This is an optimization exercise on Yosys and OpenROAD, whose aim is small area, a short achievable clock period and few clock cycles, not a production implementation. Where RTL was checked, it was by simulation tests only, not by an equivalence proof against the original. Not every run is shown, and edits may drop behaviour that the tests do not exercise. Function not checked in runs 2 to 7: the RTL went through the layout flow alone.

==> design.v <==
`timescale 1ns / 1ps
module sign_extend(
	input [5:0] instr,
	input [15:0] imm,
	output reg [17:0] offset
);
parameter BGTZ = 6'b000111;
parameter J = 6'b000010;
always@(*)
begin
	case(instr)
		BGTZ:
			offset <= imm << 2;
		J:
			offset <= imm << 2;
		default:
			offset <= {2'b0, imm};
	endcase
end
endmodule
`timescale 1ns / 1ps
module reg_file(
	input clk,
	input rst_n,
	input [4:0]r1_addr,
	input [4:0]r2_addr,
	input [4:0]r3_addr,
	input [31:0]r3_din,
	input r3_wr,
	output [31:0]r1_dout,
	output [31:0]r2_dout
);
integer i;
reg [31:0]add[31:0];
assign r1_dout = add[r1_addr];  
assign r2_dout = add[r2_addr];
always @ (posedge clk or negedge rst_n)
begin 
	if(~rst_n)
	begin
		for(i = 0; i < 32; i = i + 1)
		begin
			add[i] = 0;
		end
	end
	else if(r3_wr)
	begin
		add[r3_addr] = r3_din;
	end
	else
	begin
		add[r3_addr] = add[r3_addr];
	end
end
endmodule
`timescale 1ns / 1ps
module alu(
	input signed [31:0] alu_a,
   input signed [31:0] alu_b,
   input [2:0]	alu_op,
	output reg zero,
   output reg [31:0] alu_out
);
parameter A_MOV = 0; 	
parameter A_ADD = 1;
parameter A_SUB = 2;
parameter A_AND = 3;
parameter A_OR  = 4;
parameter A_XOR = 5;
parameter A_NOR = 6;
parameter A_JMP = 7;
always @ (*)
	case(alu_op)
		A_MOV:
		begin
			alu_out = alu_b << 15;
			zero = 0;
		end
		A_ADD:
		begin
			alu_out = alu_a + alu_b;
			if(!alu_out[31] && alu_out != 0)
				zero = 1;
			else
				zero = 0;
		end
		A_SUB:
		begin
			alu_out = alu_a - alu_b;
			zero = 0;
		end
		A_AND:
		begin
			alu_out = alu_a & alu_b;
			zero = 0;
		end
		A_OR:
		begin
			alu_out = alu_a | alu_b;
			zero = 0;
		end
		A_XOR:
		begin
			alu_out = alu_a ^ alu_b;
			zero = 0;
		end
		A_NOR:
		begin
			alu_out = ~(alu_a | alu_b);
			zero = 0;
		end
		A_JMP:
		begin
			alu_out = 0;
			zero = 1;
		end
	endcase
endmodule
`timescale 1ns / 1ps
module pc(
	input clk,
	input rst_n,
	input j_en,
	input bgtz_en,
	input PCSrc,
	input [17:0] offset,
	output reg [31:0] pc
);
reg [2:0]curr_state;
reg [2:0]next_state;
parameter S0 = 0;
parameter S1 = 1;
parameter S2 = 2;
parameter S3 = 3;
always @ (posedge clk or negedge rst_n)
begin
	if(!rst_n)
	begin
		pc <= 0;
	end
	else if(PCSrc)
	begin
		if(j_en)
			begin
				if(!offset[17])
					pc <= (pc & 18'b0) + offset;
				else
					pc <= (pc & 18'b0) - (~{14'h3fff, offset} + 1);
			end
			else if(bgtz_en)
			begin
				if(!offset[17])
					pc <= pc + offset;
				else
					pc <= pc - (~{14'h3fff, offset} + 1);
			end
		end
	else if(!PCSrc && curr_state == S1)
		pc <= pc + 4;
end
always @ (posedge clk or negedge rst_n)
begin
if(!rst_n)
	curr_state <= S0;
else
	curr_state <= next_state;
end
always @ (*)
begin
	case(curr_state)
		S0: next_state = S1;
		S1: next_state = S2;
		S2: next_state = S3;
		S3: next_state = S0;
		default: next_state = S0;
	endcase
end
endmodule
`timescale 1ns / 1ps
module cu(
	input clk,
	input rst_n,
	input [5:0]instr,
	output reg [2:0]curr_state,
	output reg IorD,
	output reg Branch,
	output reg j_en,
	output reg bgtz_en,
	output reg RegDst,
	output reg ALUSrc,
	output reg [2:0]ALUControl,
	output reg MemtoReg,
	output reg RegWrite,
	output reg MemWrite
);
reg [2:0] next_state;
parameter S0 = 0;
parameter S1 = 1;
parameter S2 = 2;
parameter S3 = 3;
parameter ADD = 6'b000000;
parameter ADDI = 6'b001000;
parameter SW = 6'b101011;
parameter LW = 6'b100011;
parameter BGTZ = 6'b000111;
parameter J = 6'b000010;
always @ (posedge clk or negedge rst_n)
begin
	if(!rst_n)
	begin
		IorD <= 0;
		Branch <= 0;
		j_en <= 0;
		bgtz_en <= 0;
		RegDst <= 0;
		ALUSrc <= 0;
		ALUControl <= 0;
		MemtoReg <= 0;
		RegWrite <= 0;
		MemWrite <= 0;
	end
	else
	begin
		case(instr)
			ADD:
				if(curr_state == S1)
				begin
					IorD <= 0;
					RegDst <= 1;
					ALUSrc <= 0;
					ALUControl <= 1;
					Branch <= 0;
					MemWrite <= 0;
					MemtoReg <= 0;
					RegWrite <= 0;
					j_en <= 0;
					bgtz_en <= 0;
				end
				else if(curr_state == S2)
				begin
					RegWrite <= 1;
				end
				else if(curr_state == S3)
				begin
					RegWrite <= 0;
				end
			ADDI:
				if(curr_state == S1) 
				begin
					IorD <= 0;
					RegDst <= 0;
					ALUSrc <= 1;
					ALUControl <= 1;
					Branch <= 0;
					MemWrite <= 0;
					MemtoReg <= 0;
					RegWrite <= 0;
					j_en <= 0;
					bgtz_en <= 0;
				end
				else if(curr_state == S2)
				begin
					RegWrite <= 1;
				end
				else if(curr_state == S3)
				begin
					RegWrite <= 0;
				end
			SW:
				if(curr_state == S1)
				begin
					IorD <= 1;
					RegDst <= 1;
					ALUSrc <= 1;
					ALUControl <= 1;
					Branch <= 0;
					RegWrite <= 0;
					MemtoReg <= 0;
					MemWrite <= 1;
					j_en <= 0;
					bgtz_en <= 0;
				end
				else if(curr_state == S2)
				begin
					IorD <= 0;
					MemWrite <= 0;
				end
			LW:
				if(curr_state == S1)
				begin
					IorD <= 1;
					RegDst <= 0;
					ALUSrc <= 1;
					ALUControl <= 1;
					Branch <= 0;
					MemWrite <= 0;
					MemtoReg <= 1;
					RegWrite <= 0;		
					j_en <= 0;
					bgtz_en <= 0;
				end
				else if(curr_state == S2)
				begin
					IorD <= 0;
					RegWrite <= 1;
				end
				else if(curr_state == S3)
				begin
					RegWrite <= 0;
				end
			BGTZ:
				if(curr_state == S1)
				begin
					IorD <= 0;
					RegDst <= 1;
					ALUSrc <= 0;
					ALUControl <= 1;
					Branch <= 1;
					RegWrite <= 0;
					MemWrite <= 0;
					MemtoReg <= 0;
					bgtz_en <= 1;
					j_en <= 0;
				end
				else
				begin
					Branch <= 0;
				end
			J:
				if(curr_state == S1)
				begin
					IorD <= 0;
					RegDst <= 1;
					ALUSrc <= 0;
					ALUControl <= 7;
					Branch <= 1;
					RegWrite <= 0;
					MemWrite <= 0;
					MemtoReg <= 0;
					j_en <= 1;
					bgtz_en <= 0;
				end
				else
				begin
					Branch <= 0;
				end
		endcase
	end
end
always@(posedge clk or negedge rst_n)
begin
	if(!rst_n)
		curr_state <= S0;
	else
		curr_state <= next_state;
end
always@(*)
begin
	case(curr_state)
		S0:
			next_state = S1;
		S1:
			next_state = S2;
		S2:
			next_state = S3;
		S3:
			next_state = S0;
		default:
			next_state = S0;
	endcase
end
endmodule
`timescale 1ns / 1ps
module top(
	input clk, rst_n,
	output [5:0] mem_raddr,
	input [31:0] mem_rdata,
	output mem_we,
	output [5:0] mem_waddr,
	output [31:0] mem_wdata
);
wire IorD;
wire Branch;
wire j_en;
wire bgtz_en;
wire RegDst;
wire ALUSrc;
wire [2:0] ALUControl;
wire MemtoReg;
wire RegWrite;
wire MemWrite;
wire [31:0] pc;
wire [31:0] pc_word;
reg [31:0] ir;
wire [4:0] r3_addr;
wire [31:0] r3_din;
wire [31:0] Memout;
wire [31:0] alu_out;
wire [31:0] r1_dout;
wire [31:0] r2_dout;
wire [31:0] alu_b;
wire PCSrc;
wire Zero;
wire [17:0] offset;
wire [5:0] addrb;
wire [2:0] state;
parameter S0 = 0;
assign PCSrc = Branch & Zero;
assign r3_addr = RegDst ? ir[15:11] : ir[20:16];
assign r3_din = MemtoReg ? Memout : alu_out;
assign alu_b = ALUSrc ? {{16{ir[15]}}, ir[15:0]} : r2_dout;
assign addrb = IorD ? alu_out[5:0] : pc_word[5:0];
assign pc_word = pc >> 2;
always @ (posedge clk)
begin
	if(state == S0)
		ir <= Memout;
end
sign_extend se(
	.instr(ir[31:26]),
	.imm(ir[15:0]),
	.offset(offset)
	);
reg_file register(
	.clk(clk),
	.rst_n(rst_n),
	.r1_addr(ir[25:21]),
	.r2_addr(ir[20:16]),
	.r3_addr(r3_addr),
	.r3_din(r3_din),
	.r3_wr(RegWrite),
	.r1_dout(r1_dout),
	.r2_dout(r2_dout)
);
alu alu_1(
	.alu_a(r1_dout),   
	.alu_b(alu_b),      
	.alu_op(ALUControl), 
	.zero(Zero),       
	.alu_out(alu_out)     
);
assign mem_we = MemWrite;
assign mem_waddr = alu_out[5:0];
assign mem_wdata = r2_dout;
assign mem_raddr = addrb;
assign Memout = mem_rdata;
pc pc_1(
	.clk(clk),		
	.rst_n(rst_n),	
	.j_en(j_en),	
	.bgtz_en(bgtz_en),
	.PCSrc(PCSrc),
	.offset(offset),
	.pc(pc)
);
cu control_unit(
	.clk(clk),			
	.rst_n(rst_n),		
	.instr(ir[31:26]),	
	.curr_state(state),		
	.IorD(IorD),			
	.Branch(Branch),
	.j_en(j_en),
	.bgtz_en(bgtz_en),	
	.RegDst(RegDst),
	.ALUSrc(ALUSrc),
	.ALUControl(ALUControl),
	.MemtoReg(MemtoReg),
	.RegWrite(RegWrite),
	.MemWrite(MemWrite)	
);
endmodule
==> run.sh <==
#!/bin/bash
# synth_recipe.tcl (not shown) runs the flow's synth.tcl, then flattens the netlist and writes it again
# the make line also repeats each setting of config.mk as NAME=value (left out here)
make -C /OpenROAD-flow-scripts/flow DESIGN_CONFIG=/design/flow/config.mk WORK_HOME=/design/flow/orfs CLKGATE_MAP_FILE= SYNTH_SCRIPT=/design/flow/synth_recipe.tcl finish
==> config.mk <==
export PLATFORM = sky130hd
export DESIGN_NAME = top
export DESIGN_NICKNAME = top
export VERILOG_FILES = /design/flow/design.v
export SDC_FILE = /design/flow/constraint.sdc
export NUM_CORES = 8
export LEC_CHECK = 0
export CAP_MARGIN = 20
export CORE_MARGIN = 2
export CORE_UTILIZATION = 25
export PLACE_DENSITY = 0.45
export SLEW_MARGIN = 20
==> constraint.sdc <==
create_clock -name core_clock -period 10.0 [get_ports {clk}]
set_input_delay 2.0000 -clock core_clock [delete_from_list [all_inputs] [get_ports {clk}]]
set_output_delay 2.0000 -clock core_clock [all_outputs]
set_load 0.01 [all_outputs]
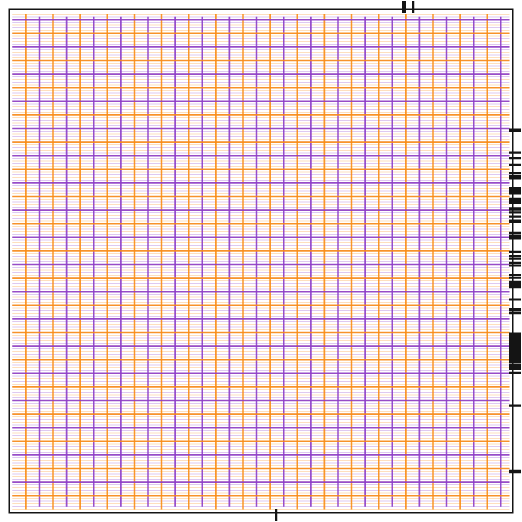
Figure 1: run 1, PDN straps and rails.
(1 px per µm) Pins as bars on the die edge.
legend:
  VSS:
    colour: orange
  VDD:
    colour: purple
met4 straps: 36
met5 straps: 36
CORE AREA: 0.246 mm²

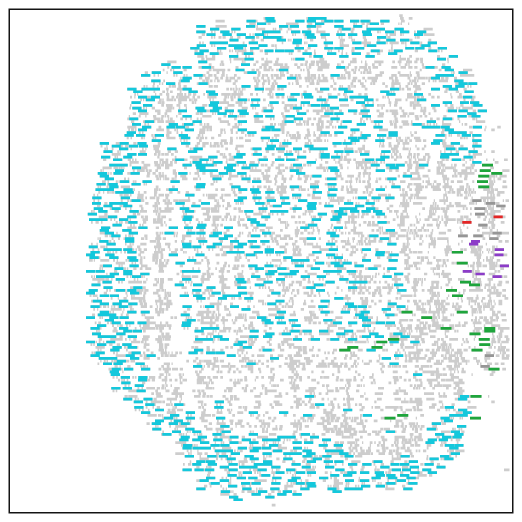
Figure 2: run 1, where the registers sit.
(1 px per µm) Other sequential cells in the stronger grey, the rest of the logic in the fainter grey.
legend:
  `register.add`:
    colour: cyan
    flops: 1024
  `pc_1.pc`:
    colour: purple
    flops: 8
    where: right middle
  `control_unit.ALUControl`:
    colour: red
    flops: 2
  `ir`:
    colour: green
    flops: 32
not coloured: 12
register share of the cell area: 37.4%
Core Util, Final: 29.5%

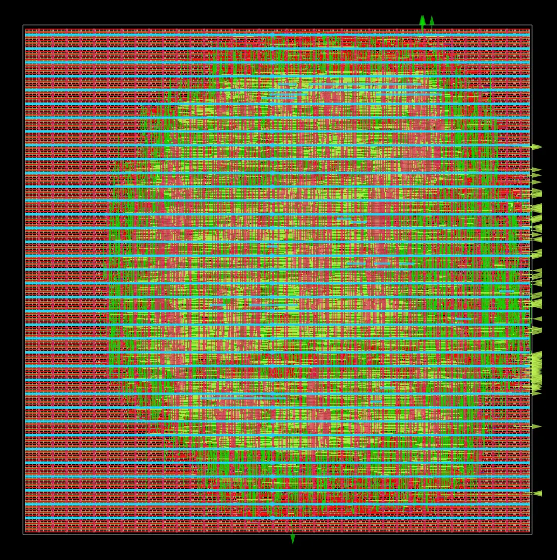
Figure 3: run 1, top view of the die.
number of cell rows: 182
Die Footprint: 0.252 mm²
final std cells w/o fill: 10600

==> run 1: worst min path at each step <==
stage	from	endpoint	slack, ps
floorplan	control_unit.Branch$_DFFE_PN0P_	control_unit.Branch$_DFFE_PN0P_	470
global placement	control_unit.Branch$_DFFE_PN0P_	control_unit.Branch$_DFFE_PN0P_	490
detailed placement	control_unit.Branch$_DFFE_PN0P_	control_unit.Branch$_DFFE_PN0P_	500
CTS	control_unit.Branch$_DFFE_PN0P_	control_unit.Branch$_DFFE_PN0P_	520
global route	control_unit.Branch$_DFFE_PN0P_	control_unit.Branch$_DFFE_PN0P_	540
finish	control_unit.Branch$_DFFE_PN0P_	control_unit.Branch$_DFFE_PN0P_	510
==> run 1: routing by layer <==
| layer | GRT usage, % | vias to the layer above | part of all wire [%] |
|---|---|---|---|
| met5 | 0.656 | - | 0.11 |
| met4 | 24.3 | 36 | 8.9 |
| met3 | 16.4 | 2466 | 15 |
| met2 | 48.2 | 7308 | 39 |
| met1 | 43.0 | 34900 | 37 |
| li1 | - | 26800 | - |
==> run 1: sequential cells by signal (all words and copies together), names as in the netlist, 2 cells and up <==
signal                   count
register.add              1024
control_unit.ALUControl      2
pc_1.curr_state              2
ir                          32
control_unit.curr_state      2
pc_1.pc                      8
==> run 1: worst max-delay path, cell delays in order (launching register included) <==
cell,delay (ps)
edfxtp_1,880
or3b_1,550
nor2_4,280
buf_4,300
a22oi_1,370
nand2_1,110
nor4_1,250
nand4_1,120
o22ai_1,820
nor2_1,80
a21oi_1,510
inv_1,100
ha_1,230
nor2b_1,130
a21oi_1,170
nor2b_1,200
xnor2_1,110
o21ai_0,450
mux2_2,260
clkdlybuf4s50_1,530
==> run 1: synthesized netlist by cell type, types with 53 or more instances <==
library cell  number
nand2_1         1516
nor4_1            82
a22o_1           190
clkbuf_1         554
a21oi_1          222
a22oi_1          946
nand3_1          103
buf_1             80
o21a_1            53
o21ai_0         1028
inv_1            149
dfrtp_1         1046
nor2_1           275
nand4_1          114
a221oi_1         194
nor3_1            53
ha_1             105
==> run 1: area by class of cell <==
class                           count  area, µm²  share of cell area, %
Inverter                          150        563                  0.776
Clock buffer                      184       3890                   5.35
Sequential cell                  1078      27100                   37.4
Multi-Input combinational cell   5434      32800                   45.1
Antenna cell                       54        135                  0.186
Timing Repair Buffer              371       3340                   4.60
Tap cell                         3312       4140                   5.71
Clock inverter                     54        614                  0.846
==> run 1: through the flow <==
stage               area, µm²  setup slack, ps  hold slack (ps)  util [%]
global placement        67800             1850              492      27.6
floorplan               62000             4170              466         -
finish                  72600              676              507      29.5
global route            72500              627              540      29.4
detailed placement      67900             1840              497      27.6
CTS                     72400             1140              515      29.4
==> run 1: cells by family (layout without fill, tap and decap cells) <==
family	count (synthesis)	count (layout)	share of synthesized area (%)
adders and majority gates	107	107	2.18
other	0	54	0
and+or+nand+nor	2328	2328	16.3
xor gates and xnor gates	43	43	0.607
buffers and inverters	827	759	5.21
muxes	35	35	0.571
DFF	1078	1078	43.8
AOI/OAI and AO/OA	2921	2921	31.4
==> results_dict.tcl, run 1 <==
set metrics [dict create \
    cp-endpoint "mem_raddr[5]" \
    cts_sinks 1078 \
    chipHeight_um 502 \
    cts_buffer_depth 3 \
    clk_pin_slew_ps 60 \
    synth_cells 7339 \
    rrSetupSlack_ps 1440 \
    yosys-top-cells-area "dfrtp_1 42%, a22oi_1 11%, nand2_1 9.2%" \
    drt-total-wl_mm 456 \
    drv_slew 0 \
    skew_ps 53.3 \
    grt_pass1_vias 65000 \
    worstSetupStartpoint "ir[20]$_DFFE_PP_" \
    finalSetupViolCount 0 \
    fmax_mhz 107 \
    hold_class "reg2reg" \
    cts_tree "done" \
    yosysTopAreaCell "dfrtp_1" \
    start_util_pct 25.2 \
    synth_top_area_share_pct 42.2 \
    wire_per_inst_um 42.8 \
    tightest_slew_ps 1340 \
    required_ps 8000 \
    io-pin-count 79 \
    seq_area_frac_synth_pct 43.8 \
    worstReg2RegStart "ir[20]$_DFFE_PP_" \
    grt_pass1_wl_mm 606 \
    yosys_most_used_dff "dfrtp_1" \
    final_cell_mix "1483 x nand2_1, 1043 x dfrtp_1, 1018 x o21ai_0" \
    drt_first_pass_iters 13 \
    io_buffers 78 \
    vias 71600 \
    dpl.cell_count 10300 \
    syn_nets 7480 \
    cts_resized 0 \
    async_reset_ff_share_pct 97.0 \
    max_cap_violations 0 \
    critPathMaxFanout 20 \
    drc_errors 0 \
    die_w_um 502 \
    dr.first_iter.drc_count 16200 \
    yosysWarnings 7 \
    antenna_found_initial 46 \
    synth.cell_area_mm2 0.0620 \
    ys_ff_latch 1078 \
    area_growth_pct 17.1 \
    cts-root-buf "clkbuf_16" \
    layout_commonest_cell "nand2_1" \
    grt_max_degree 149 \
    gr-total-overflow 0 \
    max_slew_margin_pct 10.7 \
    cts_setup_buffers 0 \
    synth.distinct_cells 101 \
    nets 7309 \
    holdBufCountCts 0 \
    dpl.hpwl_mm 280 \
    startpoint_type "flip-flop" \
    post_drt_via_cell_ratio 6.73 \
    finalCritPeriodShare_pct 93.2 \
    htreeDepth 4 \
    outcome "timing/DRC/antenna clean" \
    rsz0062_at_grt "no" \
    numCtsBuffers 133 \
    arrival_ps 7320 \
    clk-insertion-delay-late_ps 870 \
    r2r-end "pc_1.pc[4]$_DFFE_PN0P_" \
    fill_cells 26200 \
    crit_type "reg2out" \
    gp_congestion 1.03 \
    synth.avg_cell_area_um2 8.45 \
    track_usage_pct 35.1 \
]
Testbench counts for the RTL of run 1, summed over its fixed seeds: cycles 62,368.
Figure 4. Wires at chosen ports, followed through buffers (run 1).
(1 px per µm)
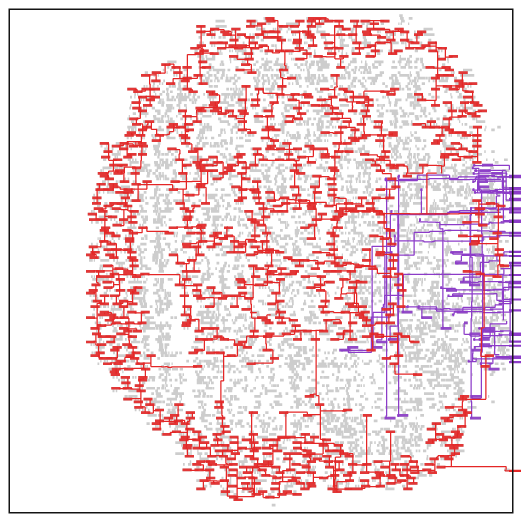

--- run 2 (changed files replaced; the others as in run 1) ---
==> design.v <==
module sign_extend(
	input [15:0] imm,
	output [31:0] ext
);
assign ext = {{16{imm[15]}}, imm};
endmodule
module reg_file(
	input clk,
	input rst_n,
	input [4:0] r1_addr,
	input [4:0] r2_addr,
	input [4:0] r3_addr,
	input [31:0] r3_din,
	input r3_wr,
	output [31:0] r1_dout,
	output [31:0] r2_dout
);
reg [31:0] rf [0:31];
reg [31:0] rv;
always @(posedge clk)
	if (r3_wr)
		rf[r3_addr] <= r3_din;
always @(posedge clk or negedge rst_n)
	if (!rst_n)
		rv <= 32'd0;
	else if (r3_wr)
		rv[r3_addr] <= 1'b1;
assign r1_dout = rv[r1_addr] ? rf[r1_addr] : 32'd0;
assign r2_dout = rv[r2_addr] ? rf[r2_addr] : 32'd0;
endmodule
module alu(
	input [31:0] alu_a,
	input [31:0] alu_b,
	output [31:0] alu_out,
	output gtz
);
assign alu_out = alu_a + alu_b;
assign gtz = !alu_out[31] && (alu_out != 32'd0);
endmodule
module pc(
	input [31:0] word,
	input [5:0] pc1,
	output redir,
	output [5:0] tgt
);
wire is_j = word[31:26] == 6'b000010;
wire is_b = word[31:26] == 6'b000111;
assign redir = is_j | (is_b & word[15]);
assign tgt = is_j ? word[5:0] : pc1 + word[5:0];
endmodule
module cu(
	input [5:0] op,
	output is_add,    
	output is_addi,
	output is_lw,
	output is_sw,
	output is_bgtz
);
assign is_addi = op == 6'b001000;
assign is_add = (op == 6'b000000) | is_addi;
assign is_lw = op == 6'b100011;
assign is_sw = op == 6'b101011;
assign is_bgtz = op == 6'b000111;
endmodule
module top(
	input clk, rst_n,
	output [5:0] mem_raddr,
	input [31:0] mem_rdata,
	output mem_we,
	output [5:0] mem_waddr,
	output [31:0] mem_wdata
);
reg        fvalid;       
reg [5:0]  fpc;          
reg [5:0]  npc;          
reg        svalid;
reg [31:0] sw_word;
reg [5:0]  spc;
reg        sredir;
reg [5:0]  stgt;
reg        dvalid;
reg [31:0] ir;
reg [5:0]  dpc;
reg        dredir;       
reg [5:0]  dtgt;
reg        evalid;
reg        e_add, e_lw, e_sw, e_bgtz, e_pred;
reg [31:0] e_a, e_b;
reg [5:0]  e_imm;
reg [4:0]  e_dest;
reg [5:0]  e_alt;        
reg        lwb;          
reg        redir;
reg [5:0]  redir_addr;
wire kill = redir;
wire       f_redir;
wire [5:0] f_tgt;
pc pd(.word(mem_rdata), .pc1(npc), .redir(f_redir), .tgt(f_tgt));
wire [31:0] sum;
wire        gtz;
alu alu_1(.alu_a(e_a), .alu_b(e_b), .alu_out(sum), .gtz(gtz));
wire [5:0] maddr = e_a[5:0] + e_imm;
wire e_go  = evalid & ~kill;
wire e_lw0 = e_go & e_lw;           
wire        rf_we = (e_go & e_add) | lwb;
wire [31:0] rf_wd = lwb ? mem_rdata : sum;
wire d_add, d_addi, d_lw, d_sw, d_bgtz;
cu dec(.op(ir[31:26]), .is_add(d_add), .is_addi(d_addi), .is_lw(d_lw),
       .is_sw(d_sw), .is_bgtz(d_bgtz));
wire [4:0] rs = ir[25:21];
wire [4:0] rt = ir[20:16];
wire [31:0] r1, r2;
reg_file register(
	.clk(clk), .rst_n(rst_n),
	.r1_addr(rs), .r2_addr(rt),
	.r3_addr(e_dest), .r3_din(rf_wd), .r3_wr(rf_we),
	.r1_dout(r1), .r2_dout(r2)
);
wire [31:0] simm;
sign_extend se(.imm(ir[15:0]), .ext(simm));
wire [31:0] opa = (rf_we && e_dest == rs) ? rf_wd : r1;
wire [31:0] opb_r = (rf_we && e_dest == rt) ? rf_wd : r2;
wire [31:0] opb = d_addi ? simm : opb_r;
wire dfire = dvalid & ~kill & ~e_lw0;
wire dtake = dfire & dredir;
wire [5:0] raddr = kill ? redir_addr :
                   e_lw0 ? maddr :
                   dtake ? dtgt : npc;
wire fetching = ~(~kill & e_lw0);
assign mem_raddr = raddr;
assign mem_we = e_go & e_sw;
assign mem_waddr = maddr;
assign mem_wdata = e_b;
wire sw_hit = (dvalid & (dpc == maddr)) | (svalid & (spc == maddr)) |
              (fvalid & (fpc == maddr)) | (fetching & (raddr == maddr));
wire e_redir = e_go & ((e_bgtz & (gtz ^ e_pred)) | (e_sw & sw_hit));
wire d_accept = ~dvalid | dfire;
always @(posedge clk or negedge rst_n)
	if (!rst_n) begin
		fvalid <= 1'b0;
		fpc <= 6'd0;
		npc <= 6'd0;
		svalid <= 1'b0;
		dvalid <= 1'b0;
		evalid <= 1'b0;
		lwb <= 1'b0;
		redir <= 1'b0;
	end else begin
		fvalid <= fetching;
		fpc <= raddr;
		if (fetching)
			npc <= raddr + 6'd1;
		redir <= e_redir;
		lwb <= e_lw0;
		if (kill) begin
			dvalid <= 1'b0;
			svalid <= 1'b0;
			evalid <= 1'b0;
		end else begin
			evalid <= dfire;
			if (d_accept) begin
				if (dtake) begin
					dvalid <= 1'b0;
					svalid <= 1'b0;
				end else if (svalid) begin
					dvalid <= 1'b1;
					svalid <= fvalid;
				end else begin
					dvalid <= fvalid;
				end
			end else begin
				svalid <= fvalid;
			end
		end
	end
always @(posedge clk) begin
	redir_addr <= e_alt;
	if (~kill) begin
		if (d_accept & ~dtake) begin
			if (svalid) begin
				ir <= sw_word;
				dpc <= spc;
				dredir <= sredir;
				dtgt <= stgt;
			end else begin
				ir <= mem_rdata;
				dpc <= fpc;
				dredir <= f_redir;
				dtgt <= f_tgt;
			end
		end
		if (svalid ? (d_accept & ~dtake) : ~d_accept) begin
			sw_word <= mem_rdata;
			spc <= fpc;
			sredir <= f_redir;
			stgt <= f_tgt;
		end
		if (dfire) begin
			e_add <= d_add;
			e_lw <= d_lw;
			e_sw <= d_sw;
			e_bgtz <= d_bgtz;
			e_pred <= dredir;
			e_a <= opa;
			e_b <= opb;
			e_imm <= ir[5:0];
			e_dest <= (ir[31:26] == 6'b000000) ? ir[15:11] : rt;
			e_alt <= (dredir | d_sw) ? dpc + 6'd1 : dtgt;
		end
	end
end
endmodule
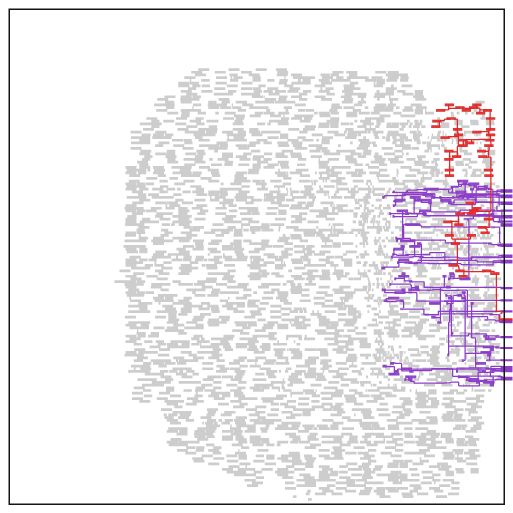
Figure 5: run 2, wires at chosen ports, followed through buffers.
(1 px per µm)
legend:
  `mem_rdata`:
    colour: purple
    bits: 32
    direction: input
    edge: right
    end_cells: 109
    buffers: 32
    wire: 3990 µm
  `rst_n`:
    colour: red
    bits: 1
    direction: input
    edge: right
    end_cells: 50
    buffers: 2
    wire: 571 µm
IO Pins: 79
PortBufs: 78

==> results_dict.tcl, run 2 <==
set metrics [dict create \
    drc_errors 0 \
    dieArea_mm2 0.243 \
    min-delay-start "e_alt[5]$_DFFE_PP_" \
    fmax_mhz 168 \
    synth_edf_count 1200 \
    arrival_ps 3960 \
    seq_area_mm2 0.0376 \
    htreeDepth 4 \
    layout_commonest_cell "edfxtp_1" \
    cts_setup_buffers 0 \
    r2r-end "register.rf[19][10]$_DFFE_PP_" \
    finalSetupViolCount 0 \
    cts-root-buf "clkbuf_16" \
    fin_util_pct 29.3 \
    synth.avg_cell_area_um2 19.2 \
    required_ps 8000 \
    synth_top_area_share_pct 60.2 \
    synth.cell_area_mm2 0.0599 \
    gp_congestion 0.865 \
    drtAntennaViolNets 0 \
    reg2regPathDepth 6 \
    multiInputGateArea_mm2 0.0216 \
    seq_area_frac_synth_pct 62.8 \
    area_growth_pct 16.6 \
    ys_ff_latch 1266 \
    syn_nets 3204 \
    fin_crit_ps 5960 \
    rsz0062_at_grt "no" \
    dpl.hpwl_mm 116 \
    clk-insertion-delay-late_ps 810 \
    skew_ps 30.2 \
    drv_slew 0 \
    yosys-top-cells-count "1200 x edfxtp_1, 660 x mux4_2, 129 x clkbuf_1, 129 x nor2_1, 109 x nand2_1" \
    drt-total-wl_mm 204 \
    tightest_slew_ps 1170 \
    hold_class "reg2reg" \
    yosysWarnings 2 \
    dr.first_iter.drc_count 3231 \
    worstReg2RegStart "lwb$_DFF_PN0_" \
    rows 179 \
    layout-drive-gt1-share_pct 33.6 \
    holdBufCountCts 0 \
    outcome "timing/DRC/antenna clean" \
    yosysTopAreaCell "edfxtp_1" \
    numCtsBuffers 145 \
    finalCritPeriodShare_pct 59.6 \
    grt_max_degree 113 \
    rrSetupSlack_ps 5690 \
    track_usage_pct 16.5 \
    die_w_um 493 \
    grt_pass1_wl_mm 283 \
    synth_cells 3120 \
    grt_pass1_vias 34200 \
    synth.distinct_cells 72 \
    fill_cells 23200 \
    yosys_most_used_dff "edfxtp_1" \
    clk_pin_slew_ps 60 \
    core_mm2 0.238 \
    drt_first_pass_iters 7 \
    wire_per_inst_um 31.2 \
    vias 33300 \
    crit_type "reg2out" \
    antenna_found_initial 6 \
    yosys-top-cells-area "edfxtp_1 60%, mux4_2 25%, dfrtp_1 2.1%" \
    final_cell_mix "1200 x edfxtp_1, 660 x mux4_2, 150 x clkbuf_16" \
    startpoint_type "flip-flop" \
    gr-total-overflow 0 \
    async_reset_ff_share_pct 3.95 \
    cts_resized 0 \
    largest_reg_flops 1024 \
    chipHeight_um 493 \
    start_util_pct 25.1 \
    nets 3332 \
    cts_sinks 1266 \
    max_slew_margin_pct 22.3 \
    holdPathEnd "redir_addr[5]$_DFF_P_" \
    max_cap_violations 0 \
    post_drt_via_cell_ratio 5.09 \
    cts_tree "done" \
    cts_buffer_depth 3 \
    critPathMaxFanout 19 \
    yosysMostFrequentCell "edfxtp_1" \
]
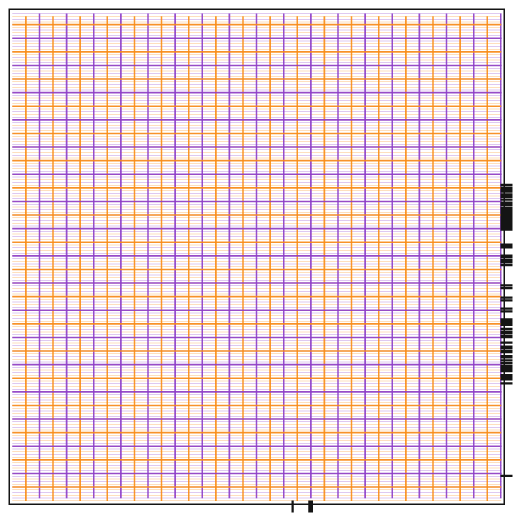
Figure 6: run 2, PDN straps and rails.
(1 px per µm) Pins as bars on the die edge.
legend:
  VDD:
    colour: purple
  VSS:
    colour: orange
rows: 179
signal pins: 79
met1 rails: 180

run 2: worst max path at each step:
stage                     startpoint                            to  slack (ps)
global placement     redir$_DFF_PN0_                  mem_raddr[1]        4860
floorplan           e_b[0]$_DFFE_PP_  register.rf[0][22]$_DFFE_PP_        5790
detailed placement   redir$_DFF_PN0_                  mem_raddr[2]        4890
CTS                  redir$_DFF_PN0_                  mem_raddr[2]        4000
global route         redir$_DFF_PN0_                  mem_raddr[1]        3710
finish               redir$_DFF_PN0_                  mem_raddr[2]        4040
run 2: area by class of cell:
class | count | area share [%]
well taps | 3167 | 5.67
diodes | 1 | 0.00358
clock buffers | 179 | 5.54
inverters | 60 | 0.322
clock inverters | 83 | 1.15
repair buffers | 186 | 2.48
flip-flops and latches | 1266 | 53.9
multi-input cells | 1589 | 30.9
run 2: logic make-up (layout without fill, tap and decap cells):
group                    Yosys count  count (layout)  synth area share [%]
multiplexers                     804             804                  27.4
other                              0               1                     0
XOR/XNOR                          77              77                  1.13
AND/OR/NAND/NOR                  347             347                  2.62
adder cells (fa/ha/maj)           50              50                  1.08
AO/OA/AOI/OAI                    311             311                  3.26
buffers and inverters            265             508                  1.73
flip-flops                      1266            1266                  62.8
run 2: worst max-delay path, stage by stage (launching register included):
cell and delay, ps:
dfrtp_1 710, and2b_1 310, nand2_1 480, inv_1 320
a21oi_1 240, a21oi_1 60, o21ai_1 400, clkdlybuf4s50_1 640
run 2: routing by layer:
metal | part of all wire, % | track usage [%] | up-vias | routed length, µm
li1 | - | - | 13500 | -
met1 | 43 | 22.4 | 18300 | 87400
met2 | 49 | 27.4 | 1124 | 99400
met3 | 5.6 | 2.61 | 279 | 11300
met4 | 2.6 | 4.65 | 8 | 5390
met5 | 0.032 | 0 | - | 65
run 2: stage by stage:
stage	instance area [µm²]	hold slack [ps]	setup slack (ps)	cells
2_1_floorplan	59900	323	5790	3120
3_3_place_gp	65000	323	4860	6262
3_5_place_dp	65200	328	4890	6268
4_1_cts	69800	342	4000	6530
5_1_grt	69800	345	3710	6530
6_report	69800	341	4040	6531
Figure 7. Where the registers sit (run 2).
(1 px per µm) Other sequential cells in the stronger grey, the rest of the logic in the fainter grey.
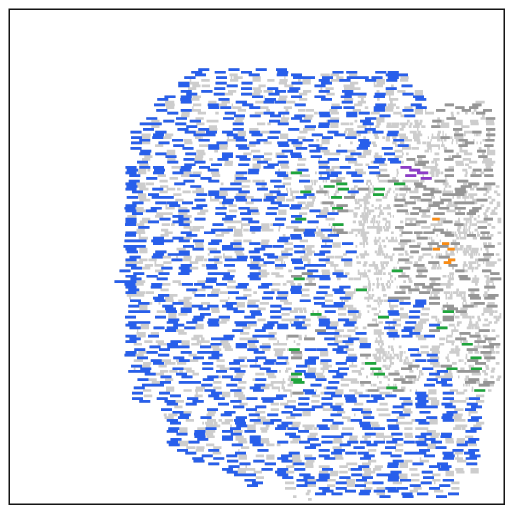

==> run 3: a larger rewrite; changed files in full <==
==> design.v <==
module sign_extend(
	input [15:0] imm,
	output [31:0] ext
);
assign ext = {{16{imm[15]}}, imm};
endmodule
module reg_file(
	input clk,
	input rst_n,
	input [4:0] r1_addr,
	input [4:0] r2_addr,
	input [4:0] r3_addr,
	input [31:0] r3_din,
	input r3_wr,
	output [31:0] r1_dout,
	output [31:0] r2_dout
);
reg [31:0] rf [0:31];
reg [31:0] rv;
always @(posedge clk)
	if (r3_wr)
		rf[r3_addr] <= r3_din;
always @(posedge clk or negedge rst_n)
	if (!rst_n)
		rv <= 32'd0;
	else if (r3_wr)
		rv[r3_addr] <= 1'b1;
assign r1_dout = rv[r1_addr] ? rf[r1_addr] : 32'd0;
assign r2_dout = rv[r2_addr] ? rf[r2_addr] : 32'd0;
endmodule
module alu(
	input [31:0] alu_a,
	input [31:0] alu_b,
	output [31:0] alu_out,
	output gtz
);
assign alu_out = alu_a + alu_b;
assign gtz = !alu_out[31] && (alu_out != 32'd0);
endmodule
module pc(
	input [31:0] word,
	input [5:0] wpc,
	output redir,
	output [5:0] tgt
);
wire is_j = word[31:26] == 6'b000010;
wire is_b = word[31:26] == 6'b000111;
assign redir = is_j | (is_b & word[15]);
assign tgt = is_j ? word[5:0] : wpc + word[5:0] + 6'd1;
endmodule
module cu(
	input [5:0] op,
	output is_add,    
	output is_addi,
	output is_lw,
	output is_sw,
	output is_bgtz
);
assign is_addi = op == 6'b001000;
assign is_add = (op == 6'b000000) | is_addi;
assign is_lw = op == 6'b100011;
assign is_sw = op == 6'b101011;
assign is_bgtz = op == 6'b000111;
endmodule
module top(
	input clk, rst_n,
	output [5:0] mem_raddr,
	input [31:0] mem_rdata,
	output mem_we,
	output [5:0] mem_waddr,
	output [31:0] mem_wdata
);
reg [5:0]  raddr_q;      
reg        ra_fetch;     
reg [5:0]  npc;          
reg        fvalid;       
reg [5:0]  fpc;          
reg        svalid;
reg [31:0] sk_word;
reg [5:0]  spc;
reg        sredir;
reg [5:0]  stgt;
reg        dvalid;
reg [31:0] ir;
reg [5:0]  dpc;
reg        dredir;       
reg        dpend;        
reg [5:0]  dtgt;
reg        evalid;
reg        e_add, e_lw, e_sw, e_bgtz, e_pred;
reg [31:0] e_a, e_b;
reg [5:0]  e_maddr;
reg [4:0]  e_dest;
reg [5:0]  e_alt;        
reg        we_q;         
reg        lwb;          
reg        kill;         
wire       f_redir;
wire [5:0] f_tgt;
pc pd(.word(mem_rdata), .wpc(fpc), .redir(f_redir), .tgt(f_tgt));
wire [31:0] sum;
wire        gtz;
alu alu_1(.alu_a(e_a), .alu_b(e_b), .alu_out(sum), .gtz(gtz));
wire e_go = evalid & ~kill;
wire e_lw0 = e_go & e_lw;           
wire        rf_we = (e_go & e_add) | lwb;
wire [31:0] rf_wd = lwb ? mem_rdata : sum;
wire d_add, d_addi, d_lw, d_sw, d_bgtz;
cu dec(.op(ir[31:26]), .is_add(d_add), .is_addi(d_addi), .is_lw(d_lw),
       .is_sw(d_sw), .is_bgtz(d_bgtz));
wire [4:0] rs = ir[25:21];
wire [4:0] rt = ir[20:16];
wire [31:0] r1, r2;
reg_file register(
	.clk(clk), .rst_n(rst_n),
	.r1_addr(rs), .r2_addr(rt),
	.r3_addr(e_dest), .r3_din(rf_wd), .r3_wr(rf_we),
	.r1_dout(r1), .r2_dout(r2)
);
wire [31:0] simm;
sign_extend se(.imm(ir[15:0]), .ext(simm));
wire [31:0] opa = (rf_we && e_dest == rs) ? rf_wd : r1;
wire [31:0] opb_r = (rf_we && e_dest == rt) ? rf_wd : r2;
wire [31:0] opb = d_addi ? simm : opb_r;
wire [5:0]  maddr = opa[5:0] + ir[5:0];
wire dlive = dvalid & ~kill;
wire dfire = dlive & ~e_lw0;
wire flive = fvalid & ~kill;
wire sw_hit = (dvalid & (dpc == e_maddr)) | (svalid & (spc == e_maddr)) |
              (fvalid & (fpc == e_maddr)) | (ra_fetch & (raddr_q == e_maddr));
wire e_mis = e_go & ((e_bgtz & (gtz ^ e_pred)) | (e_sw & sw_hit));
wire req_lw = dfire & d_lw;
wire req_d  = dlive & dpend;
wire req_f  = flive & f_redir;
wire take_d = ~req_lw & req_d;                  
wire take_f = ~req_lw & ~req_d & req_f;
wire [5:0] seq_addr = take_d ? dtgt : take_f ? f_tgt : npc;
wire d_accept = ~dvalid | dfire;
wire f_keep = flive & ~take_d;                  
always @(posedge clk or negedge rst_n)
	if (!rst_n) begin
		raddr_q <= 6'd0;
		ra_fetch <= 1'b1;
		npc <= 6'd1;
		fvalid <= 1'b0;
		svalid <= 1'b0;
		dvalid <= 1'b0;
		dpend <= 1'b0;
		evalid <= 1'b0;
		we_q <= 1'b0;
		lwb <= 1'b0;
		kill <= 1'b0;
	end else begin
		kill <= e_mis;
		lwb <= e_lw0;
		we_q <= dfire & d_sw & ~e_mis;
		evalid <= dfire;
		if (e_mis) begin
			raddr_q <= e_alt;
			npc <= e_alt + 6'd1;
			ra_fetch <= 1'b1;
		end else if (req_lw) begin
			raddr_q <= maddr;
			ra_fetch <= 1'b0;
		end else begin
			raddr_q <= seq_addr;
			npc <= seq_addr + 6'd1;
			ra_fetch <= 1'b1;
		end
		fvalid <= ra_fetch & ~take_d & ~take_f;
		if (kill) begin
			dvalid <= 1'b0;
			svalid <= 1'b0;
			dpend <= 1'b0;
		end else if (d_accept) begin
			if (svalid) begin
				dvalid <= ~take_d;
				dpend <= 1'b0;
				svalid <= f_keep;
			end else begin
				dvalid <= f_keep;
				dpend <= f_keep & req_f & req_lw;
			end
		end else begin
			if (take_d)
				dpend <= 1'b0;
			svalid <= f_keep;
		end
	end
always @(posedge clk) begin
	fpc <= raddr_q;
	e_alt <= (dredir | d_sw) ? dpc + 6'd1 : dtgt;
	e_a <= opa;
	e_b <= opb;
	e_maddr <= maddr;
	e_add <= d_add;
	e_lw <= d_lw;
	e_sw <= d_sw;
	e_bgtz <= d_bgtz;
	e_pred <= dredir;
	if (dfire)
		e_dest <= (ir[31:26] == 6'b000000) ? ir[15:11] : rt;
	if (d_accept) begin
		if (svalid) begin
			ir <= sk_word;
			dpc <= spc;
			dredir <= sredir;
			dtgt <= stgt;
		end else begin
			ir <= mem_rdata;
			dpc <= fpc;
			dredir <= f_redir;
			dtgt <= f_tgt;
		end
	end
	if (svalid ? d_accept : ~d_accept) begin
		sk_word <= mem_rdata;
		spc <= fpc;
		sredir <= f_redir;
		stgt <= f_tgt;
	end
end
assign mem_raddr = raddr_q;
assign mem_we = we_q;
assign mem_waddr = e_maddr;
assign mem_wdata = e_b;
endmodule
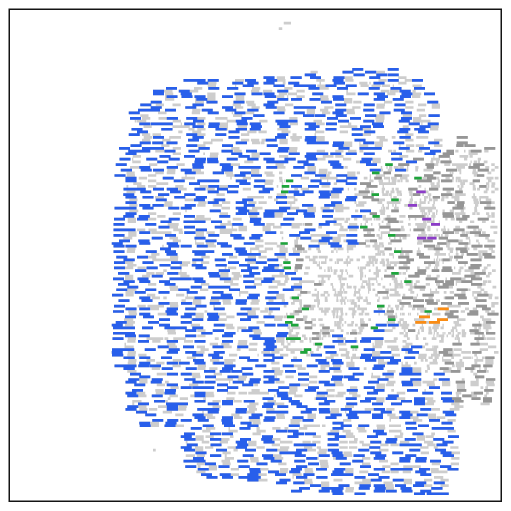
Figure 8: run 3, where the registers sit.
(1 px per µm) Other sequential cells in the stronger grey, the rest of the logic in the fainter grey.
legend:
  `e_b`:
    colour: green
    flops: 32
  `e_dest`:
    colour: orange
    flops: 5
  `npc`:
    colour: purple
    flops: 6
    where: right middle
  `register.rf`:
    colour: blue
    flops: 1024
not coloured: 202

==> results_dict.tcl, run 3 <==
set metrics [dict create \
    outcome "timing/DRC/antenna clean" \
    grt_max_degree 127 \
    yosys-top-cells-count "1119 x edfxtp_1, 660 x mux4_2, 140 x clkbuf_1, 132 x nor2_1, 104 x nand2_1" \
    grt_pass1_vias 33800 \
    io_buffers 78 \
    yosysTopAreaCell "edfxtp_1" \
    finalSetupViolCount 0 \
    r2r-end "npc[4]$_DFFE_PN0P_" \
    gp_congestion 0.833 \
    finalCritPeriodShare_pct 53.2 \
    start_util_pct 25.1 \
    fill_cells 23200 \
    cts_tree "done" \
    gr-total-overflow 0 \
    fmax_mhz 188 \
    reg2regPathDepth 20 \
    end_kind "flip-flop" \
    numCtsBuffers 147 \
    skew_ps 32.1 \
    core_mm2 0.235 \
    cts_setup_buffers 0 \
    vias 33100 \
    synth_top_area_share_pct 56.8 \
    critPathMaxFanout 28 \
    crit_type "reg2reg" \
    rsz0062_at_grt "no" \
    dieArea_mm2 0.241 \
    max_cap_violations 0 \
    final_cells 6471 \
    fin_ws_ps 4680 \
    yosys-top-cells-area "edfxtp_1 57%, mux4_2 25%, dfxtp_1 3.3%" \
    fin_crit_ps 5320 \
    worstSetupStartpoint "e_b[17]$_DFF_P_" \
    crit_chain "ha_1, nand2_1, or4_1, nor4_1, o21ai_1, a31oi_1, xor2_1, a21oi_1, and4_1, a31oi_1, nand3_2, o21ai_0, ha_1, inv_1, nor2_1, nand2_1, xnor2_1, nor2_1, a211oi_1, a21oi_1" \
    synth_cells 3104 \
    layout-drive-gt1-share_pct 33.7 \
    syn_nets 3188 \
    io-pin-count 79 \
    yosysMostFrequentCell "edfxtp_1" \
    dpl.hpwl_mm 114 \
    seq_area_frac_synth_pct 62.3 \
    yosysWarnings 2 \
    holdBufCountCts 0 \
    clk-insertion-delay-late_ps 800 \
    synth.distinct_cells 73 \
    dpl.cell_count 6214 \
    rrSetupSlack_ps 4680 \
    drv_slew 0 \
    critPathMaxStageDelay_ps 510 \
    cts-root-buf "clkbuf_16" \
    startpoint_type "flip-flop" \
    crit_slowest_cell "or4_1" \
    tightest_slew_ps 1190 \
    final_cell_mix "1119 x edfxtp_1, 660 x mux4_2, 150 x clkbuf_16" \
    async_reset_ff_share_pct 4.18 \
    nets 3297 \
    ys_ff_latch 1269 \
    dp_slack_ps 4580 \
    yosys_most_used_dff "edfxtp_1" \
    drtAntennaViolNets 0 \
    required_ps 10660 \
    layout_commonest_cell "edfxtp_1" \
    post_drt_via_cell_ratio 5.12 \
    cts_sinks 1269 \
    max_slew_margin_pct 21.0 \
    grt_pass1_wl_mm 281 \
    worstReg2RegStart "e_b[17]$_DFF_P_" \
    track_usage_pct 16.6 \
    dr.first_iter.drc_count 3588 \
    synth.cell_area_mm2 0.0592 \
    cts_buffer_depth 3 \
    wire_per_inst_um 31.5 \
    dpl_cell_area_mm2 0.0642 \
    htreeDepth 4 \
    cts_resized 0 \
    area_growth_pct 16.1 \
    clk_pin_slew_ps 60 \
    fin_hold_ws_ps 447 \
    drc_errors 0 \
    antenna_found_initial 4 \
    hold_class "reg2reg" \
    synth_edf_count 1119 \
]
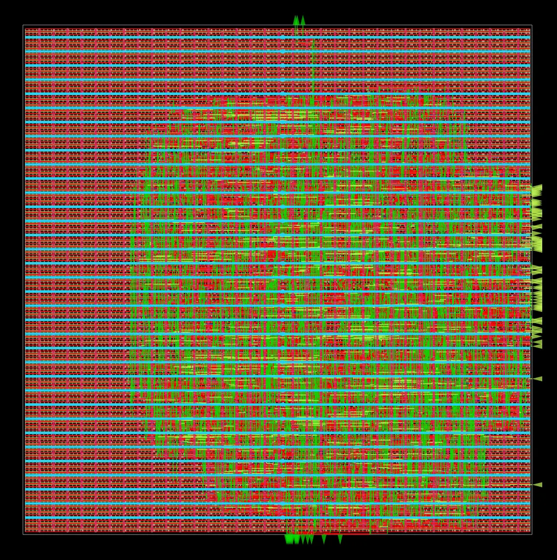
Figure 9: run 3, top view of the die.
post-route cell area: 0.0687 mm²
Routed WL: 204 mm
number of cell rows: 178
die span in x: 491 µm
Core Util, Final: 29.2%

[run 3: cell types whose count changed in the layout (fill, tap and decap cells not counted), sizes merged, moves of 26 or more]
cell / change
mux2i: -36
a221oi: +26
clkbuf: +26
edfxtp: -81
clkinv: -28
a21oi: -41
dfxtp: +81
mux2: +29
[run 3: how the worst min path moves through the flow]
stage                     start              to  slack (ps)  depth (start not counted)
2_1_floorplan  dredir$_DFFE_PN_  e_pred$_DFF_P_         350                          0
3_3_place_gp   dredir$_DFFE_PN_  e_pred$_DFF_P_         440                          0
3_5_place_dp   dredir$_DFFE_PN_  e_pred$_DFF_P_         410                          0
4_1_cts        dredir$_DFFE_PN_  e_pred$_DFF_P_         440                          0
5_1_grt        dredir$_DFFE_PN_  e_pred$_DFF_P_         460                          0
6_report       dredir$_DFFE_PN_  e_pred$_DFF_P_         450                          0
[run 3: layout make-up]
type	count	area (µm²)	share of cell area (%)
Sequential cell	1269	36900	53.7
Multi-Input combinational cell	1571	21700	31.5
Clock buffer	205	3990	5.81
Tap cell	3150	3940	5.74
Timing Repair Buffer	167	1520	2.21
Clock inverter	51	453	0.659
Inverter	57	214	0.311
Antenna cell	1	2.50	0.00364
[run 3: metal layers]
layer | track usage (%) | vias up | part of all wire, %
li1 | - | 13300 | -
met1 | 23.8 | 18300 | 45
met2 | 26.3 | 1237 | 47
met3 | 2.44 | 250 | 6.0
met4 | 4.62 | 0 | 2.5
met5 | 0 | - | 0
[run 3: critical path, delay by kind of cell (launching register included)]
family	cells	cell delay (ps)
buffers and inverters	1	70
and+or+nand+nor	8	1940
adders and majority gates	2	760
DFF	1	340
AOI/OAI and AO/OA	7	1450
xor gates and xnor gates	2	600
[run 3: logic make-up (layout without fill, tap and decap cells)]
logic type | Yosys count | count (layout) | synth area share, %
muxes | 797 | 797 | 27.6
buffers and inverters | 264 | 480 | 1.70
AOI/OAI and AO/OA | 292 | 292 | 3.31
other | 0 | 1 | 0
and+or+nand+nor | 349 | 349 | 2.72
DFF | 1269 | 1269 | 62.3
xor gates and xnor gates | 83 | 83 | 1.23
adders and majority gates | 50 | 50 | 1.10
Figure 10. Wires at chosen ports, followed through buffers (run 3).
(1 px per µm)
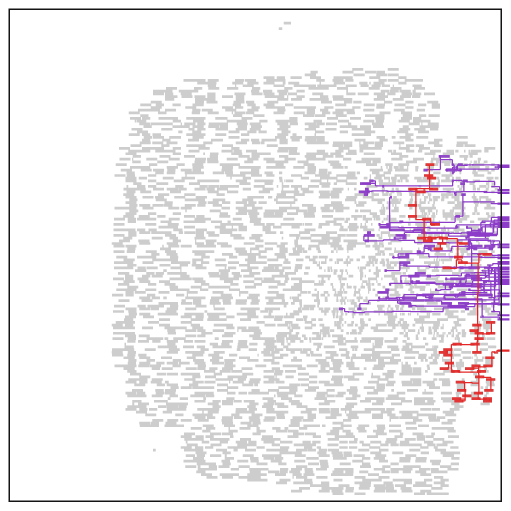

==> run 4, diff against run 3 <==
--- a/config.mk
+++ b/config.mk
@@ -7,2 +7,3 @@
 export LEC_CHECK = 0
+export ABC_CLOCK_PERIOD_IN_PS = 3000
 export CAP_MARGIN = 20
@@ -11,2 +12,3 @@
 export PLACE_DENSITY = 0.45
+export SETUP_SLACK_MARGIN = 5
 export SLEW_MARGIN = 20
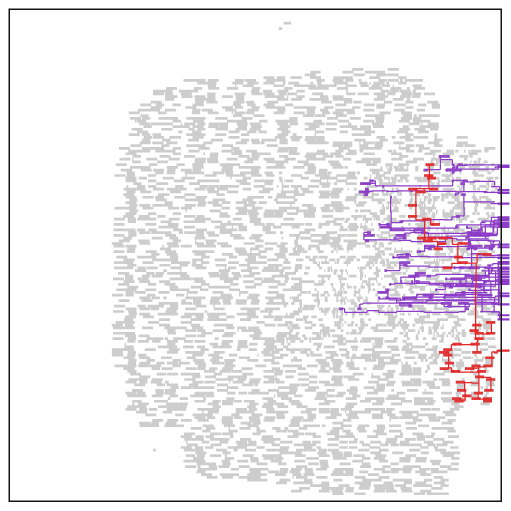
Figure 11: run 4, wires at chosen ports, followed through buffers.
(1 px per µm)
legend:
  `rst_n`:
    colour: red
    bits: 1
    direction: input
    edge: right
    end_cells: 53
    buffers: 2
    wire: 606 µm
  `mem_rdata`:
    colour: purple
    bits: 32
    direction: input
    edge: right
    end_cells: 108
    buffers: 32
    wire: 3700 µm

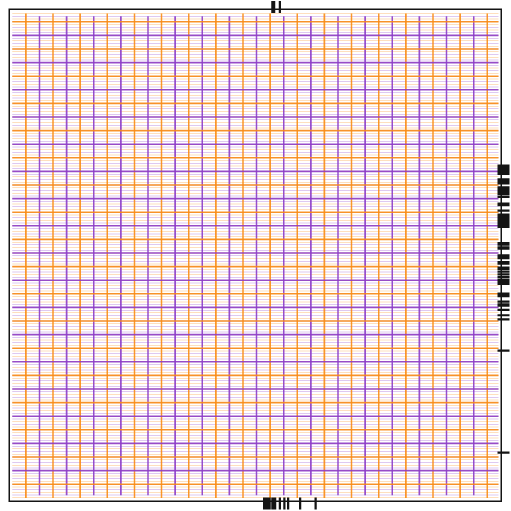
Figure 12: run 4, PDN straps and rails.
(1 px per µm) Pins as bars on the die edge.
legend:
  VSS:
    colour: orange
  VDD:
    colour: purple
met5 straps: 35
met4 straps: 35
rows: 178
signal pins: 79
Die H: 491 µm
CORE AREA: 0.235 mm²

==> results_dict.tcl, run 4 <==
set metrics [dict create \
    outcome "timing/DRC/antenna clean" \
    holdBufCountCts 0 \
    final_cells 6493 \
    fin_util_pct 29.3 \
    end_kind "flip-flop" \
    dpl.cell_count 6214 \
    dr_wl_met3_mm 11.4 \
    fmax_mhz 208 \
    cp_top_family "simple AND/OR/NAND/NOR gates" \
    finalCritPeriodShare_pct 48.1 \
    syn_nets 3188 \
    cts_buffer_depth 3 \
    async_reset_ff_share_pct 4.18 \
    gr-total-overflow 0 \
    synth.cell_area_mm2 0.0592 \
    cts_sinks 1269 \
    drt-total-wl_mm 205 \
    min-delay-start "dredir$_DFFE_PN_" \
    yosysTopAreaCell "edfxtp_1" \
    met1_length_mm 92.3 \
    wire_per_inst_um 31.5 \
    synth_top_area_share_pct 56.8 \
    dp_slack_ps 4580 \
    fin_ws_ps 5190 \
    drc_errors 0 \
    antenna_found_initial 4 \
    area_growth_pct 16.7 \
    startpoint_type "flip-flop" \
    rsz0062_at_grt "yes" \
    dpl.hpwl_mm 114 \
    clk_pin_slew_ps 60 \
    synth_edf_count 1119 \
    layout_commonest_cell "edfxtp_1" \
    io_buffers 78 \
    route.met2.wl_mm 95.7 \
    drv_slew 0 \
    max_slew_margin_pct 20.9 \
    track_usage_pct 16.7 \
    seq_area_frac_synth_pct 62.3 \
    dieArea_mm2 0.241 \
    yosys-top-cells-area "edfxtp_1 57%, mux4_2 25%, dfxtp_1 3.3%" \
    htreeDepth 4 \
    critPathMaxFanout 11 \
    gp_congestion 0.833 \
]
run 4: area by class of cell:
type	count	area [µm²]
repair buffers	188	1740
clock buffers	205	3990
well taps	3150	3940
fillers	23100	166000
flip-flops and latches	1269	36900
multi-input cells	1572	21800
inverters	57	214
clock inverters	51	453
diodes	1	2.50
run 4: worst paths after layout:
kind,cells after the start,slack (ps),to
setup / recovery,20,5190,npc[4]$_DFFE_PN0P_
hold / removal,0,450,e_pred$_DFF_P_
setup reg to reg,20,5190,npc[4]$_DFFE_PN0P_
hold reg to reg,0,450,e_pred$_DFF_P_
max in group asynchronous,2,8080,svalid$_DFF_PN0_
min in group asynchronous,2,1340,register.rv[12]$_DFFE_PN0P_
run 4: cell families after synthesis:
family,after synthesis,synth area share [%]
muxes,797,27.6
DFF,1269,62.3
and+or+nand+nor,349,2.72
buffers and inverters,264,1.70
xor gates and xnor gates,83,1.23
adders and majority gates,50,1.10
AOI/OAI and AO/OA,292,3.31
run 4: what timing repair did:
action	4_1_cts	5_1_grt
setup buffers	1	19
pin swaps	0	3
gates cloned	1	1
endpoints found under the setup margin	3	3
resized for setup	4	18
run 4: per-layer routing:
metal,global-route usage (%),vias to the layer above
li1,-,13400
met1,23.8,18400
met2,26.4,1168
met3,2.44,252
met4,4.62,0
met5,0,-
run 4: worst reg2reg max path, delay by kind of cell, from the launching register on:
family | cells | cell delay, ps
AO/OA/AOI/OAI | 7 | 1440
XOR/XNOR | 2 | 490
adder cells (fa/ha/maj) | 2 | 690
buffers and inverters | 1 | 60
flip-flops | 1 | 330
AND/OR/NAND/NOR | 8 | 1700
Figure 13. Top view of the die (run 4).
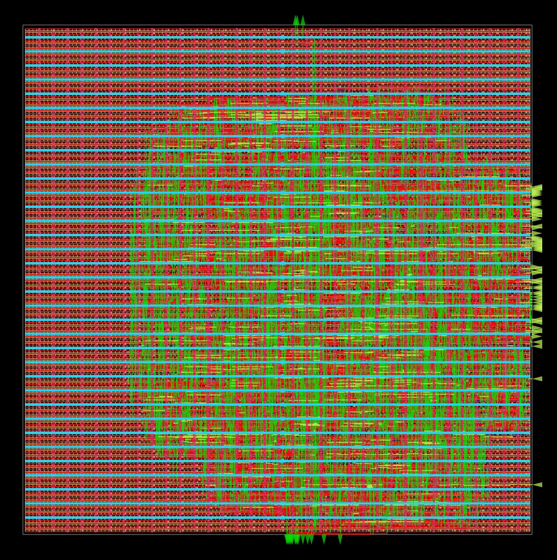

==> run 5, diff against run 4 <==
--- a/design.v
+++ b/design.v
@@ -14,4 +14,4 @@
 	input r3_wr,
-	output [31:0] r1_dout,
-	output [31:0] r2_dout
+	output reg [31:0] r1_dout,
+	output reg [31:0] r2_dout
 );
@@ -19,2 +19,3 @@
 reg [31:0] rv;
+integer i;
 always @(posedge clk)
@@ -27,4 +28,10 @@
 		rv[r3_addr] <= 1'b1;
-assign r1_dout = rv[r1_addr] ? rf[r1_addr] : 32'd0;
-assign r2_dout = rv[r2_addr] ? rf[r2_addr] : 32'd0;
+always @(*) begin
+	r1_dout = 32'd0;
+	r2_dout = 32'd0;
+	for (i = 0; i < 32; i = i + 1) begin
+		r1_dout = r1_dout | ({32{rv[i] && r1_addr == i}} & rf[i]);
+		r2_dout = r2_dout | ({32{rv[i] && r2_addr == i}} & rf[i]);
+	end
+end
 endmodule
@@ -37,3 +44,4 @@
 assign alu_out = alu_a + alu_b;
-assign gtz = !alu_out[31] && (alu_out != 32'd0);
+wire zero = ((alu_a ^ alu_b) == {alu_a[30:0] | alu_b[30:0], 1'b0});
+assign gtz = ~alu_out[31] & ~zero;
 endmodule
@@ -43,3 +51,4 @@
 	output redir,
-	output [5:0] tgt
+	output [5:0] tgt,
+	output [5:0] tgt1
 );
@@ -49,2 +58,3 @@
 assign tgt = is_j ? word[5:0] : wpc + word[5:0] + 6'd1;
+assign tgt1 = is_j ? word[5:0] + 6'd1 : wpc + word[5:0] + 6'd2;
 endmodule
@@ -81,3 +91,3 @@
 reg        sredir;
-reg [5:0]  stgt;
+reg [5:0]  stgt, stgt1;
 reg        dvalid;
@@ -87,3 +97,3 @@
 reg        dpend;        
-reg [5:0]  dtgt;
+reg [5:0]  dtgt, dtgt1;   
 reg        evalid;
@@ -94,2 +104,3 @@
 reg [5:0]  e_alt;        
+reg [5:0]  e_alt1;       
 reg        we_q;         
@@ -98,4 +109,4 @@
 wire       f_redir;
-wire [5:0] f_tgt;
-pc pd(.word(mem_rdata), .wpc(fpc), .redir(f_redir), .tgt(f_tgt));
+wire [5:0] f_tgt, f_tgt1;
+pc pd(.word(mem_rdata), .wpc(fpc), .redir(f_redir), .tgt(f_tgt), .tgt1(f_tgt1));
 wire [31:0] sum;
@@ -121,6 +132,9 @@
 sign_extend se(.imm(ir[15:0]), .ext(simm));
-wire [31:0] opa = (rf_we && e_dest == rs) ? rf_wd : r1;
-wire [31:0] opb_r = (rf_we && e_dest == rt) ? rf_wd : r2;
-wire [31:0] opb = d_addi ? simm : opb_r;
-wire [5:0]  maddr = opa[5:0] + ir[5:0];
+wire fwd_a = rf_we && e_dest == rs;
+wire fwd_b = rf_we && e_dest == rt;
+wire [31:0] opa = fwd_a ? rf_wd : r1;
+wire [31:0] opb = d_addi ? simm : fwd_b ? rf_wd : r2;
+wire [5:0]  maddr_f = rf_wd[5:0] + ir[5:0];
+wire [5:0]  maddr_r = r1[5:0] + ir[5:0];
+wire [5:0]  maddr = fwd_a ? maddr_f : maddr_r;
 wire dlive = dvalid & ~kill;
@@ -137,2 +151,5 @@
 wire [5:0] seq_addr = take_d ? dtgt : take_f ? f_tgt : npc;
+wire [5:0] seq_addr1 = take_d ? dtgt1 : take_f ? f_tgt1 : npc + 6'd1;
+wire [5:0] ra_next = req_lw ? maddr : seq_addr;
+wire [5:0] npc_next = req_lw ? npc : seq_addr1;
 wire d_accept = ~dvalid | dfire;
@@ -157,14 +174,5 @@
 		evalid <= dfire;
-		if (e_mis) begin
-			raddr_q <= e_alt;
-			npc <= e_alt + 6'd1;
-			ra_fetch <= 1'b1;
-		end else if (req_lw) begin
-			raddr_q <= maddr;
-			ra_fetch <= 1'b0;
-		end else begin
-			raddr_q <= seq_addr;
-			npc <= seq_addr + 6'd1;
-			ra_fetch <= 1'b1;
-		end
+		raddr_q <= e_mis ? e_alt : ra_next;
+		npc <= e_mis ? e_alt1 : npc_next;
+		ra_fetch <= e_mis | ~req_lw;
 		fvalid <= ra_fetch & ~take_d & ~take_f;
@@ -192,2 +200,3 @@
 	e_alt <= (dredir | d_sw) ? dpc + 6'd1 : dtgt;
+	e_alt1 <= (dredir | d_sw) ? dpc + 6'd2 : dtgt1;
 	e_a <= opa;
@@ -208,2 +217,3 @@
 			dtgt <= stgt;
+			dtgt1 <= stgt1;
 		end else begin
@@ -213,2 +223,3 @@
 			dtgt <= f_tgt;
+			dtgt1 <= f_tgt1;
 		end
@@ -220,2 +231,3 @@
 		stgt <= f_tgt;
+		stgt1 <= f_tgt1;
 	end
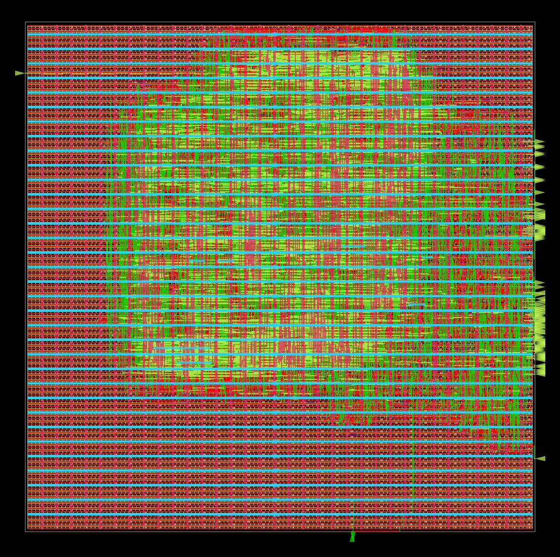
Figure 14: run 5, top view of the die.
Die H: 477 µm
number of cell rows: 173
final std cells w/o fill: 7203
Die Footprint: 0.227 mm²
post-route cell area: 0.0657 mm²

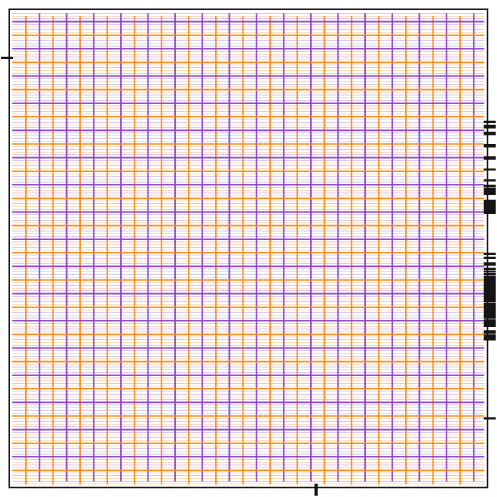
Figure 15: run 5, PDN straps and rails.
(1 px per µm) Pins as bars on the die edge.
legend:
  VSS:
    colour: orange
  VDD:
    colour: purple
met5 straps: 34
signal pins: 79
met1 rails: 174
met4 straps: 34

==> results_dict.tcl, run 5 <==
set metrics [dict create \
    largest_reg_flops 1024 \
    grt_max_degree 60 \
    layout_commonest_cell "edfxtp_1" \
    dr.first_iter.drc_count 9810 \
    cts_tree "done" \
    fin_ws_ps 5030 \
    yosys_most_used_dff "edfxtp_1" \
    startpoint_type "flip-flop" \
    drt-total-wl_mm 295 \
    yosys-top-cells-area "edfxtp_1 61%, a22oi_1 7.1%, a221oi_1 4.0%" \
    synth_compound_area_share_pct 18.4 \
    grt_pass1_vias 42500 \
    ys_ff_latch 1277 \
    drc_errors 0 \
    yosysWarnings 2 \
    dp_slack_ps 4510 \
    synth.avg_cell_area_um2 13.8 \
    grt_pass1_wl_mm 388 \
    min-delay-start "dredir$_DFFE_PN_" \
    skew_ps 33.4 \
    syn_nets 4160 \
    holdBufCountCts 0 \
    synth_xor_area_share_pct 2.01 \
    cts_sinks 1277 \
    drtAntennaViolNets 0 \
    max_cap_violations 0 \
    yosysMostFrequentCell "edfxtp_1" \
    synth_top_family_by_area "compound AO/OA/AOI/OAI gates" \
    die_w_um 477 \
    multiInputGateArea_mm2 0.0176 \
    fin_crit_ps 4970 \
    gr-total-overflow 0 \
    clk_pin_slew_ps 60 \
    finalSetupTns_ps 0 \
    yosys-top-cells-count "1131 x edfxtp_1, 526 x a22oi_1, 262 x clkbuf_1, 256 x a221oi_1, 245 x a22o_1" \
    tightest_slew_ps 1290 \
    antenna_found_initial 16 \
    cts_buffer_depth 3 \
    end_kind "flip-flop" \
    gp_congestion 0.912 \
    synthMuxAreaShare_pct 1.61 \
    outcome "timing/DRC/antenna clean" \
    synth_cells 4041 \
    synth_adder_area_share_pct 1.94 \
    max_slew_margin_pct 14.0 \
    cts-root-buf "clkbuf_16" \
    vias 45400 \
    io_buffers 78 \
    nets 4223 \
    seq_area_mm2 0.0372 \
    critPathMaxFanout 21 \
    synthSimpleGateAreaFrac_pct 6.65 \
    async_reset_ff_share_pct 4.15 \
    hold_viol_final 0 \
    track_usage_pct 24.9 \
    synth.cell_area_mm2 0.0559 \
    area_growth_pct 17.6 \
    fill_cells 22400 \
    core_mm2 0.222 \
    worstSetupStartpoint "ir[24]$_DFFE_PN_" \
    rsz0062_at_grt "yes" \
    numCtsBuffers 147 \
    cts_resized 0 \
    crit_type "reg2reg" \
    synth_edf_count 1131 \
    io-pin-count 79 \
    seq_area_frac_synth_pct 66.5 \
    clk-insertion-delay-late_ps 810 \
    final_cell_mix "1131 x edfxtp_1, 526 x a22oi_1, 256 x a221oi_1" \
    cts_setup_buffers 0 \
    synth_top_area_share_pct 60.8 \
    arrival_ps 5640 \
    fmax_mhz 201 \
    layout-drive-gt1-share_pct 14.0 \
    wire_per_inst_um 41.0 \
    required_ps 10670 \
    dpl.hpwl_mm 165 \
    drt_first_pass_iters 11 \
    worstReg2RegStart "ir[24]$_DFFE_PN_" \
    htreeDepth 4 \
    yosysTopAreaCell "edfxtp_1" \
    start_util_pct 25.2 \
    finalCritPeriodShare_pct 49.7 \
    post_drt_via_cell_ratio 6.31 \
    hold_class "reg2reg" \
    synth.distinct_cells 72 \
    drv_slew 0 \
    finalSetupViolCount 0 \
]
-- run 5: cell types whose count changed after synthesis, sizes merged, moves of 53 or more --
| cell | before | now |
|---|---|---|
| a221oi | 29 | 256 |
| a22o | 1 | 245 |
| a22oi | 4 | 526 |
| and3 | 5 | 75 |
| clkbuf | 140 | 263 |
| mux4 | 660 | 0 |
| nand3 | 22 | 76 |
| nand4 | 11 | 162 |
| nor3 | 12 | 66 |
| o21ai | 55 | 108 |
-- run 5: critical path, cell delays in order (launching register included) --
cell	delay (ps)
edfxtp_1	460
nor2b_1	490
and3_2	820
buf_4	740
a22oi_1	160
nand4_1	190
nor3_1	100
a21oi_1	290
ha_1	240
inv_1	70
fa_1	430
inv_1	80
a21o_1	120
a21oi_1	70
xnor2_1	140
nor2_1	120
nor2_1	70
mux2_4	260
-- run 5: cell families after synthesis --
| kind of cell | Yosys count |
|---|---|
| buffers and inverters | 413 |
| AOI/OAI and AO/OA | 1341 |
| adders and majority gates | 85 |
| muxes | 80 |
| and+or+nand+nor | 717 |
| DFF | 1277 |
| xor gates and xnor gates | 128 |
-- run 5: cell type report --
cell class	instances	share of cell area, %
inverters	89	0.508
flip-flops and latches	1277	56.5
well taps	2975	5.66
clock buffers	194	6.28
clock inverters	76	1.11
repair buffers	238	3.03
multi-input cells	2351	26.8
diodes	3	0.0114
-- run 5: worst paths after layout --
kind / endpoint / slack [ps] / cells past startpoint
worst min-delay path: e_pred$_DFF_P_ / 380 / 0
worst max register to register: raddr_q[4]$_DFF_PN0_ / 5030 / 17
max in group asynchronous: lwb$_DFF_PN0_ / 8020 / 2
min in group asynchronous: svalid$_DFF_PN0_ / 1370 / 2
worst max-delay path: raddr_q[4]$_DFF_PN0_ / 5030 / 17
worst min register to register: e_pred$_DFF_P_ / 380 / 0
-- run 5: per-layer routing --
metal	track usage [%]	routed length (µm)
met5	0.147	149
met4	13.3	19900
met3	9.29	43900
met2	36.4	123000
met1	31.7	108000
-- run 5: per-stage QoR --
step,instance area [µm²],std cells,hold slack [ps],util [%]
6_report,65700,7203,384,29.6
5_1_grt,65700,7200,395,29.6
4_1_cts,65600,7199,384,29.6
3_5_place_dp,60800,6929,369,27.4
3_3_place_gp,60800,6929,377,27.4
2_1_floorplan,55900,4041,349,-
Figure 16. Where the registers sit (run 5).
(1 px per µm) Other sequential cells in the stronger grey, the rest of the logic in the fainter grey.
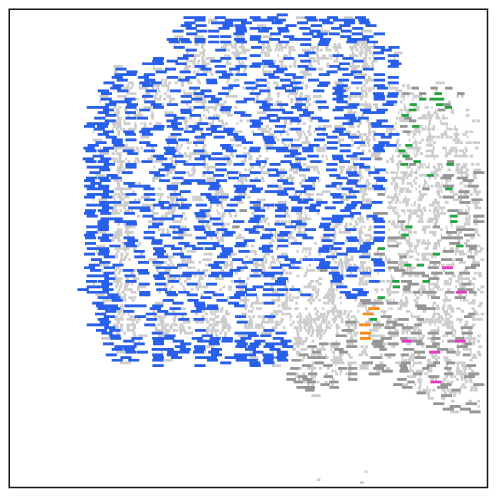

==> run 6, diff against run 5 <==
==> flow/run.sh (new file) <==
#!/bin/bash
set -euo pipefail
bash standard.sh synth > synth.log 2>&1
bash standard.sh SETUP_SLACK_MARGIN=6.5 finish > layout.log 2>&1
==> standard.sh (new file) <==
#!/bin/bash
# synth_recipe.tcl (not shown) runs the flow's synth.tcl, then flattens the netlist and writes it again
# the make line also repeats each setting of config.mk as NAME=value (left out here)
make -C /OpenROAD-flow-scripts/flow DESIGN_CONFIG=/design/flow/config.mk WORK_HOME=/design/flow/orfs CLKGATE_MAP_FILE= SYNTH_SCRIPT=/design/flow/synth_recipe.tcl "${@:-finish}"
removed: run.sh
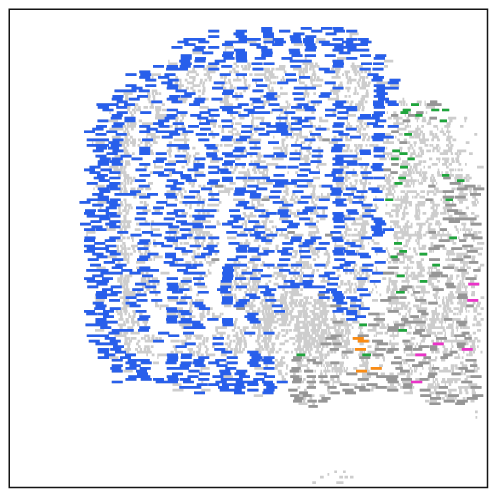
Figure 17: run 6, where the registers sit.
(1 px per µm) Other sequential cells in the stronger grey, the rest of the logic in the fainter grey.
legend:
  `e_b`:
    colour: green
    flops: 32
  `e_dest`:
    colour: orange
    flops: 5
  `register.rf`:
    colour: blue
    flops: 1024
  `stgt1`:
    colour: magenta
    flops: 6

==> results_dict.tcl, run 6 <==
set metrics [dict create \
    outcome "timing/DRC/antenna clean" \
    core_mm2 0.222 \
    finalSetupViolCount 0 \
    dr.first_iter.drc_count 10500 \
    ys_ff_latch 1277 \
    dpl.hpwl_mm 169 \
    max_cap_violations 0 \
    synth.cell_area_mm2 0.0559 \
    finalCritPeriodShare_pct 41.8 \
    cts_buffer_depth 3 \
    gp_congestion 0.934 \
    async_reset_ff_share_pct 4.15 \
    crit_chain "buf_6, and3b_2, and3_4, buf_16, a22o_1, a221oi_2, nand4_1, nor3_4, nand2_1, o21a_1, ha_1, a21o_1, a21oi_2, o21bai_1, a21oi_2, xor2_1, xnor2_1, o221ai_1, o2bb2ai_1" \
    arrival_ps 4890 \
    critPathMaxStageDelay_ps 500 \
    io_buffers 78 \
    skew_ps 38.9 \
    area_growth_pct 23.6 \
    die_w_um 477 \
    yosysTopAreaCell "edfxtp_1" \
    r2r-end "raddr_q[5]$_DFF_PN0_" \
    grt_pass1_wl_mm 402 \
    fmax_mhz 239 \
    layout_commonest_cell "edfxtp_1" \
    yosys-top-cells-area "edfxtp_1 61%, a22oi_1 7.1%, a221oi_1 4.0%" \
    tightest_slew_ps 1250 \
    drv_slew 0 \
    syn_nets 4160 \
    layout-drive-gt1-share_pct 22.1 \
    fin_crit_ps 4180 \
    start_util_pct 25.2 \
    wire_per_inst_um 41.8 \
    synth_top_area_share_pct 60.8 \
    io-pin-count 79 \
    yosysMostFrequentCell "edfxtp_1" \
    crit_buf_inv 2 \
    yosys-top-cells-count "1131 x edfxtp_1, 526 x a22oi_1, 262 x clkbuf_1, 256 x a221oi_1, 245 x a22o_1" \
    crit_type "reg2reg" \
    chipHeight_um 477 \
    hold_class "reg2reg" \
    max_slew_margin_pct 15.7 \
    critPathMaxFanout 6 \
    cp_top_family "compound AO/OA/AOI/OAI gates" \
    nets 4389 \
    holdBufCountCts 0 \
    startpoint_type "flip-flop" \
    yosys_most_used_dff "edfxtp_1" \
    drt_first_pass_iters 11 \
    crit_slowest_cell "edfxtp_1" \
    cts_tree "done" \
    drt-total-wl_mm 308 \
    clk_pin_slew_ps 60 \
    rows 173 \
    yosysWarnings 2 \
    numCtsBuffers 143 \
    worstSetupStartpoint "ir[21]$_DFFE_PN_" \
    synth.avg_cell_area_um2 13.8 \
    cts-root-buf "clkbuf_16" \
    htreeDepth 4 \
    synth_edf_count 1131 \
    synth.distinct_cells 72 \
    final_cell_mix "1131 x edfxtp_1, 525 x a22oi_1, 249 x a221oi_1" \
    end_kind "flip-flop" \
    track_usage_pct 25.8 \
    dieArea_mm2 0.227 \
    rsz0062_at_grt "yes" \
    synth_cells 4041 \
    required_ps 10710 \
    drc_errors 0 \
]
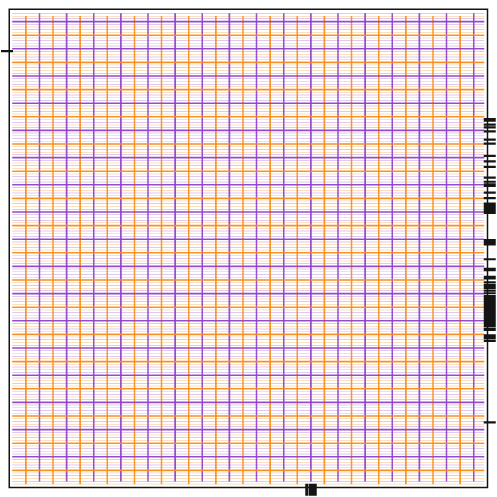
Figure 18: run 6, PDN straps and rails.
(1 px per µm) Pins as bars on the die edge.
legend:
  VDD:
    colour: purple
  VSS:
    colour: orange
met4 straps: 34
signal pins: 79
met5 straps: 34

[run 6: per-stage QoR]
step,setup slack [ps],std cells,hold WS [ps],util [%]
floorplan,6020,4041,349,-
global placement,4720,6924,372,27.4
detailed placement,4840,6926,388,27.4
CTS,6000,7331,396,30.7
global route,5670,7360,422,31.1
finish,5820,7371,391,31.1
[run 6: what timing repair did]
item | CTS | global route
resized for setup | 458 | 119
setup endpoints to repair | 857 | 453
gates cloned | 16 | 2
setup buffers | 129 | 27
pin swaps | 72 | 33
[run 6: how the worst min path moves through the flow]
stage / startpoint / end / slack (ps) / cells past startpoint
4_1_cts: dredir$_DFFE_PN_ / e_pred$_DFF_P_ / 400 / 0
6_report: dredir$_DFFE_PN_ / e_pred$_DFF_P_ / 390 / 0
3_3_place_gp: dredir$_DFFE_PN_ / e_pred$_DFF_P_ / 370 / 0
5_1_grt: dredir$_DFFE_PN_ / e_pred$_DFF_P_ / 420 / 0
3_5_place_dp: dredir$_DFFE_PN_ / e_pred$_DFF_P_ / 390 / 0
2_1_floorplan: dredir$_DFFE_PN_ / e_pred$_DFF_P_ / 350 / 0
[run 6: area by class of cell]
cell class	instances	area, µm²
Timing Repair inverter	2	15.0
Antenna cell	11	27.5
Sequential cell	1277	37200
Tap cell	2975	3720
Clock inverter	78	831
Timing Repair Buffer	398	4130
Multi-Input combinational cell	2359	18800
Fill cell	22100	153000
Clock buffer	182	3950
Inverter	89	344
[run 6: cells by family (layout without fill, tap and decap cells)]
family	after synthesis	after routing	share of synthesized area (%)
fa+ha+maj	85	85	1.94
mux	80	82	1.61
flops	1277	1277	66.5
other cells	0	11	0
compound gates	1341	1347	18.4
simple gates	717	717	6.65
buf+inv	413	749	2.86
xor+xnor	128	128	2.01
[run 6: routing by layer]
| metal | up-vias | part of all wire [%] | routed length (µm) | global-route usage [%] |
|---|---|---|---|---|
| met5 | - | 0.12 | 359 | 0.189 |
| met2 | 5043 | 41 | 127000 | 37.9 |
| met1 | 23400 | 36 | 109000 | 32.0 |
| met3 | 1492 | 16 | 48000 | 10.6 |
| met4 | 24 | 7.5 | 23200 | 14.7 |
| li1 | 17100 | - | - | - |
Figure 19. Top view of the die (run 6).
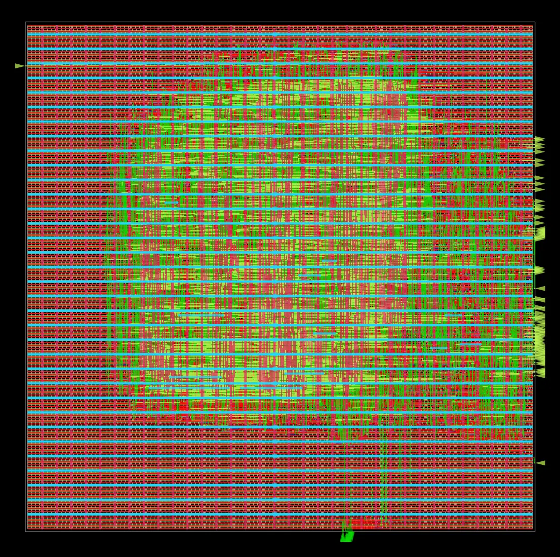

==> run 7, diff against run 6 <==
--- a/design.v
+++ b/design.v
@@ -82,2 +82,3 @@
 );
+localparam NB = 4;               
 reg [5:0]  raddr_q;      
@@ -87,2 +88,7 @@
 reg [5:0]  fpc;          
+reg        fhit;         
+reg [NB-1:0] bv;
+reg [5:0]  btag [0:NB-1];
+reg [5:0]  btgt [0:NB-1];
+reg [1:0]  brr;          
 reg        svalid;
@@ -99,3 +105,3 @@
 reg        evalid;
-reg        e_add, e_lw, e_sw, e_bgtz, e_pred;
+reg        e_add, e_lw, e_sw, e_bgtz, e_j, e_pred;
 reg [31:0] e_a, e_b;
@@ -103,2 +109,3 @@
 reg [4:0]  e_dest;
+reg [5:0]  e_pc, e_tgt;
 reg [5:0]  e_alt;        
@@ -108,2 +115,3 @@
 reg        kill;         
+integer i;
 wire       f_redir;
@@ -111,2 +119,3 @@
 pc pd(.word(mem_rdata), .wpc(fpc), .redir(f_redir), .tgt(f_tgt), .tgt1(f_tgt1));
+wire f_isb = mem_rdata[31:26] == 6'b000111;
 wire [31:0] sum;
@@ -121,2 +130,3 @@
        .is_sw(d_sw), .is_bgtz(d_bgtz));
+wire d_j = ir[31:26] == 6'b000010;
 wire [4:0] rs = ir[25:21];
@@ -145,13 +155,35 @@
 wire e_mis = e_go & ((e_bgtz & (gtz ^ e_pred)) | (e_sw & sw_hit));
+reg [NB-1:0] bhit;
+reg [5:0]    bsel;
+always @(*) begin
+	bsel = 6'd0;
+	for (i = 0; i < NB; i = i + 1) begin
+		bhit[i] = bv[i] & (btag[i] == raddr_q);
+		bsel = bsel | ({6{bhit[i]}} & btgt[i]);
+	end
+end
+wire bpred = ra_fetch & (|bhit);
+wire [5:0] succ  = bpred ? bsel : npc;
+wire [5:0] succ1 = bpred ? bsel + 6'd1 : npc + 6'd1;
 wire req_lw = dfire & d_lw;
 wire req_d  = dlive & dpend;
-wire req_f  = flive & f_redir;
+wire req_f  = flive & f_redir & ~fhit;
 wire take_d = ~req_lw & req_d;                  
 wire take_f = ~req_lw & ~req_d & req_f;
-wire [5:0] seq_addr = take_d ? dtgt : take_f ? f_tgt : npc;
-wire [5:0] seq_addr1 = take_d ? dtgt1 : take_f ? f_tgt1 : npc + 6'd1;
+wire [5:0] seq_addr = take_d ? dtgt : take_f ? f_tgt : succ;
+wire [5:0] seq_addr1 = take_d ? dtgt1 : take_f ? f_tgt1 : succ1;
 wire [5:0] ra_next = req_lw ? maddr : seq_addr;
-wire [5:0] npc_next = req_lw ? npc : seq_addr1;
+wire [5:0] npc_next = req_lw ? succ : seq_addr1;
+reg [NB-1:0] bm_pc, bm_st;
+always @(*)
+	for (i = 0; i < NB; i = i + 1) begin
+		bm_pc[i] = bv[i] & (btag[i] == e_pc);
+		bm_st[i] = bv[i] & (btag[i] == e_maddr);
+	end
+wire b_ins = e_go & (e_j | (e_bgtz & gtz));
+wire b_del = e_go & e_bgtz & ~gtz;
+wire b_any = |bm_pc;
 wire d_accept = ~dvalid | dfire;
 wire f_keep = flive & ~take_d;                  
+wire f_pt = f_redir | (fhit & f_isb);           
 always @(posedge clk or negedge rst_n)
@@ -162,2 +194,3 @@
 		fvalid <= 1'b0;
+		fhit <= 1'b0;
 		svalid <= 1'b0;
@@ -169,2 +202,4 @@
 		kill <= 1'b0;
+		bv <= {NB{1'b0}};
+		brr <= 2'd0;
 	end else begin
@@ -178,2 +213,3 @@
 		fvalid <= ra_fetch & ~take_d & ~take_f;
+		fhit <= bpred;
 		if (kill) begin
@@ -196,2 +232,17 @@
 		end
+		if (we_q)
+			bv <= bv & ~bm_st;
+		else if (b_del)
+			bv <= bv & ~bm_pc;
+		else if (b_ins) begin
+			if (!b_any) begin
+				bv[brr] <= 1'b1;
+				brr <= brr + 2'd1;
+			end
+		end
+	end
+always @(posedge clk)
+	if (b_ins && !b_any) begin
+		btag[brr] <= e_pc;
+		btgt[brr] <= e_tgt;
 	end
@@ -201,2 +252,4 @@
 	e_alt1 <= (dredir | d_sw) ? dpc + 6'd2 : dtgt1;
+	e_pc <= dpc;
+	e_tgt <= dtgt;
 	e_a <= opa;
@@ -208,2 +261,3 @@
 	e_bgtz <= d_bgtz;
+	e_j <= d_j;
 	e_pred <= dredir;
@@ -221,3 +275,3 @@
 			dpc <= fpc;
-			dredir <= f_redir;
+			dredir <= f_pt;
 			dtgt <= f_tgt;
@@ -229,3 +283,3 @@
 		spc <= fpc;
-		sredir <= f_redir;
+		sredir <= f_pt;
 		stgt <= f_tgt;
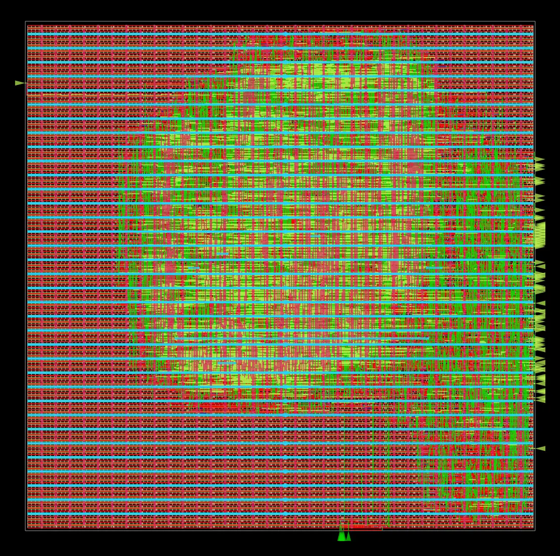
Figure 20: run 7, top view of the die.
number of cell rows: 178
Core Util, Final: 31.3%
final std cells w/o fill: 7909

==> results_dict.tcl, run 7 <==
set metrics [dict create \
    crit_chain "buf_6, and3b_2, and3_4, buf_8, a22oi_1, nand4_1, nor3_4, mux2i_2, ha_1, inv_1, o21bai_4, a21oi_2, xor2_1, xnor2_2, a22oi_1, o21ai_1" \
    grt_pass1_wl_mm 419 \
    dpl.cell_count 7386 \
    critPathMaxFanout 10 \
    yosys-top-cells-area "edfxtp_1 60%, a22oi_1 6.7%, a221oi_1 3.8%" \
    gp_congestion 0.932 \
    dpl.hpwl_mm 179 \
    max_slew_margin_pct 14.3 \
    final_cell_mix "1179 x edfxtp_1, 527 x a22oi_1, 276 x buf_4" \
    largest_reg_flops 1024 \
    wire_per_inst_um 40.6 \
    dpl_cell_area_mm2 0.0647 \
    gr-total-overflow 0 \
    yosysWarnings 2 \
    dieArea_mm2 0.241 \
    yosys-top-cells-count "1179 x edfxtp_1, 527 x a22oi_1, 280 x clkbuf_1, 258 x a221oi_1, 248 x a22o_1" \
    clk-insertion-delay-late_ps 850 \
    cts_sinks 1345 \
    yosysMostFrequentCell "edfxtp_1" \
    layout_commonest_cell "edfxtp_1" \
    crit_slowest_cell "edfxtp_1" \
    dr.first_iter.drc_count 9820 \
    synth_cells 4334 \
    ys_ff_latch 1345 \
    yosys_most_used_dff "edfxtp_1" \
    skew_ps 57.0 \
    hold_viol_final 0 \
    drc_errors 0 \
    synth.avg_cell_area_um2 13.7 \
    synth.cell_area_mm2 0.0593 \
    max_cap_violations 0 \
    synth_top_area_share_pct 59.7 \
    rsz0062_at_grt "yes" \
    tightest_slew_ps 1280 \
    drv_slew 0 \
    antenna_found_initial 15 \
    drtAntennaViolNets 0 \
    grt_max_degree 62 \
    critPathMaxStageDelay_ps 550 \
    synth.distinct_cells 85 \
    holdBufCountCts 0 \
    rrSetupSlack_ps 5860 \
    hold_class "reg2reg" \
    fin_crit_ps 4140 \
    htreeDepth 4 \
    vias 49400 \
    io-pin-count 79 \
    synth_edf_count 1179 \
    numCtsBuffers 147 \
    cts_buffer_depth 3 \
    track_usage_pct 25.3 \
    fmax_mhz 241 \
    cpMostUsedCell "a22oi_1" \
    chipHeight_um 491 \
    die_w_um 491 \
    clk_pin_slew_ps 60 \
    post_drt_via_cell_ratio 6.25 \
    syn_nets 4458 \
    final_area_mm2 0.0737 \
    async_reset_ff_share_pct 4.46 \
    area_growth_pct 24.4 \
    start_util_pct 25.2 \
    required_ps 10690 \
    finalSetupTns_ps 0 \
    drt_first_pass_iters 10 \
    core_mm2 0.236 \
    finalSetupViolCount 0 \
    outcome "timing/DRC/antenna clean" \
    nets 4755 \
    end_kind "flip-flop" \
    fin_hold_ws_ps 385 \
    io_buffers 78 \
    seq_area_frac_synth_pct 65.8 \
    cts-root-buf "clkbuf_16" \
    grt_pass1_vias 46200 \
    arrival_ps 4830 \
    layout-drive-gt1-share_pct 23.1 \
    yosysTopAreaCell "edfxtp_1" \
    finalCritPeriodShare_pct 41.4 \
    cts_tree "done" \
    drt-total-wl_mm 321 \
    crit_type "reg2reg" \
    startpoint_type "flip-flop" \
]
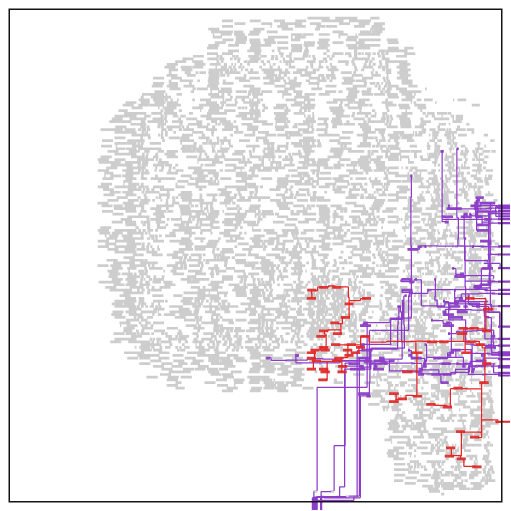
Figure 21: run 7, wires at chosen ports, followed through buffers.
(1 px per µm)
legend:
  `rst_n`:
    colour: red
    bits: 1
    direction: input
    edge: right
    end_cells: 60
    buffers: 2
    wire: 866 µm
  `mem_rdata`:
    colour: purple
    bits: 32
    direction: input
    edge: 26 right, 6 bottom
    end_cells: 123
    buffers: 32
    wire: 5010 µm

[run 7: kinds of logic (layout without fill, tap and decap cells)]
logic type                 after synthesis  after routing  synth area share (%)
AOI/OAI and AO/OA                     1393           1399                  18.0
DFF                                   1345           1345                  65.8
and+or+nand+nor                        800            810                  7.08
buffers and inverters                  437            837                  2.84
xor gates and xnor gates               191            191                  2.82
adders and majority gates               90             90                  1.94
muxes                                   78             80                  1.45
other                                    0              7                     0
[run 7: cell type report]
| type | instances | area, µm² |
|---|---|---|
| tap | 3150 | 3940 |
| timing repair inverter | 2 | 15.0 |
| clock inverter | 77 | 721 |
| sequential | 1345 | 39100 |
| timing repair buffer | 469 | 4690 |
| multi-input combinational | 2570 | 20700 |
| clock buffer | 193 | 4090 |
| fill | 23500 | 162000 |
| antenna | 7 | 17.5 |
| inverter | 96 | 373 |
[run 7: metal layers]
| layer | vias up | part of all wire, % | global-route usage (%) |
|---|---|---|---|
| met2 | 4895 | 41 | 36.9 |
| met4 | 12 | 7.1 | 13.6 |
| met1 | 24900 | 36 | 31.5 |
| met5 | - | 0.093 | 0 |
| met3 | 1383 | 15 | 10.6 |
| li1 | 18300 | - | - |
[run 7: worst max-delay path: cells and delay by family (launching register included)]
kind            cells  cell delay (ps)
buf+inv             3              530
compound gates      5              820
simple gates        4             1220
xor+xnor            2              340
fa+ha+maj           1              350
flops               1              550
mux                 1              160
[run 7: worst paths after layout]
kind,cells past startpoint,endpoint,from
setup reg to reg,16,raddr_q[5]$_DFF_PN0_,ir[22]$_DFFE_PN_
hold / removal,0,e_pred$_DFF_P_,dredir$_DFFE_PN_
max in group asynchronous,2,raddr_q[1]$_DFF_PN0_,rst_n
hold reg to reg,0,e_pred$_DFF_P_,dredir$_DFFE_PN_
min in group asynchronous,2,bv[3]$_DFFE_PN0P_,rst_n
setup / recovery,16,raddr_q[5]$_DFF_PN0_,ir[22]$_DFFE_PN_
[run 7: stage by stage]
step / utilization, % / worst slack [ps]
floorplan: - / 5850
global placement: 27.4 / 4740
detailed placement: 27.4 / 4760
CTS: 30.7 / 6180
global route: 31.3 / 5800
finish: 31.3 / 5860
[run 7: what timing repair did]
action	4_1_cts	5_1_grt
buffers inserted	159	60
gates resized for setup	512	159
endpoints found under the setup margin	1310	405
pin swaps	78	81
gates cloned	19	7
Figure 22. Where the registers sit (run 7).
(1 px per µm) Other sequential cells in the stronger grey, the rest of the logic in the fainter grey.
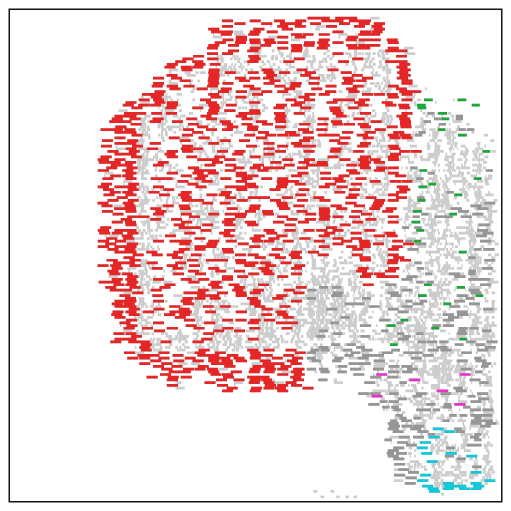

==> run 8, diff against run 7 <==
--- a/design.v
+++ b/design.v
@@ -9,4 +9,4 @@
 	input rst_n,
-	input [4:0] r1_addr,
-	input [4:0] r2_addr,
+	input [31:0] r1_sel,
+	input [31:0] r2_sel,
 	input [4:0] r3_addr,
@@ -32,4 +32,4 @@
 	for (i = 0; i < 32; i = i + 1) begin
-		r1_dout = r1_dout | ({32{rv[i] && r1_addr == i}} & rf[i]);
-		r2_dout = r2_dout | ({32{rv[i] && r2_addr == i}} & rf[i]);
+		r1_dout = r1_dout | ({32{rv[i] & r1_sel[i]}} & rf[i]);
+		r2_dout = r2_dout | ({32{rv[i] & r2_sel[i]}} & rf[i]);
 	end
@@ -100,2 +100,3 @@
 reg [31:0] ir;
+reg [31:0] dsel_a, dsel_b;   
 reg [5:0]  dpc;
@@ -136,3 +137,3 @@
 	.clk(clk), .rst_n(rst_n),
-	.r1_addr(rs), .r2_addr(rt),
+	.r1_sel(dsel_a), .r2_sel(dsel_b),
 	.r3_addr(e_dest), .r3_din(rf_wd), .r3_wr(rf_we),
@@ -186,2 +187,3 @@
 wire d_accept = ~dvalid | dfire;
+wire [31:0] d_word = svalid ? sk_word : mem_rdata;    
 wire f_keep = flive & ~take_d;                  
@@ -266,2 +268,4 @@
 	if (d_accept) begin
+		dsel_a <= 32'd1 << d_word[25:21];
+		dsel_b <= 32'd1 << d_word[20:16];
 		if (svalid) begin
--- a/config.mk
+++ b/config.mk
@@ -10,4 +10,4 @@
 export CORE_MARGIN = 2
-export CORE_UTILIZATION = 25
-export PLACE_DENSITY = 0.45
+export CORE_UTILIZATION = 50
+export PLACE_DENSITY = 0.65
 export SETUP_SLACK_MARGIN = 5
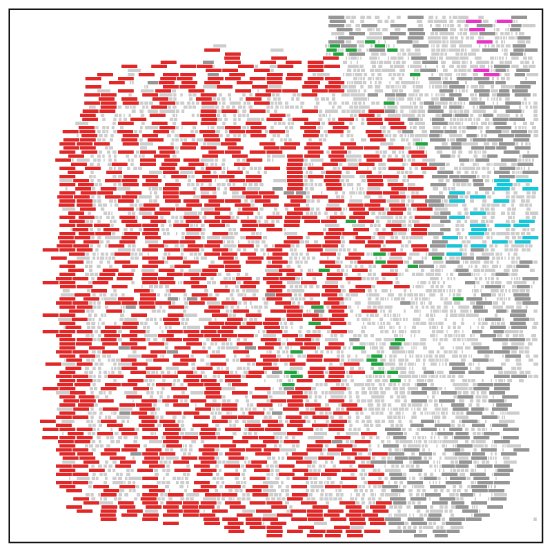
Figure 23: run 8, where the registers sit.
(1.5 px per µm) Other sequential cells in the stronger grey, the rest of the logic in the fainter grey.
legend:
  `btag`:
    colour: cyan
    flops: 24
    where: right middle
  `e_b`:
    colour: green
    flops: 32
  `register.rf`:
    colour: red
    flops: 1024
  `stgt1`:
    colour: magenta
    flops: 6
    where: top right
not coloured: 323

==> results_dict.tcl, run 8 <==
set metrics [dict create \
    outcome "finished with violations" \
    so.violations "max-capacitance violations, max-slew violations" \
    yosys-top-cells-count "1243 x edfxtp_1, 707 x a22oi_1, 305 x clkbuf_1, 239 x nand4_1, 209 x nor2_1" \
    htreeDepth 4 \
    max_slew_margin_pct -42.6 \
    synthSimpleGateAreaFrac_pct 7.41 \
    fmax_mhz 268 \
    rows 128 \
    die_w_um 354 \
    tightest_slew_ps 2110 \
    ys_ff_latch 1409 \
    gp_congestion 0.958 \
    dpl.cell_count 5984 \
    cpMostUsedCell "buf_4" \
    crit_type "reg2reg" \
    crit_chain "and2_2, buf_4, buf_4, a22oi_1, nand4_1, o22a_1, ha_1, inv_1, o21bai_1, a21oi_1, xor2_1, xnor2_1, o2bb2ai_1, mux2_4" \
    synth_compound_area_share_pct 17.1 \
    wire_per_inst_um 43.9 \
    required_ps 10660 \
    synth.avg_cell_area_um2 13.7 \
    fin_util_pct 58.7 \
    io_buffers 78 \
    critPathMaxFanout 20 \
    yosysTopAreaCell "edfxtp_1" \
    io-pin-count 79 \
    crit_slowest_cell "buf_4" \
    final_cell_mix "1243 x edfxtp_1, 704 x a22oi_1, 239 x nand4_1" \
    final_cells 6384 \
    clk-insertion-delay-late_ps 810 \
    post_drt_via_cell_ratio 7.93 \
    grt_pass1_wl_mm 370 \
    dr.first_iter.drc_count 12500 \
    critPathMaxStageDelay_ps 610 \
    startpoint_type "flip-flop" \
    yosysWarnings 2 \
    end_kind "flip-flop" \
    antenna_found_initial 17 \
    hold_viol_final 0 \
    drtAntennaViolNets 0 \
    cts_tree "done" \
    drv_slew 4 \
    synth.distinct_cells 87 \
    layout-drive-gt1-share_pct 18.5 \
    async_reset_ff_share_pct 4.26 \
    clk_pin_slew_ps 60 \
    chipHeight_um 354 \
    drc_errors 0 \
    finalSetupViolCount 0 \
    yosys_most_used_dff "edfxtp_1" \
    final_area_mm2 0.0716 \
    worstSetupStartpoint "register.rv[0]$_DFFE_PN0P_" \
    grt_pass1_vias 45700 \
    arrival_ps 4390 \
    numCtsBuffers 147 \
    syn_nets 4601 \
    multiInputGateArea_mm2 0.0202 \
    fin_ws_ps 6270 \
    synth_xor_area_share_pct 2.64 \
    seq_area_mm2 0.0410 \
    fin_hold_ws_ps 373 \
    min-delay-start "dredir$_DFFE_PN_" \
    fill_cells 9361 \
    fin_crit_ps 3730 \
    layout_commonest_cell "edfxtp_1" \
    nets 4749 \
    synth_adder_area_share_pct 1.85 \
    yosys-top-cells-area "edfxtp_1 61%, a22oi_1 8.6%, dfxtp_1 3.5%" \
    cts_buffer_depth 3 \
    dpl.hpwl_mm 149 \
    synth_top_family_by_area "compound AO/OA/AOI/OAI gates" \
    gr-total-overflow 0 \
    dieArea_mm2 0.126 \
    synth_top_area_share_pct 60.8 \
    seq_area_frac_synth_pct 66.7 \
    rsz0062_at_grt "yes" \
    synth_edf_count 1243 \
    synth_cells 4478 \
    dpl_cell_area_mm2 0.0647 \
    synth.cell_area_mm2 0.0614 \
    core_mm2 0.122 \
    dp_slack_ps 4840 \
    drt_first_pass_iters 12 \
    largest_reg_flops 1024 \
    synthMuxAreaShare_pct 1.56 \
    crit_buf_inv 3 \
    finalSetupTns_ps 0 \
    yosysMostFrequentCell "edfxtp_1" \
    cts-root-buf "clkbuf_16" \
    cp_top_family "buffers and inverters" \
    hold_class "reg2reg" \
    cts_sinks 1409 \
    holdBufCountCts 0 \
    skew_ps 42.1 \
    start_util_pct 50.4 \
    drt-total-wl_mm 280 \
    area_growth_pct 16.6 \
    track_usage_pct 42.8 \
    vias 50600 \
    grt_max_degree 85 \
    worstReg2RegStart "register.rv[0]$_DFFE_PN0P_" \
    max_cap_violations 1 \
    finalCritPeriodShare_pct 37.3 \
]
Testbench counts for the RTL of run 8, summed over its fixed seeds: cycles 18,334.
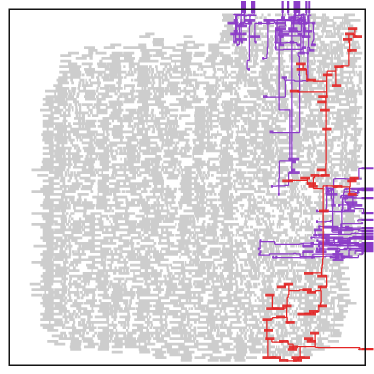
Figure 24: run 8, wires at chosen ports, followed through buffers.
(1 px per µm)
legend:
  `rst_n`:
    colour: red
    bits: 1
    direction: input
    edge: right
    end_cells: 60
    buffers: 1
    wire: 838 µm
  `mem_rdata`:
    colour: purple
    bits: 32
    direction: input
    edge: 19 right, 13 top
    end_cells: 125
    buffers: 35
    wire: 2980 µm

run 8: changes by cell type after synthesis, sizes merged, moves of 36 or more:
cell	before	now
a22oi	528	707
and2	13	76
nor2	136	210
a221oi	258	167
and3	83	10
edfxtp	1179	1243
nor3	76	40
a22o	248	164
nand4	201	240
run 8: timing repair:
item	CTS	global route
gates cloned	4	12
pin swaps	21	62
gates resized for setup	241	171
setup endpoints to repair	666	696
buffers inserted	48	53
run 8: layout make-up:
cell class	instances	area share, %
diodes	11	0.0384
clock buffers	184	5.49
clock inverters	87	1.23
inverters	105	0.566
multi-input cells	2631	28.3
flip-flops and latches	1409	57.3
well taps	1625	2.84
repair buffers	330	4.20
repair inverters	2	0.0210
run 8: worst paths after layout:
kind | endpoint | depth (start not counted) | slack (ps)
worst max register to register | raddr_q[5]$_DFF_PN0_ | 14 | 6270
worst min register to register | e_pred$_DFF_P_ | 0 | 370
min in group asynchronous | register.rv[19]$_DFFE_PN0P_ | 1 | 1320
max in group asynchronous | lwb$_DFF_PN0_ | 1 | 7870
worst max-delay path | raddr_q[5]$_DFF_PN0_ | 14 | 6270
worst min-delay path | e_pred$_DFF_P_ | 0 | 370
run 8: cell families (layout without fill, tap and decap cells):
logic type / Yosys count / in the layout
AND/OR/NAND/NOR: 878 / 883
AO/OA/AOI/OAI: 1380 / 1384
multiplexers: 88 / 90
adder cells (fa/ha/maj): 89 / 89
XOR/XNOR: 185 / 185
buffers and inverters: 449 / 708
flip-flops: 1409 / 1409
other: 0 / 11
run 8: layer usage:
| layer | up-vias | wire [µm] | global-route usage, % |
|---|---|---|---|
| met5 | - | 400 | 2.26 |
| met4 | 26 | 26400 | 29.2 |
| met3 | 1860 | 54500 | 22.1 |
| met2 | 6093 | 110000 | 57.9 |
| met1 | 24300 | 89600 | 52.6 |
| li1 | 18400 | - | - |
Figure 25. Top view of the die (run 8).
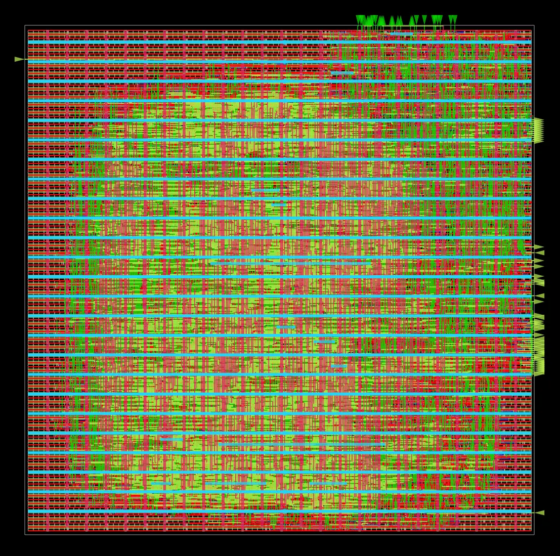

==> run 9, diff against run 8 <==
--- a/config.mk
+++ b/config.mk
@@ -10,4 +10,4 @@
 export CORE_MARGIN = 2
-export CORE_UTILIZATION = 50
-export PLACE_DENSITY = 0.65
+export CORE_UTILIZATION = 25
+export PLACE_DENSITY = 0.45
 export SETUP_SLACK_MARGIN = 5
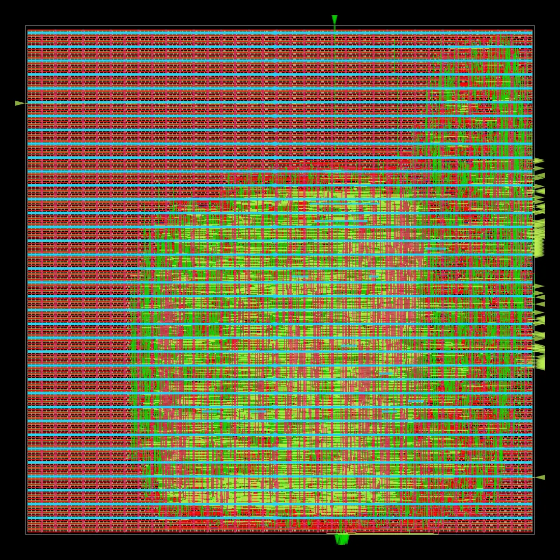
Figure 26: run 9, top view of the die.
number of cell rows: 181
Routed WL: 330 mm

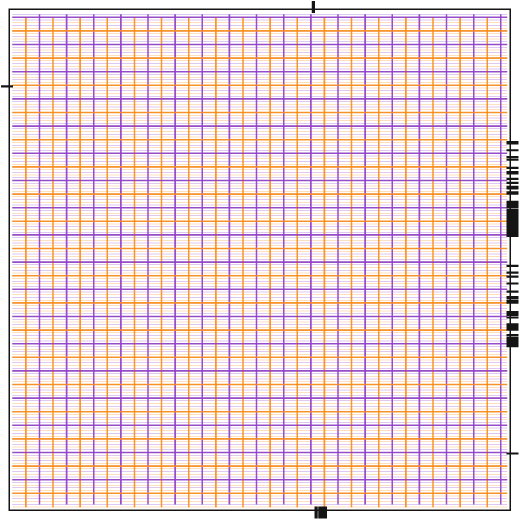
Figure 27: run 9, PDN straps and rails.
(1 px per µm) Pins as bars on the die edge.
legend:
  VDD:
    colour: purple
  VSS:
    colour: orange
met1 rails: 182
signal pins: 79
met5 straps: 36
met4 straps: 36
rows: 181
die span in x: 500 µm
CORE AREA: 0.244 mm²

==> results_dict.tcl, run 9 <==
set metrics [dict create \
    outcome "timing/DRC/antenna clean" \
    track_usage_pct 25.1 \
    yosysTopAreaCell "edfxtp_1" \
    yosysWarnings 2 \
    dpl.cell_count 7593 \
    tightest_slew_ps 1250 \
    finalSetupViolCount 0 \
    clk_pin_slew_ps 60 \
    synth.cell_area_mm2 0.0614 \
    required_ps 10700 \
    area_growth_pct 21.8 \
    synthMuxAreaShare_pct 1.56 \
    synth_top_family_by_area "compound AO/OA/AOI/OAI gates" \
    path_depth 15 \
    crit_type "reg2reg" \
    fin_ws_ps 6300 \
    nets 4817 \
    seq_area_frac_synth_pct 66.7 \
    grt_pass1_vias 46300 \
    synth.distinct_cells 87 \
    r2r-end "raddr_q[5]$_DFF_PN0_" \
    grt_max_degree 62 \
    start_util_pct 25.2 \
    cts-root-buf "clkbuf_16" \
    finalCritPeriodShare_pct 37.0 \
    crit_slowest_cell "dfrtp_1" \
    io_buffers 78 \
    dieArea_mm2 0.250 \
    drtAntennaViolNets 0 \
    hold_class "reg2reg" \
    critPathMaxFanout 15 \
    cts_sinks 1409 \
    layout_commonest_cell "edfxtp_1" \
    cts_buffer_depth 3 \
    fill_cells 24200 \
    async_reset_ff_share_pct 4.26 \
    synthSimpleGateAreaFrac_pct 7.41 \
    startpoint_type "flip-flop" \
    critPathMaxStageDelay_ps 390 \
    cts_tree "done" \
    ys_ff_latch 1409 \
    clk-insertion-delay-late_ps 850 \
    syn_nets 4601 \
    synth.avg_cell_area_um2 13.7 \
    vias 50400 \
    post_drt_via_cell_ratio 6.27 \
    yosysMostFrequentCell "edfxtp_1" \
    arrival_ps 4390 \
    synth_edf_count 1243 \
    worstReg2RegStart "register.rv[28]$_DFFE_PN0P_" \
    skew_ps 84.3 \
    max_cap_violations 0 \
    final_cells 8035 \
    dp_slack_ps 4670 \
    synth_compound_area_share_pct 17.1 \
    rsz0062_at_grt "yes" \
    gp_congestion 0.902 \
    min-delay-start "dredir$_DFFE_PN_" \
    crit_buf_inv 1 \
    dpl.hpwl_mm 183 \
    reg2regPathDepth 15 \
    rrSetupSlack_ps 6300 \
    io-pin-count 79 \
    end_kind "flip-flop" \
    final_cell_mix "1243 x edfxtp_1, 705 x a22oi_1, 246 x buf_4" \
    grt_pass1_wl_mm 428 \
    numCtsBuffers 154 \
    fin_crit_ps 3700 \
    drt_first_pass_iters 9 \
]
[run 9: cell counts after synthesis]
Identical to the previous run, type by type.
[run 9: metal layers]
metal	vias up	track usage, %	routed length (µm)
li1	18500	-	-
met5	-	0.193	235
met3	1337	10.4	51600
met1	25400	32.4	122000
met2	5062	36.0	136000
met4	22	12.5	21300
[run 9: worst min path at each step]
stage | endpoint | depth (start not counted)
floorplan | e_pc[3]$_DFF_P_ | 0
global placement | e_pred$_DFF_P_ | 0
detailed placement | e_pred$_DFF_P_ | 0
CTS | e_pred$_DFF_P_ | 0
global route | e_pred$_DFF_P_ | 0
finish | e_pred$_DFF_P_ | 0
[run 9: worst reg2reg max path, stage by stage (launching register included)]
cell,delay [ps]
dfrtp_1,390
and2_2,200
buf_4,290
a221oi_2,420
nand4_1,200
nor3_4,340
a21oi_4,120
ha_4,220
a21o_1,170
a21oi_2,170
o21bai_1,110
a21oi_1,190
xor2_1,190
xnor2_1,110
o2bb2ai_1,150
mux2_2,260
[run 9: timing repair]
action / 4_1_cts / 5_1_grt
resized for setup: 396 / 145
buffers inserted: 71 / 56
pin swaps: 32 / 45
endpoints found under the setup margin: 1560 / 520
gates cloned: 11 / 8
[run 9: kinds of logic (layout without fill, tap and decap cells)]
logic type,count (synthesis),in the layout
AO/OA/AOI/OAI,1380,1389
XOR/XNOR,185,185
adder cells (fa/ha/maj),89,89
buffers and inverters,449,778
flip-flops,1409,1409
multiplexers,88,90
other,0,11
AND/OR/NAND/NOR,878,882
[run 9: area by class of cell]
class | count | area [µm²] | share of cell area (%)
diodes | 11 | 27.5 | 0.0368
clock buffers | 205 | 4180 | 5.58
clock inverters | 79 | 1070 | 1.43
inverters | 105 | 405 | 0.542
multi-input cells | 2635 | 20400 | 27.3
flip-flops and latches | 1409 | 41000 | 54.9
well taps | 3202 | 4010 | 5.36
repair buffers | 387 | 3610 | 4.83
repair inverters | 2 | 15.0 | 0.0201
[run 9: stage by stage]
stage / util [%] / hold WS, ps / area, µm²
after global routing: 30.7 / 429 / 74800
after CTS: 30.2 / 416 / 73600
final: 30.7 / 415 / 74800
after global placement: 27.5 / 403 / 67000
after detailed placement: 27.5 / 391 / 67000
after floorplan: - / 346 / 61700
Figure 28. Wires at chosen ports, followed through buffers (run 9).
(1 px per µm)
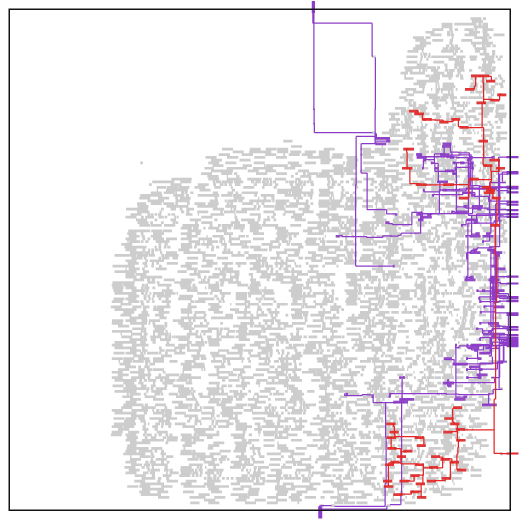

==> run 10, diff against run 9 <==
--- a/config.mk
+++ b/config.mk
@@ -11,2 +11,4 @@
 export CORE_UTILIZATION = 25
+export CTS_BUF_LIST = sky130_fd_sc_hd__clkbuf_8
+export CTS_CLUSTER_SIZE = 30
 export PLACE_DENSITY = 0.45
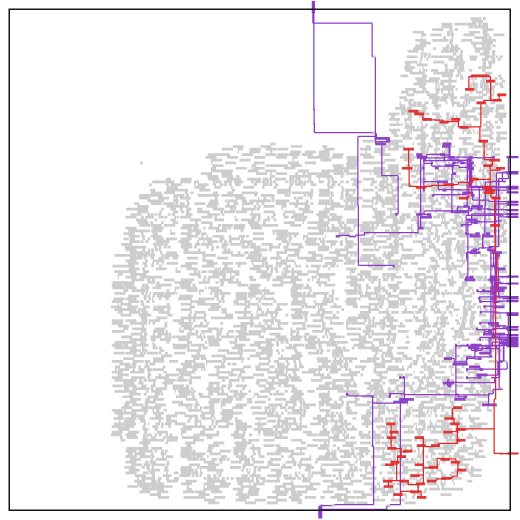
Figure 29: run 10, wires at chosen ports, followed through buffers.
(1 px per µm)
legend:
  `rst_n`:
    colour: red
    bits: 1
    direction: input
    edge: right
    end_cells: 60
    buffers: 1
    wire: 1090 µm
  `mem_rdata`:
    colour: purple
    bits: 32
    direction: input
    edge: 28 right, 2 bottom, 2 top
    end_cells: 124
    buffers: 33
    wire: 4500 µm

==> results_dict.tcl, run 10 <==
set metrics [dict create \
    final_area_mm2 0.0746 \
    clk-insertion-delay-late_ps 1040 \
    grt_pass1_wl_mm 432 \
    synth.distinct_cells 87 \
    dpl.hpwl_mm 183 \
    gp_congestion 0.902 \
    yosysMostFrequentCell "edfxtp_1" \
    nets 4889 \
    seq_area_frac_synth_pct 66.7 \
    clk_pin_slew_ps 70 \
    die_w_um 500 \
    core_mm2 0.244 \
    dp_slack_ps 4670 \
    critPathMaxStageDelay_ps 520 \
    hold_class "reg2reg" \
    area_growth_pct 21.4 \
    drt-total-wl_mm 333 \
    crit_type "reg2out" \
    rows 181 \
    drt_first_pass_iters 8 \
    crit_buf_inv 1 \
    grt_pass1_vias 47100 \
    syn_nets 4601 \
    startpoint_type "flip-flop" \
    io_buffers 78 \
    arrival_ps 1700 \
    finalCritPeriodShare_pct 37.0 \
    yosysWarnings 2 \
    cts-root-buf "clkbuf_8" \
    rsz0062_at_grt "yes" \
    finalSetupViolCount 0 \
    async_reset_ff_share_pct 4.26 \
    synth.cell_area_mm2 0.0614 \
    yosys-top-cells-area "edfxtp_1 61%, a22oi_1 8.6%, dfxtp_1 3.5%" \
    fin_ws_ps 6300 \
    synth_edf_count 1243 \
    holdBufCountCts 0 \
    vias 50600 \
    dpl_cell_area_mm2 0.0670 \
    fmax_mhz 270 \
    skew_ps 108 \
    required_ps 8000 \
    synth.avg_cell_area_um2 13.7 \
    yosysTopAreaCell "edfxtp_1" \
    cts_buffer_depth 3 \
    post_drt_via_cell_ratio 6.19 \
    start_util_pct 25.2 \
    cts_sinks 1409 \
    critPathMaxFanout 2 \
    grt_max_degree 62 \
    dpl.cell_count 7593 \
    numCtsBuffers 227 \
    cts_tree "done" \
    max_cap_violations 0 \
    layout_commonest_cell "edfxtp_1" \
    ys_ff_latch 1409 \
    crit_chain "buf_6" \
    drtAntennaViolNets 0 \
    tightest_slew_ps 1240 \
    track_usage_pct 25.4 \
    crit_slowest_cell "dfrtp_4" \
    fill_cells 24400 \
    io-pin-count 79 \
    final_cell_mix "1243 x edfxtp_1, 704 x a22oi_1, 246 x buf_4" \
    end_kind "output pin" \
    fin_crit_ps 3700 \
    yosys_most_used_dff "edfxtp_1" \
    outcome "timing/DRC/antenna clean" \
]
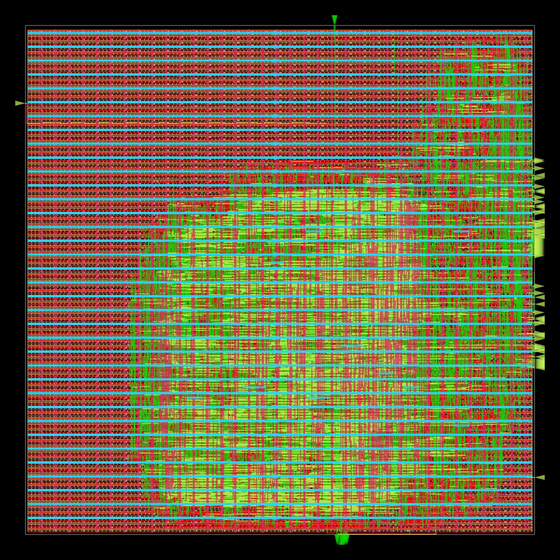
Figure 30: run 10, top view of the die.
Die Footprint: 0.250 mm²
Die H: 500 µm
final std cells w/o fill: 8180

## run 10: per-stage QoR
step / util, % / hold WS [ps]
after floorplan: - / 346
after global placement: 27.5 / 403
after detailed placement: 27.5 / 391
after CTS: 30.3 / 419
after global routing: 30.6 / 432
final: 30.6 / 419
## run 10: routing by layer
metal,global-route usage (%),part of all wire (%)
met5,0,0.043
met4,12.8,6.3
met3,10.5,16
met2,36.5,41
met1,32.7,37
## run 10: logic make-up (layout without fill, tap and decap cells)
family | Yosys count | count (layout) | share of synthesized area, %
AOI/OAI and AO/OA | 1380 | 1389 | 17.1
xor gates and xnor gates | 185 | 185 | 2.64
adders and majority gates | 89 | 89 | 1.85
buffers and inverters | 449 | 926 | 2.79
DFF | 1409 | 1409 | 66.7
muxes | 88 | 89 | 1.56
other | 0 | 8 | 0
and+or+nand+nor | 878 | 883 | 7.41
## run 10: final cells by class
cell class	count	area [µm²]	area share (%)
multi-input cells	2635	20500	27.4
clock inverters	189	1470	1.96
well taps	3202	4010	5.37
inverters	105	405	0.544
repair inverters	2	15.0	0.0201
flip-flops and latches	1409	41100	55.1
diodes	8	20.0	0.0268
repair buffers	386	3740	5.02
clock buffers	244	3360	4.50
## run 10: final timing paths
path                            slack (ps)                           to                         from  depth (start not counted)
worst max-delay path                  6300                 mem_raddr[2]         raddr_q[2]$_DFF_PN0_                          1
worst min-delay path                   420               e_pred$_DFF_P_             dredir$_DFFE_PN_                          0
worst max register to register        6330         raddr_q[5]$_DFF_PN0_  register.rv[19]$_DFFE_PN0P_                         14
worst min register to register         420               e_pred$_DFF_P_             dredir$_DFFE_PN_                          0
max in group asynchronous             7990         raddr_q[3]$_DFF_PN0_                        rst_n                          1
min in group asynchronous             1130  register.rv[29]$_DFFE_PN0P_                        rst_n                          1
## run 10: what timing repair did
| item | 4_1_cts | 5_1_grt |
|---|---|---|
| pin swaps | 44 | 33 |
| resized for setup | 540 | 101 |
| buffers inserted | 97 | 30 |
| endpoints found under the setup margin | 1548 | 417 |
| cloned | 13 | 6 |
Figure 31. Where the registers sit (run 10).
(1 px per µm) Other sequential cells in the stronger grey, the rest of the logic in the fainter grey.
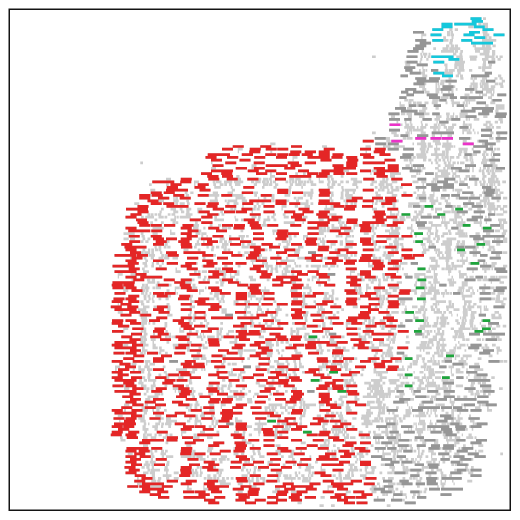

==> run 11, diff against run 10 <==
==> flow/run.sh (replaced) <==
#!/bin/bash
set -euo pipefail
bash standard.sh synth > synth.log 2>&1
bash standard.sh SETUP_SLACK_MARGIN=7.2 finish > layout.log 2>&1
--- a/config.mk
+++ b/config.mk
@@ -11,4 +11,2 @@
 export CORE_UTILIZATION = 25
-export CTS_BUF_LIST = sky130_fd_sc_hd__clkbuf_8
-export CTS_CLUSTER_SIZE = 30
 export PLACE_DENSITY = 0.45
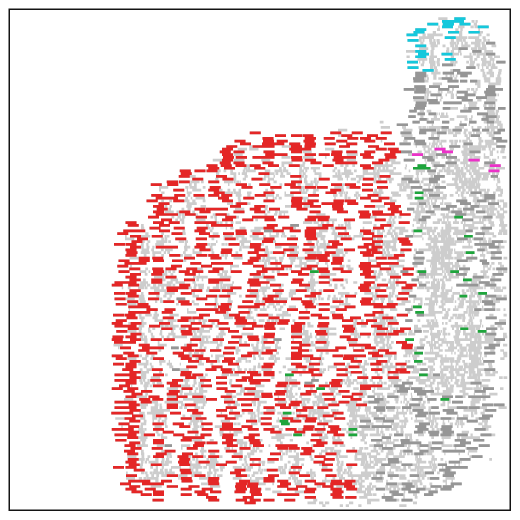
Figure 32: run 11, where the registers sit.
(1 px per µm) Other sequential cells in the stronger grey, the rest of the logic in the fainter grey.
legend:
  `e_b`:
    colour: green
    flops: 32
  `stgt1`:
    colour: magenta
    flops: 6
  `register.rf`:
    colour: red
    flops: 1024
  `btag`:
    colour: cyan
    flops: 24
    where: top right
Core Util, Final: 33.3%
register share of the cell area: 50.7%
register area: 0.0411 mm²

==> results_dict.tcl, run 11 <==
set metrics [dict create \
    syn_nets 4601 \
    outcome "timing/DRC/antenna clean" \
    dpl.hpwl_mm 184 \
    clk_pin_slew_ps 60 \
    required_ps 10680 \
    io-pin-count 79 \
    synth.avg_cell_area_um2 13.7 \
    finalSetupViolCount 0 \
    fmax_mhz 277 \
    dieArea_mm2 0.250 \
    drtAntennaViolNets 0 \
    drt-total-wl_mm 346 \
    drt_first_pass_iters 14 \
    yosys-top-cells-area "edfxtp_1 61%, a22oi_1 8.6%, dfxtp_1 3.5%" \
    io_buffers 78 \
    core_mm2 0.244 \
    async_reset_ff_share_pct 4.26 \
    end_kind "flip-flop" \
    vias 52100 \
    yosysWarnings 2 \
    clk-insertion-delay-late_ps 860 \
    yosysMostFrequentCell "edfxtp_1" \
    rows 181 \
    max_cap_violations 0 \
    final_cell_mix "1243 x edfxtp_1, 694 x a22oi_1, 242 x buf_4" \
    numCtsBuffers 153 \
    track_usage_pct 26.4 \
    finalCritPeriodShare_pct 36.1 \
    gp_congestion 0.910 \
    grt_pass1_vias 48500 \
    synth.distinct_cells 87 \
    yosys_most_used_dff "edfxtp_1" \
    area_growth_pct 32.0 \
    grt_max_degree 75 \
    layout_commonest_cell "edfxtp_1" \
    critPathMaxStageDelay_ps 360 \
    crit_type "in2reg" \
    skew_ps 84.8 \
    post_drt_via_cell_ratio 6.28 \
    cts_tree "done" \
    tightest_slew_ps 1210 \
    synth_edf_count 1243 \
    die_w_um 500 \
    seq_area_frac_synth_pct 66.7 \
    holdBufCountCts 0 \
    cts_sinks 1409 \
    ys_ff_latch 1409 \
    arrival_ps 4290 \
    start_util_pct 25.2 \
    crit_buf_inv 2 \
    hold_class "reg2reg" \
    holdPathStages 0 \
    crit_chain "buf_12, ha_4, fa_2, buf_6, xor2_4, ha_4, nand2_4, xnor2_2, mux2i_1, mux2i_1, mux2i_1, o21ai_1, mux2_4" \
    fin_crit_ps 3610 \
    synth.cell_area_mm2 0.0614 \
    cts-root-buf "clkbuf_16" \
    yosysTopAreaCell "edfxtp_1" \
    crit_slowest_cell "fa_2" \
    rrSetupSlack_ps 6480 \
    cts_buffer_depth 3 \
    startpoint_type "primary input" \
]
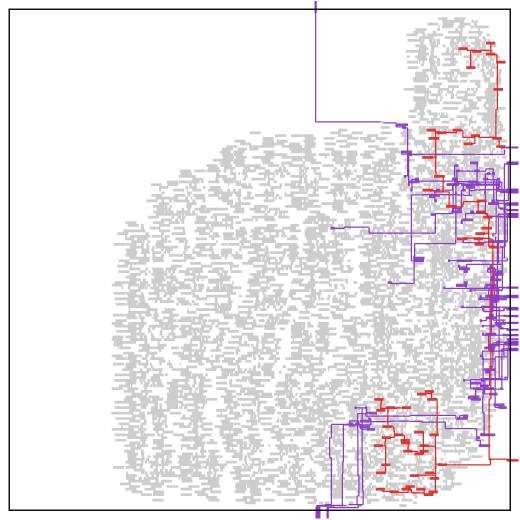
Figure 33: run 11, wires at chosen ports, followed through buffers.
(1 px per µm)
legend:
  `rst_n`:
    colour: red
    bits: 1
    direction: input
    edge: right
    end_cells: 60
    buffers: 2
    wire: 1150 µm
  `mem_rdata`:
    colour: purple
    bits: 32
    direction: input
    edge: 27 right, 4 bottom, 1 top
    end_cells: 125
    buffers: 35
    wire: 4450 µm

==> run 11: cell type report <==
type	instances	area, µm²
Multi-Input combinational cell	2657	22600
Inverter	105	425
Sequential cell	1409	41100
Antenna cell	11	27.5
Clock buffer	200	4220
Clock inverter	84	1020
Tap cell	3202	4010
Timing Repair inverter	2	15.0
Fill cell	23700	163000
Timing Repair Buffer	615	7660
==> run 11: logic make-up (layout without fill, tap and decap cells) <==
family / Yosys count / in the layout / synth area share, %
AO/OA/AOI/OAI: 1380 / 1396 / 17.1
XOR/XNOR: 185 / 185 / 2.64
adder cells (fa/ha/maj): 89 / 89 / 1.85
buffers and inverters: 449 / 1006 / 2.79
flip-flops: 1409 / 1409 / 66.7
multiplexers: 88 / 90 / 1.56
other: 0 / 11 / 0
AND/OR/NAND/NOR: 878 / 897 / 7.41
==> run 11: timing repair <==
item                                     CTS  global route
gates resized for setup                 1038           239
cloned                                    60            20
setup buffers                            238            72
endpoints found under the setup margin  2126          1106
pin swaps                                174           114
==> run 11: stage by stage <==
stage / worst slack [ps] / hold slack, ps / utilization, % / instance area (µm²) / instances
floorplan: 5920 / 346 / - / 62300 / 4478
global placement: 4710 / 439 / 27.7 / 67400 / 7599
detailed placement: 4730 / 431 / 27.7 / 67400 / 7600
CTS: 6480 / 458 / 32.4 / 79000 / 8182
global route: 6320 / 467 / 33.3 / 81000 / 8275
finish: 6390 / 447 / 33.3 / 81100 / 8285
==> run 11: worst paths after layout <==
kind                                          start                     endpoint
min reg2reg                       dtgt[0]$_DFFE_PN_             e_tgt[0]$_DFF_P_
max                                    mem_rdata[0]         raddr_q[3]$_DFF_PN0_
max in group asynchronous                     rst_n         raddr_q[3]$_DFF_PN0_
max reg2reg                dsel_a[27]$_SDFFCE_PN0N_         raddr_q[5]$_DFF_PN0_
min in group asynchronous                     rst_n  register.rv[24]$_DFFE_PN0P_
min                               dtgt[0]$_DFFE_PN_             e_tgt[0]$_DFF_P_
==> run 11: per-layer routing <==
layer	wire [µm]	share of wire, %	track usage (%)	vias up
met5	554	0.16	0.289	-
met4	24400	7.0	13.9	26
met3	55500	16	12.1	1420
met2	141000	41	37.9	5204
met1	125000	36	33.0	26300
li1	-	-	-	19100

==> what the ideal ports hide <==
The results above use ideal ports. As a check the final layouts listed here were re-extracted and re-timed, cells and wires unchanged.
Step 1 assumes that a clkbuf_16 drives the clock port and a buf_2 every other input.
Step 2 moves the port delays by t, midway between the first and last clock arrival at a register: inputs arrive t later, outputs are due t later. That takes back most of the time a late clock gives input paths.
Three values: ideal ports, drivers, drivers and shift; two values: the first two.
run | t (ns) | setup WS [ns] | worst register clock-pin slew, ns
run 1 | 0.953 | 0.676 / 0.570 / 1.441 | 0.08 / 0.08
run 2 | 0.881 | 4.041 / 3.955 / 4.837 | 0.07 / 0.07
run 3 | 0.871 | 4.682 / 4.682 / 4.565 | 0.06 / 0.06
run 4 | 0.873 | 5.193 / 5.193 / 4.671 | 0.06 / 0.06
run 5 | 0.882 | 5.032 / 5.032 / 4.448 | 0.07 / 0.07
run 6 | 0.886 | 5.820 / 5.820 / 5.478 | 0.07 / 0.07
run 7 | 0.916 | 5.857 / 5.857 / 5.397 | 0.07 / 0.07
run 8 | 0.864 | 6.272 / 6.272 / 5.629 | 0.07 / 0.07
run 9 | 0.910 | 6.302 / 6.302 / 5.541 | 0.07 / 0.07
run 10 | 1.083 | 6.301 / 6.219 / 5.333 | 0.07 / 0.07
run 11 | 0.906 | 6.392 / 6.430 / 5.524 | 0.07 / 0.07
The setup slack of run 10, which loses most, moves by -0.082 ns with the drivers and by -0.968 ns with both steps.
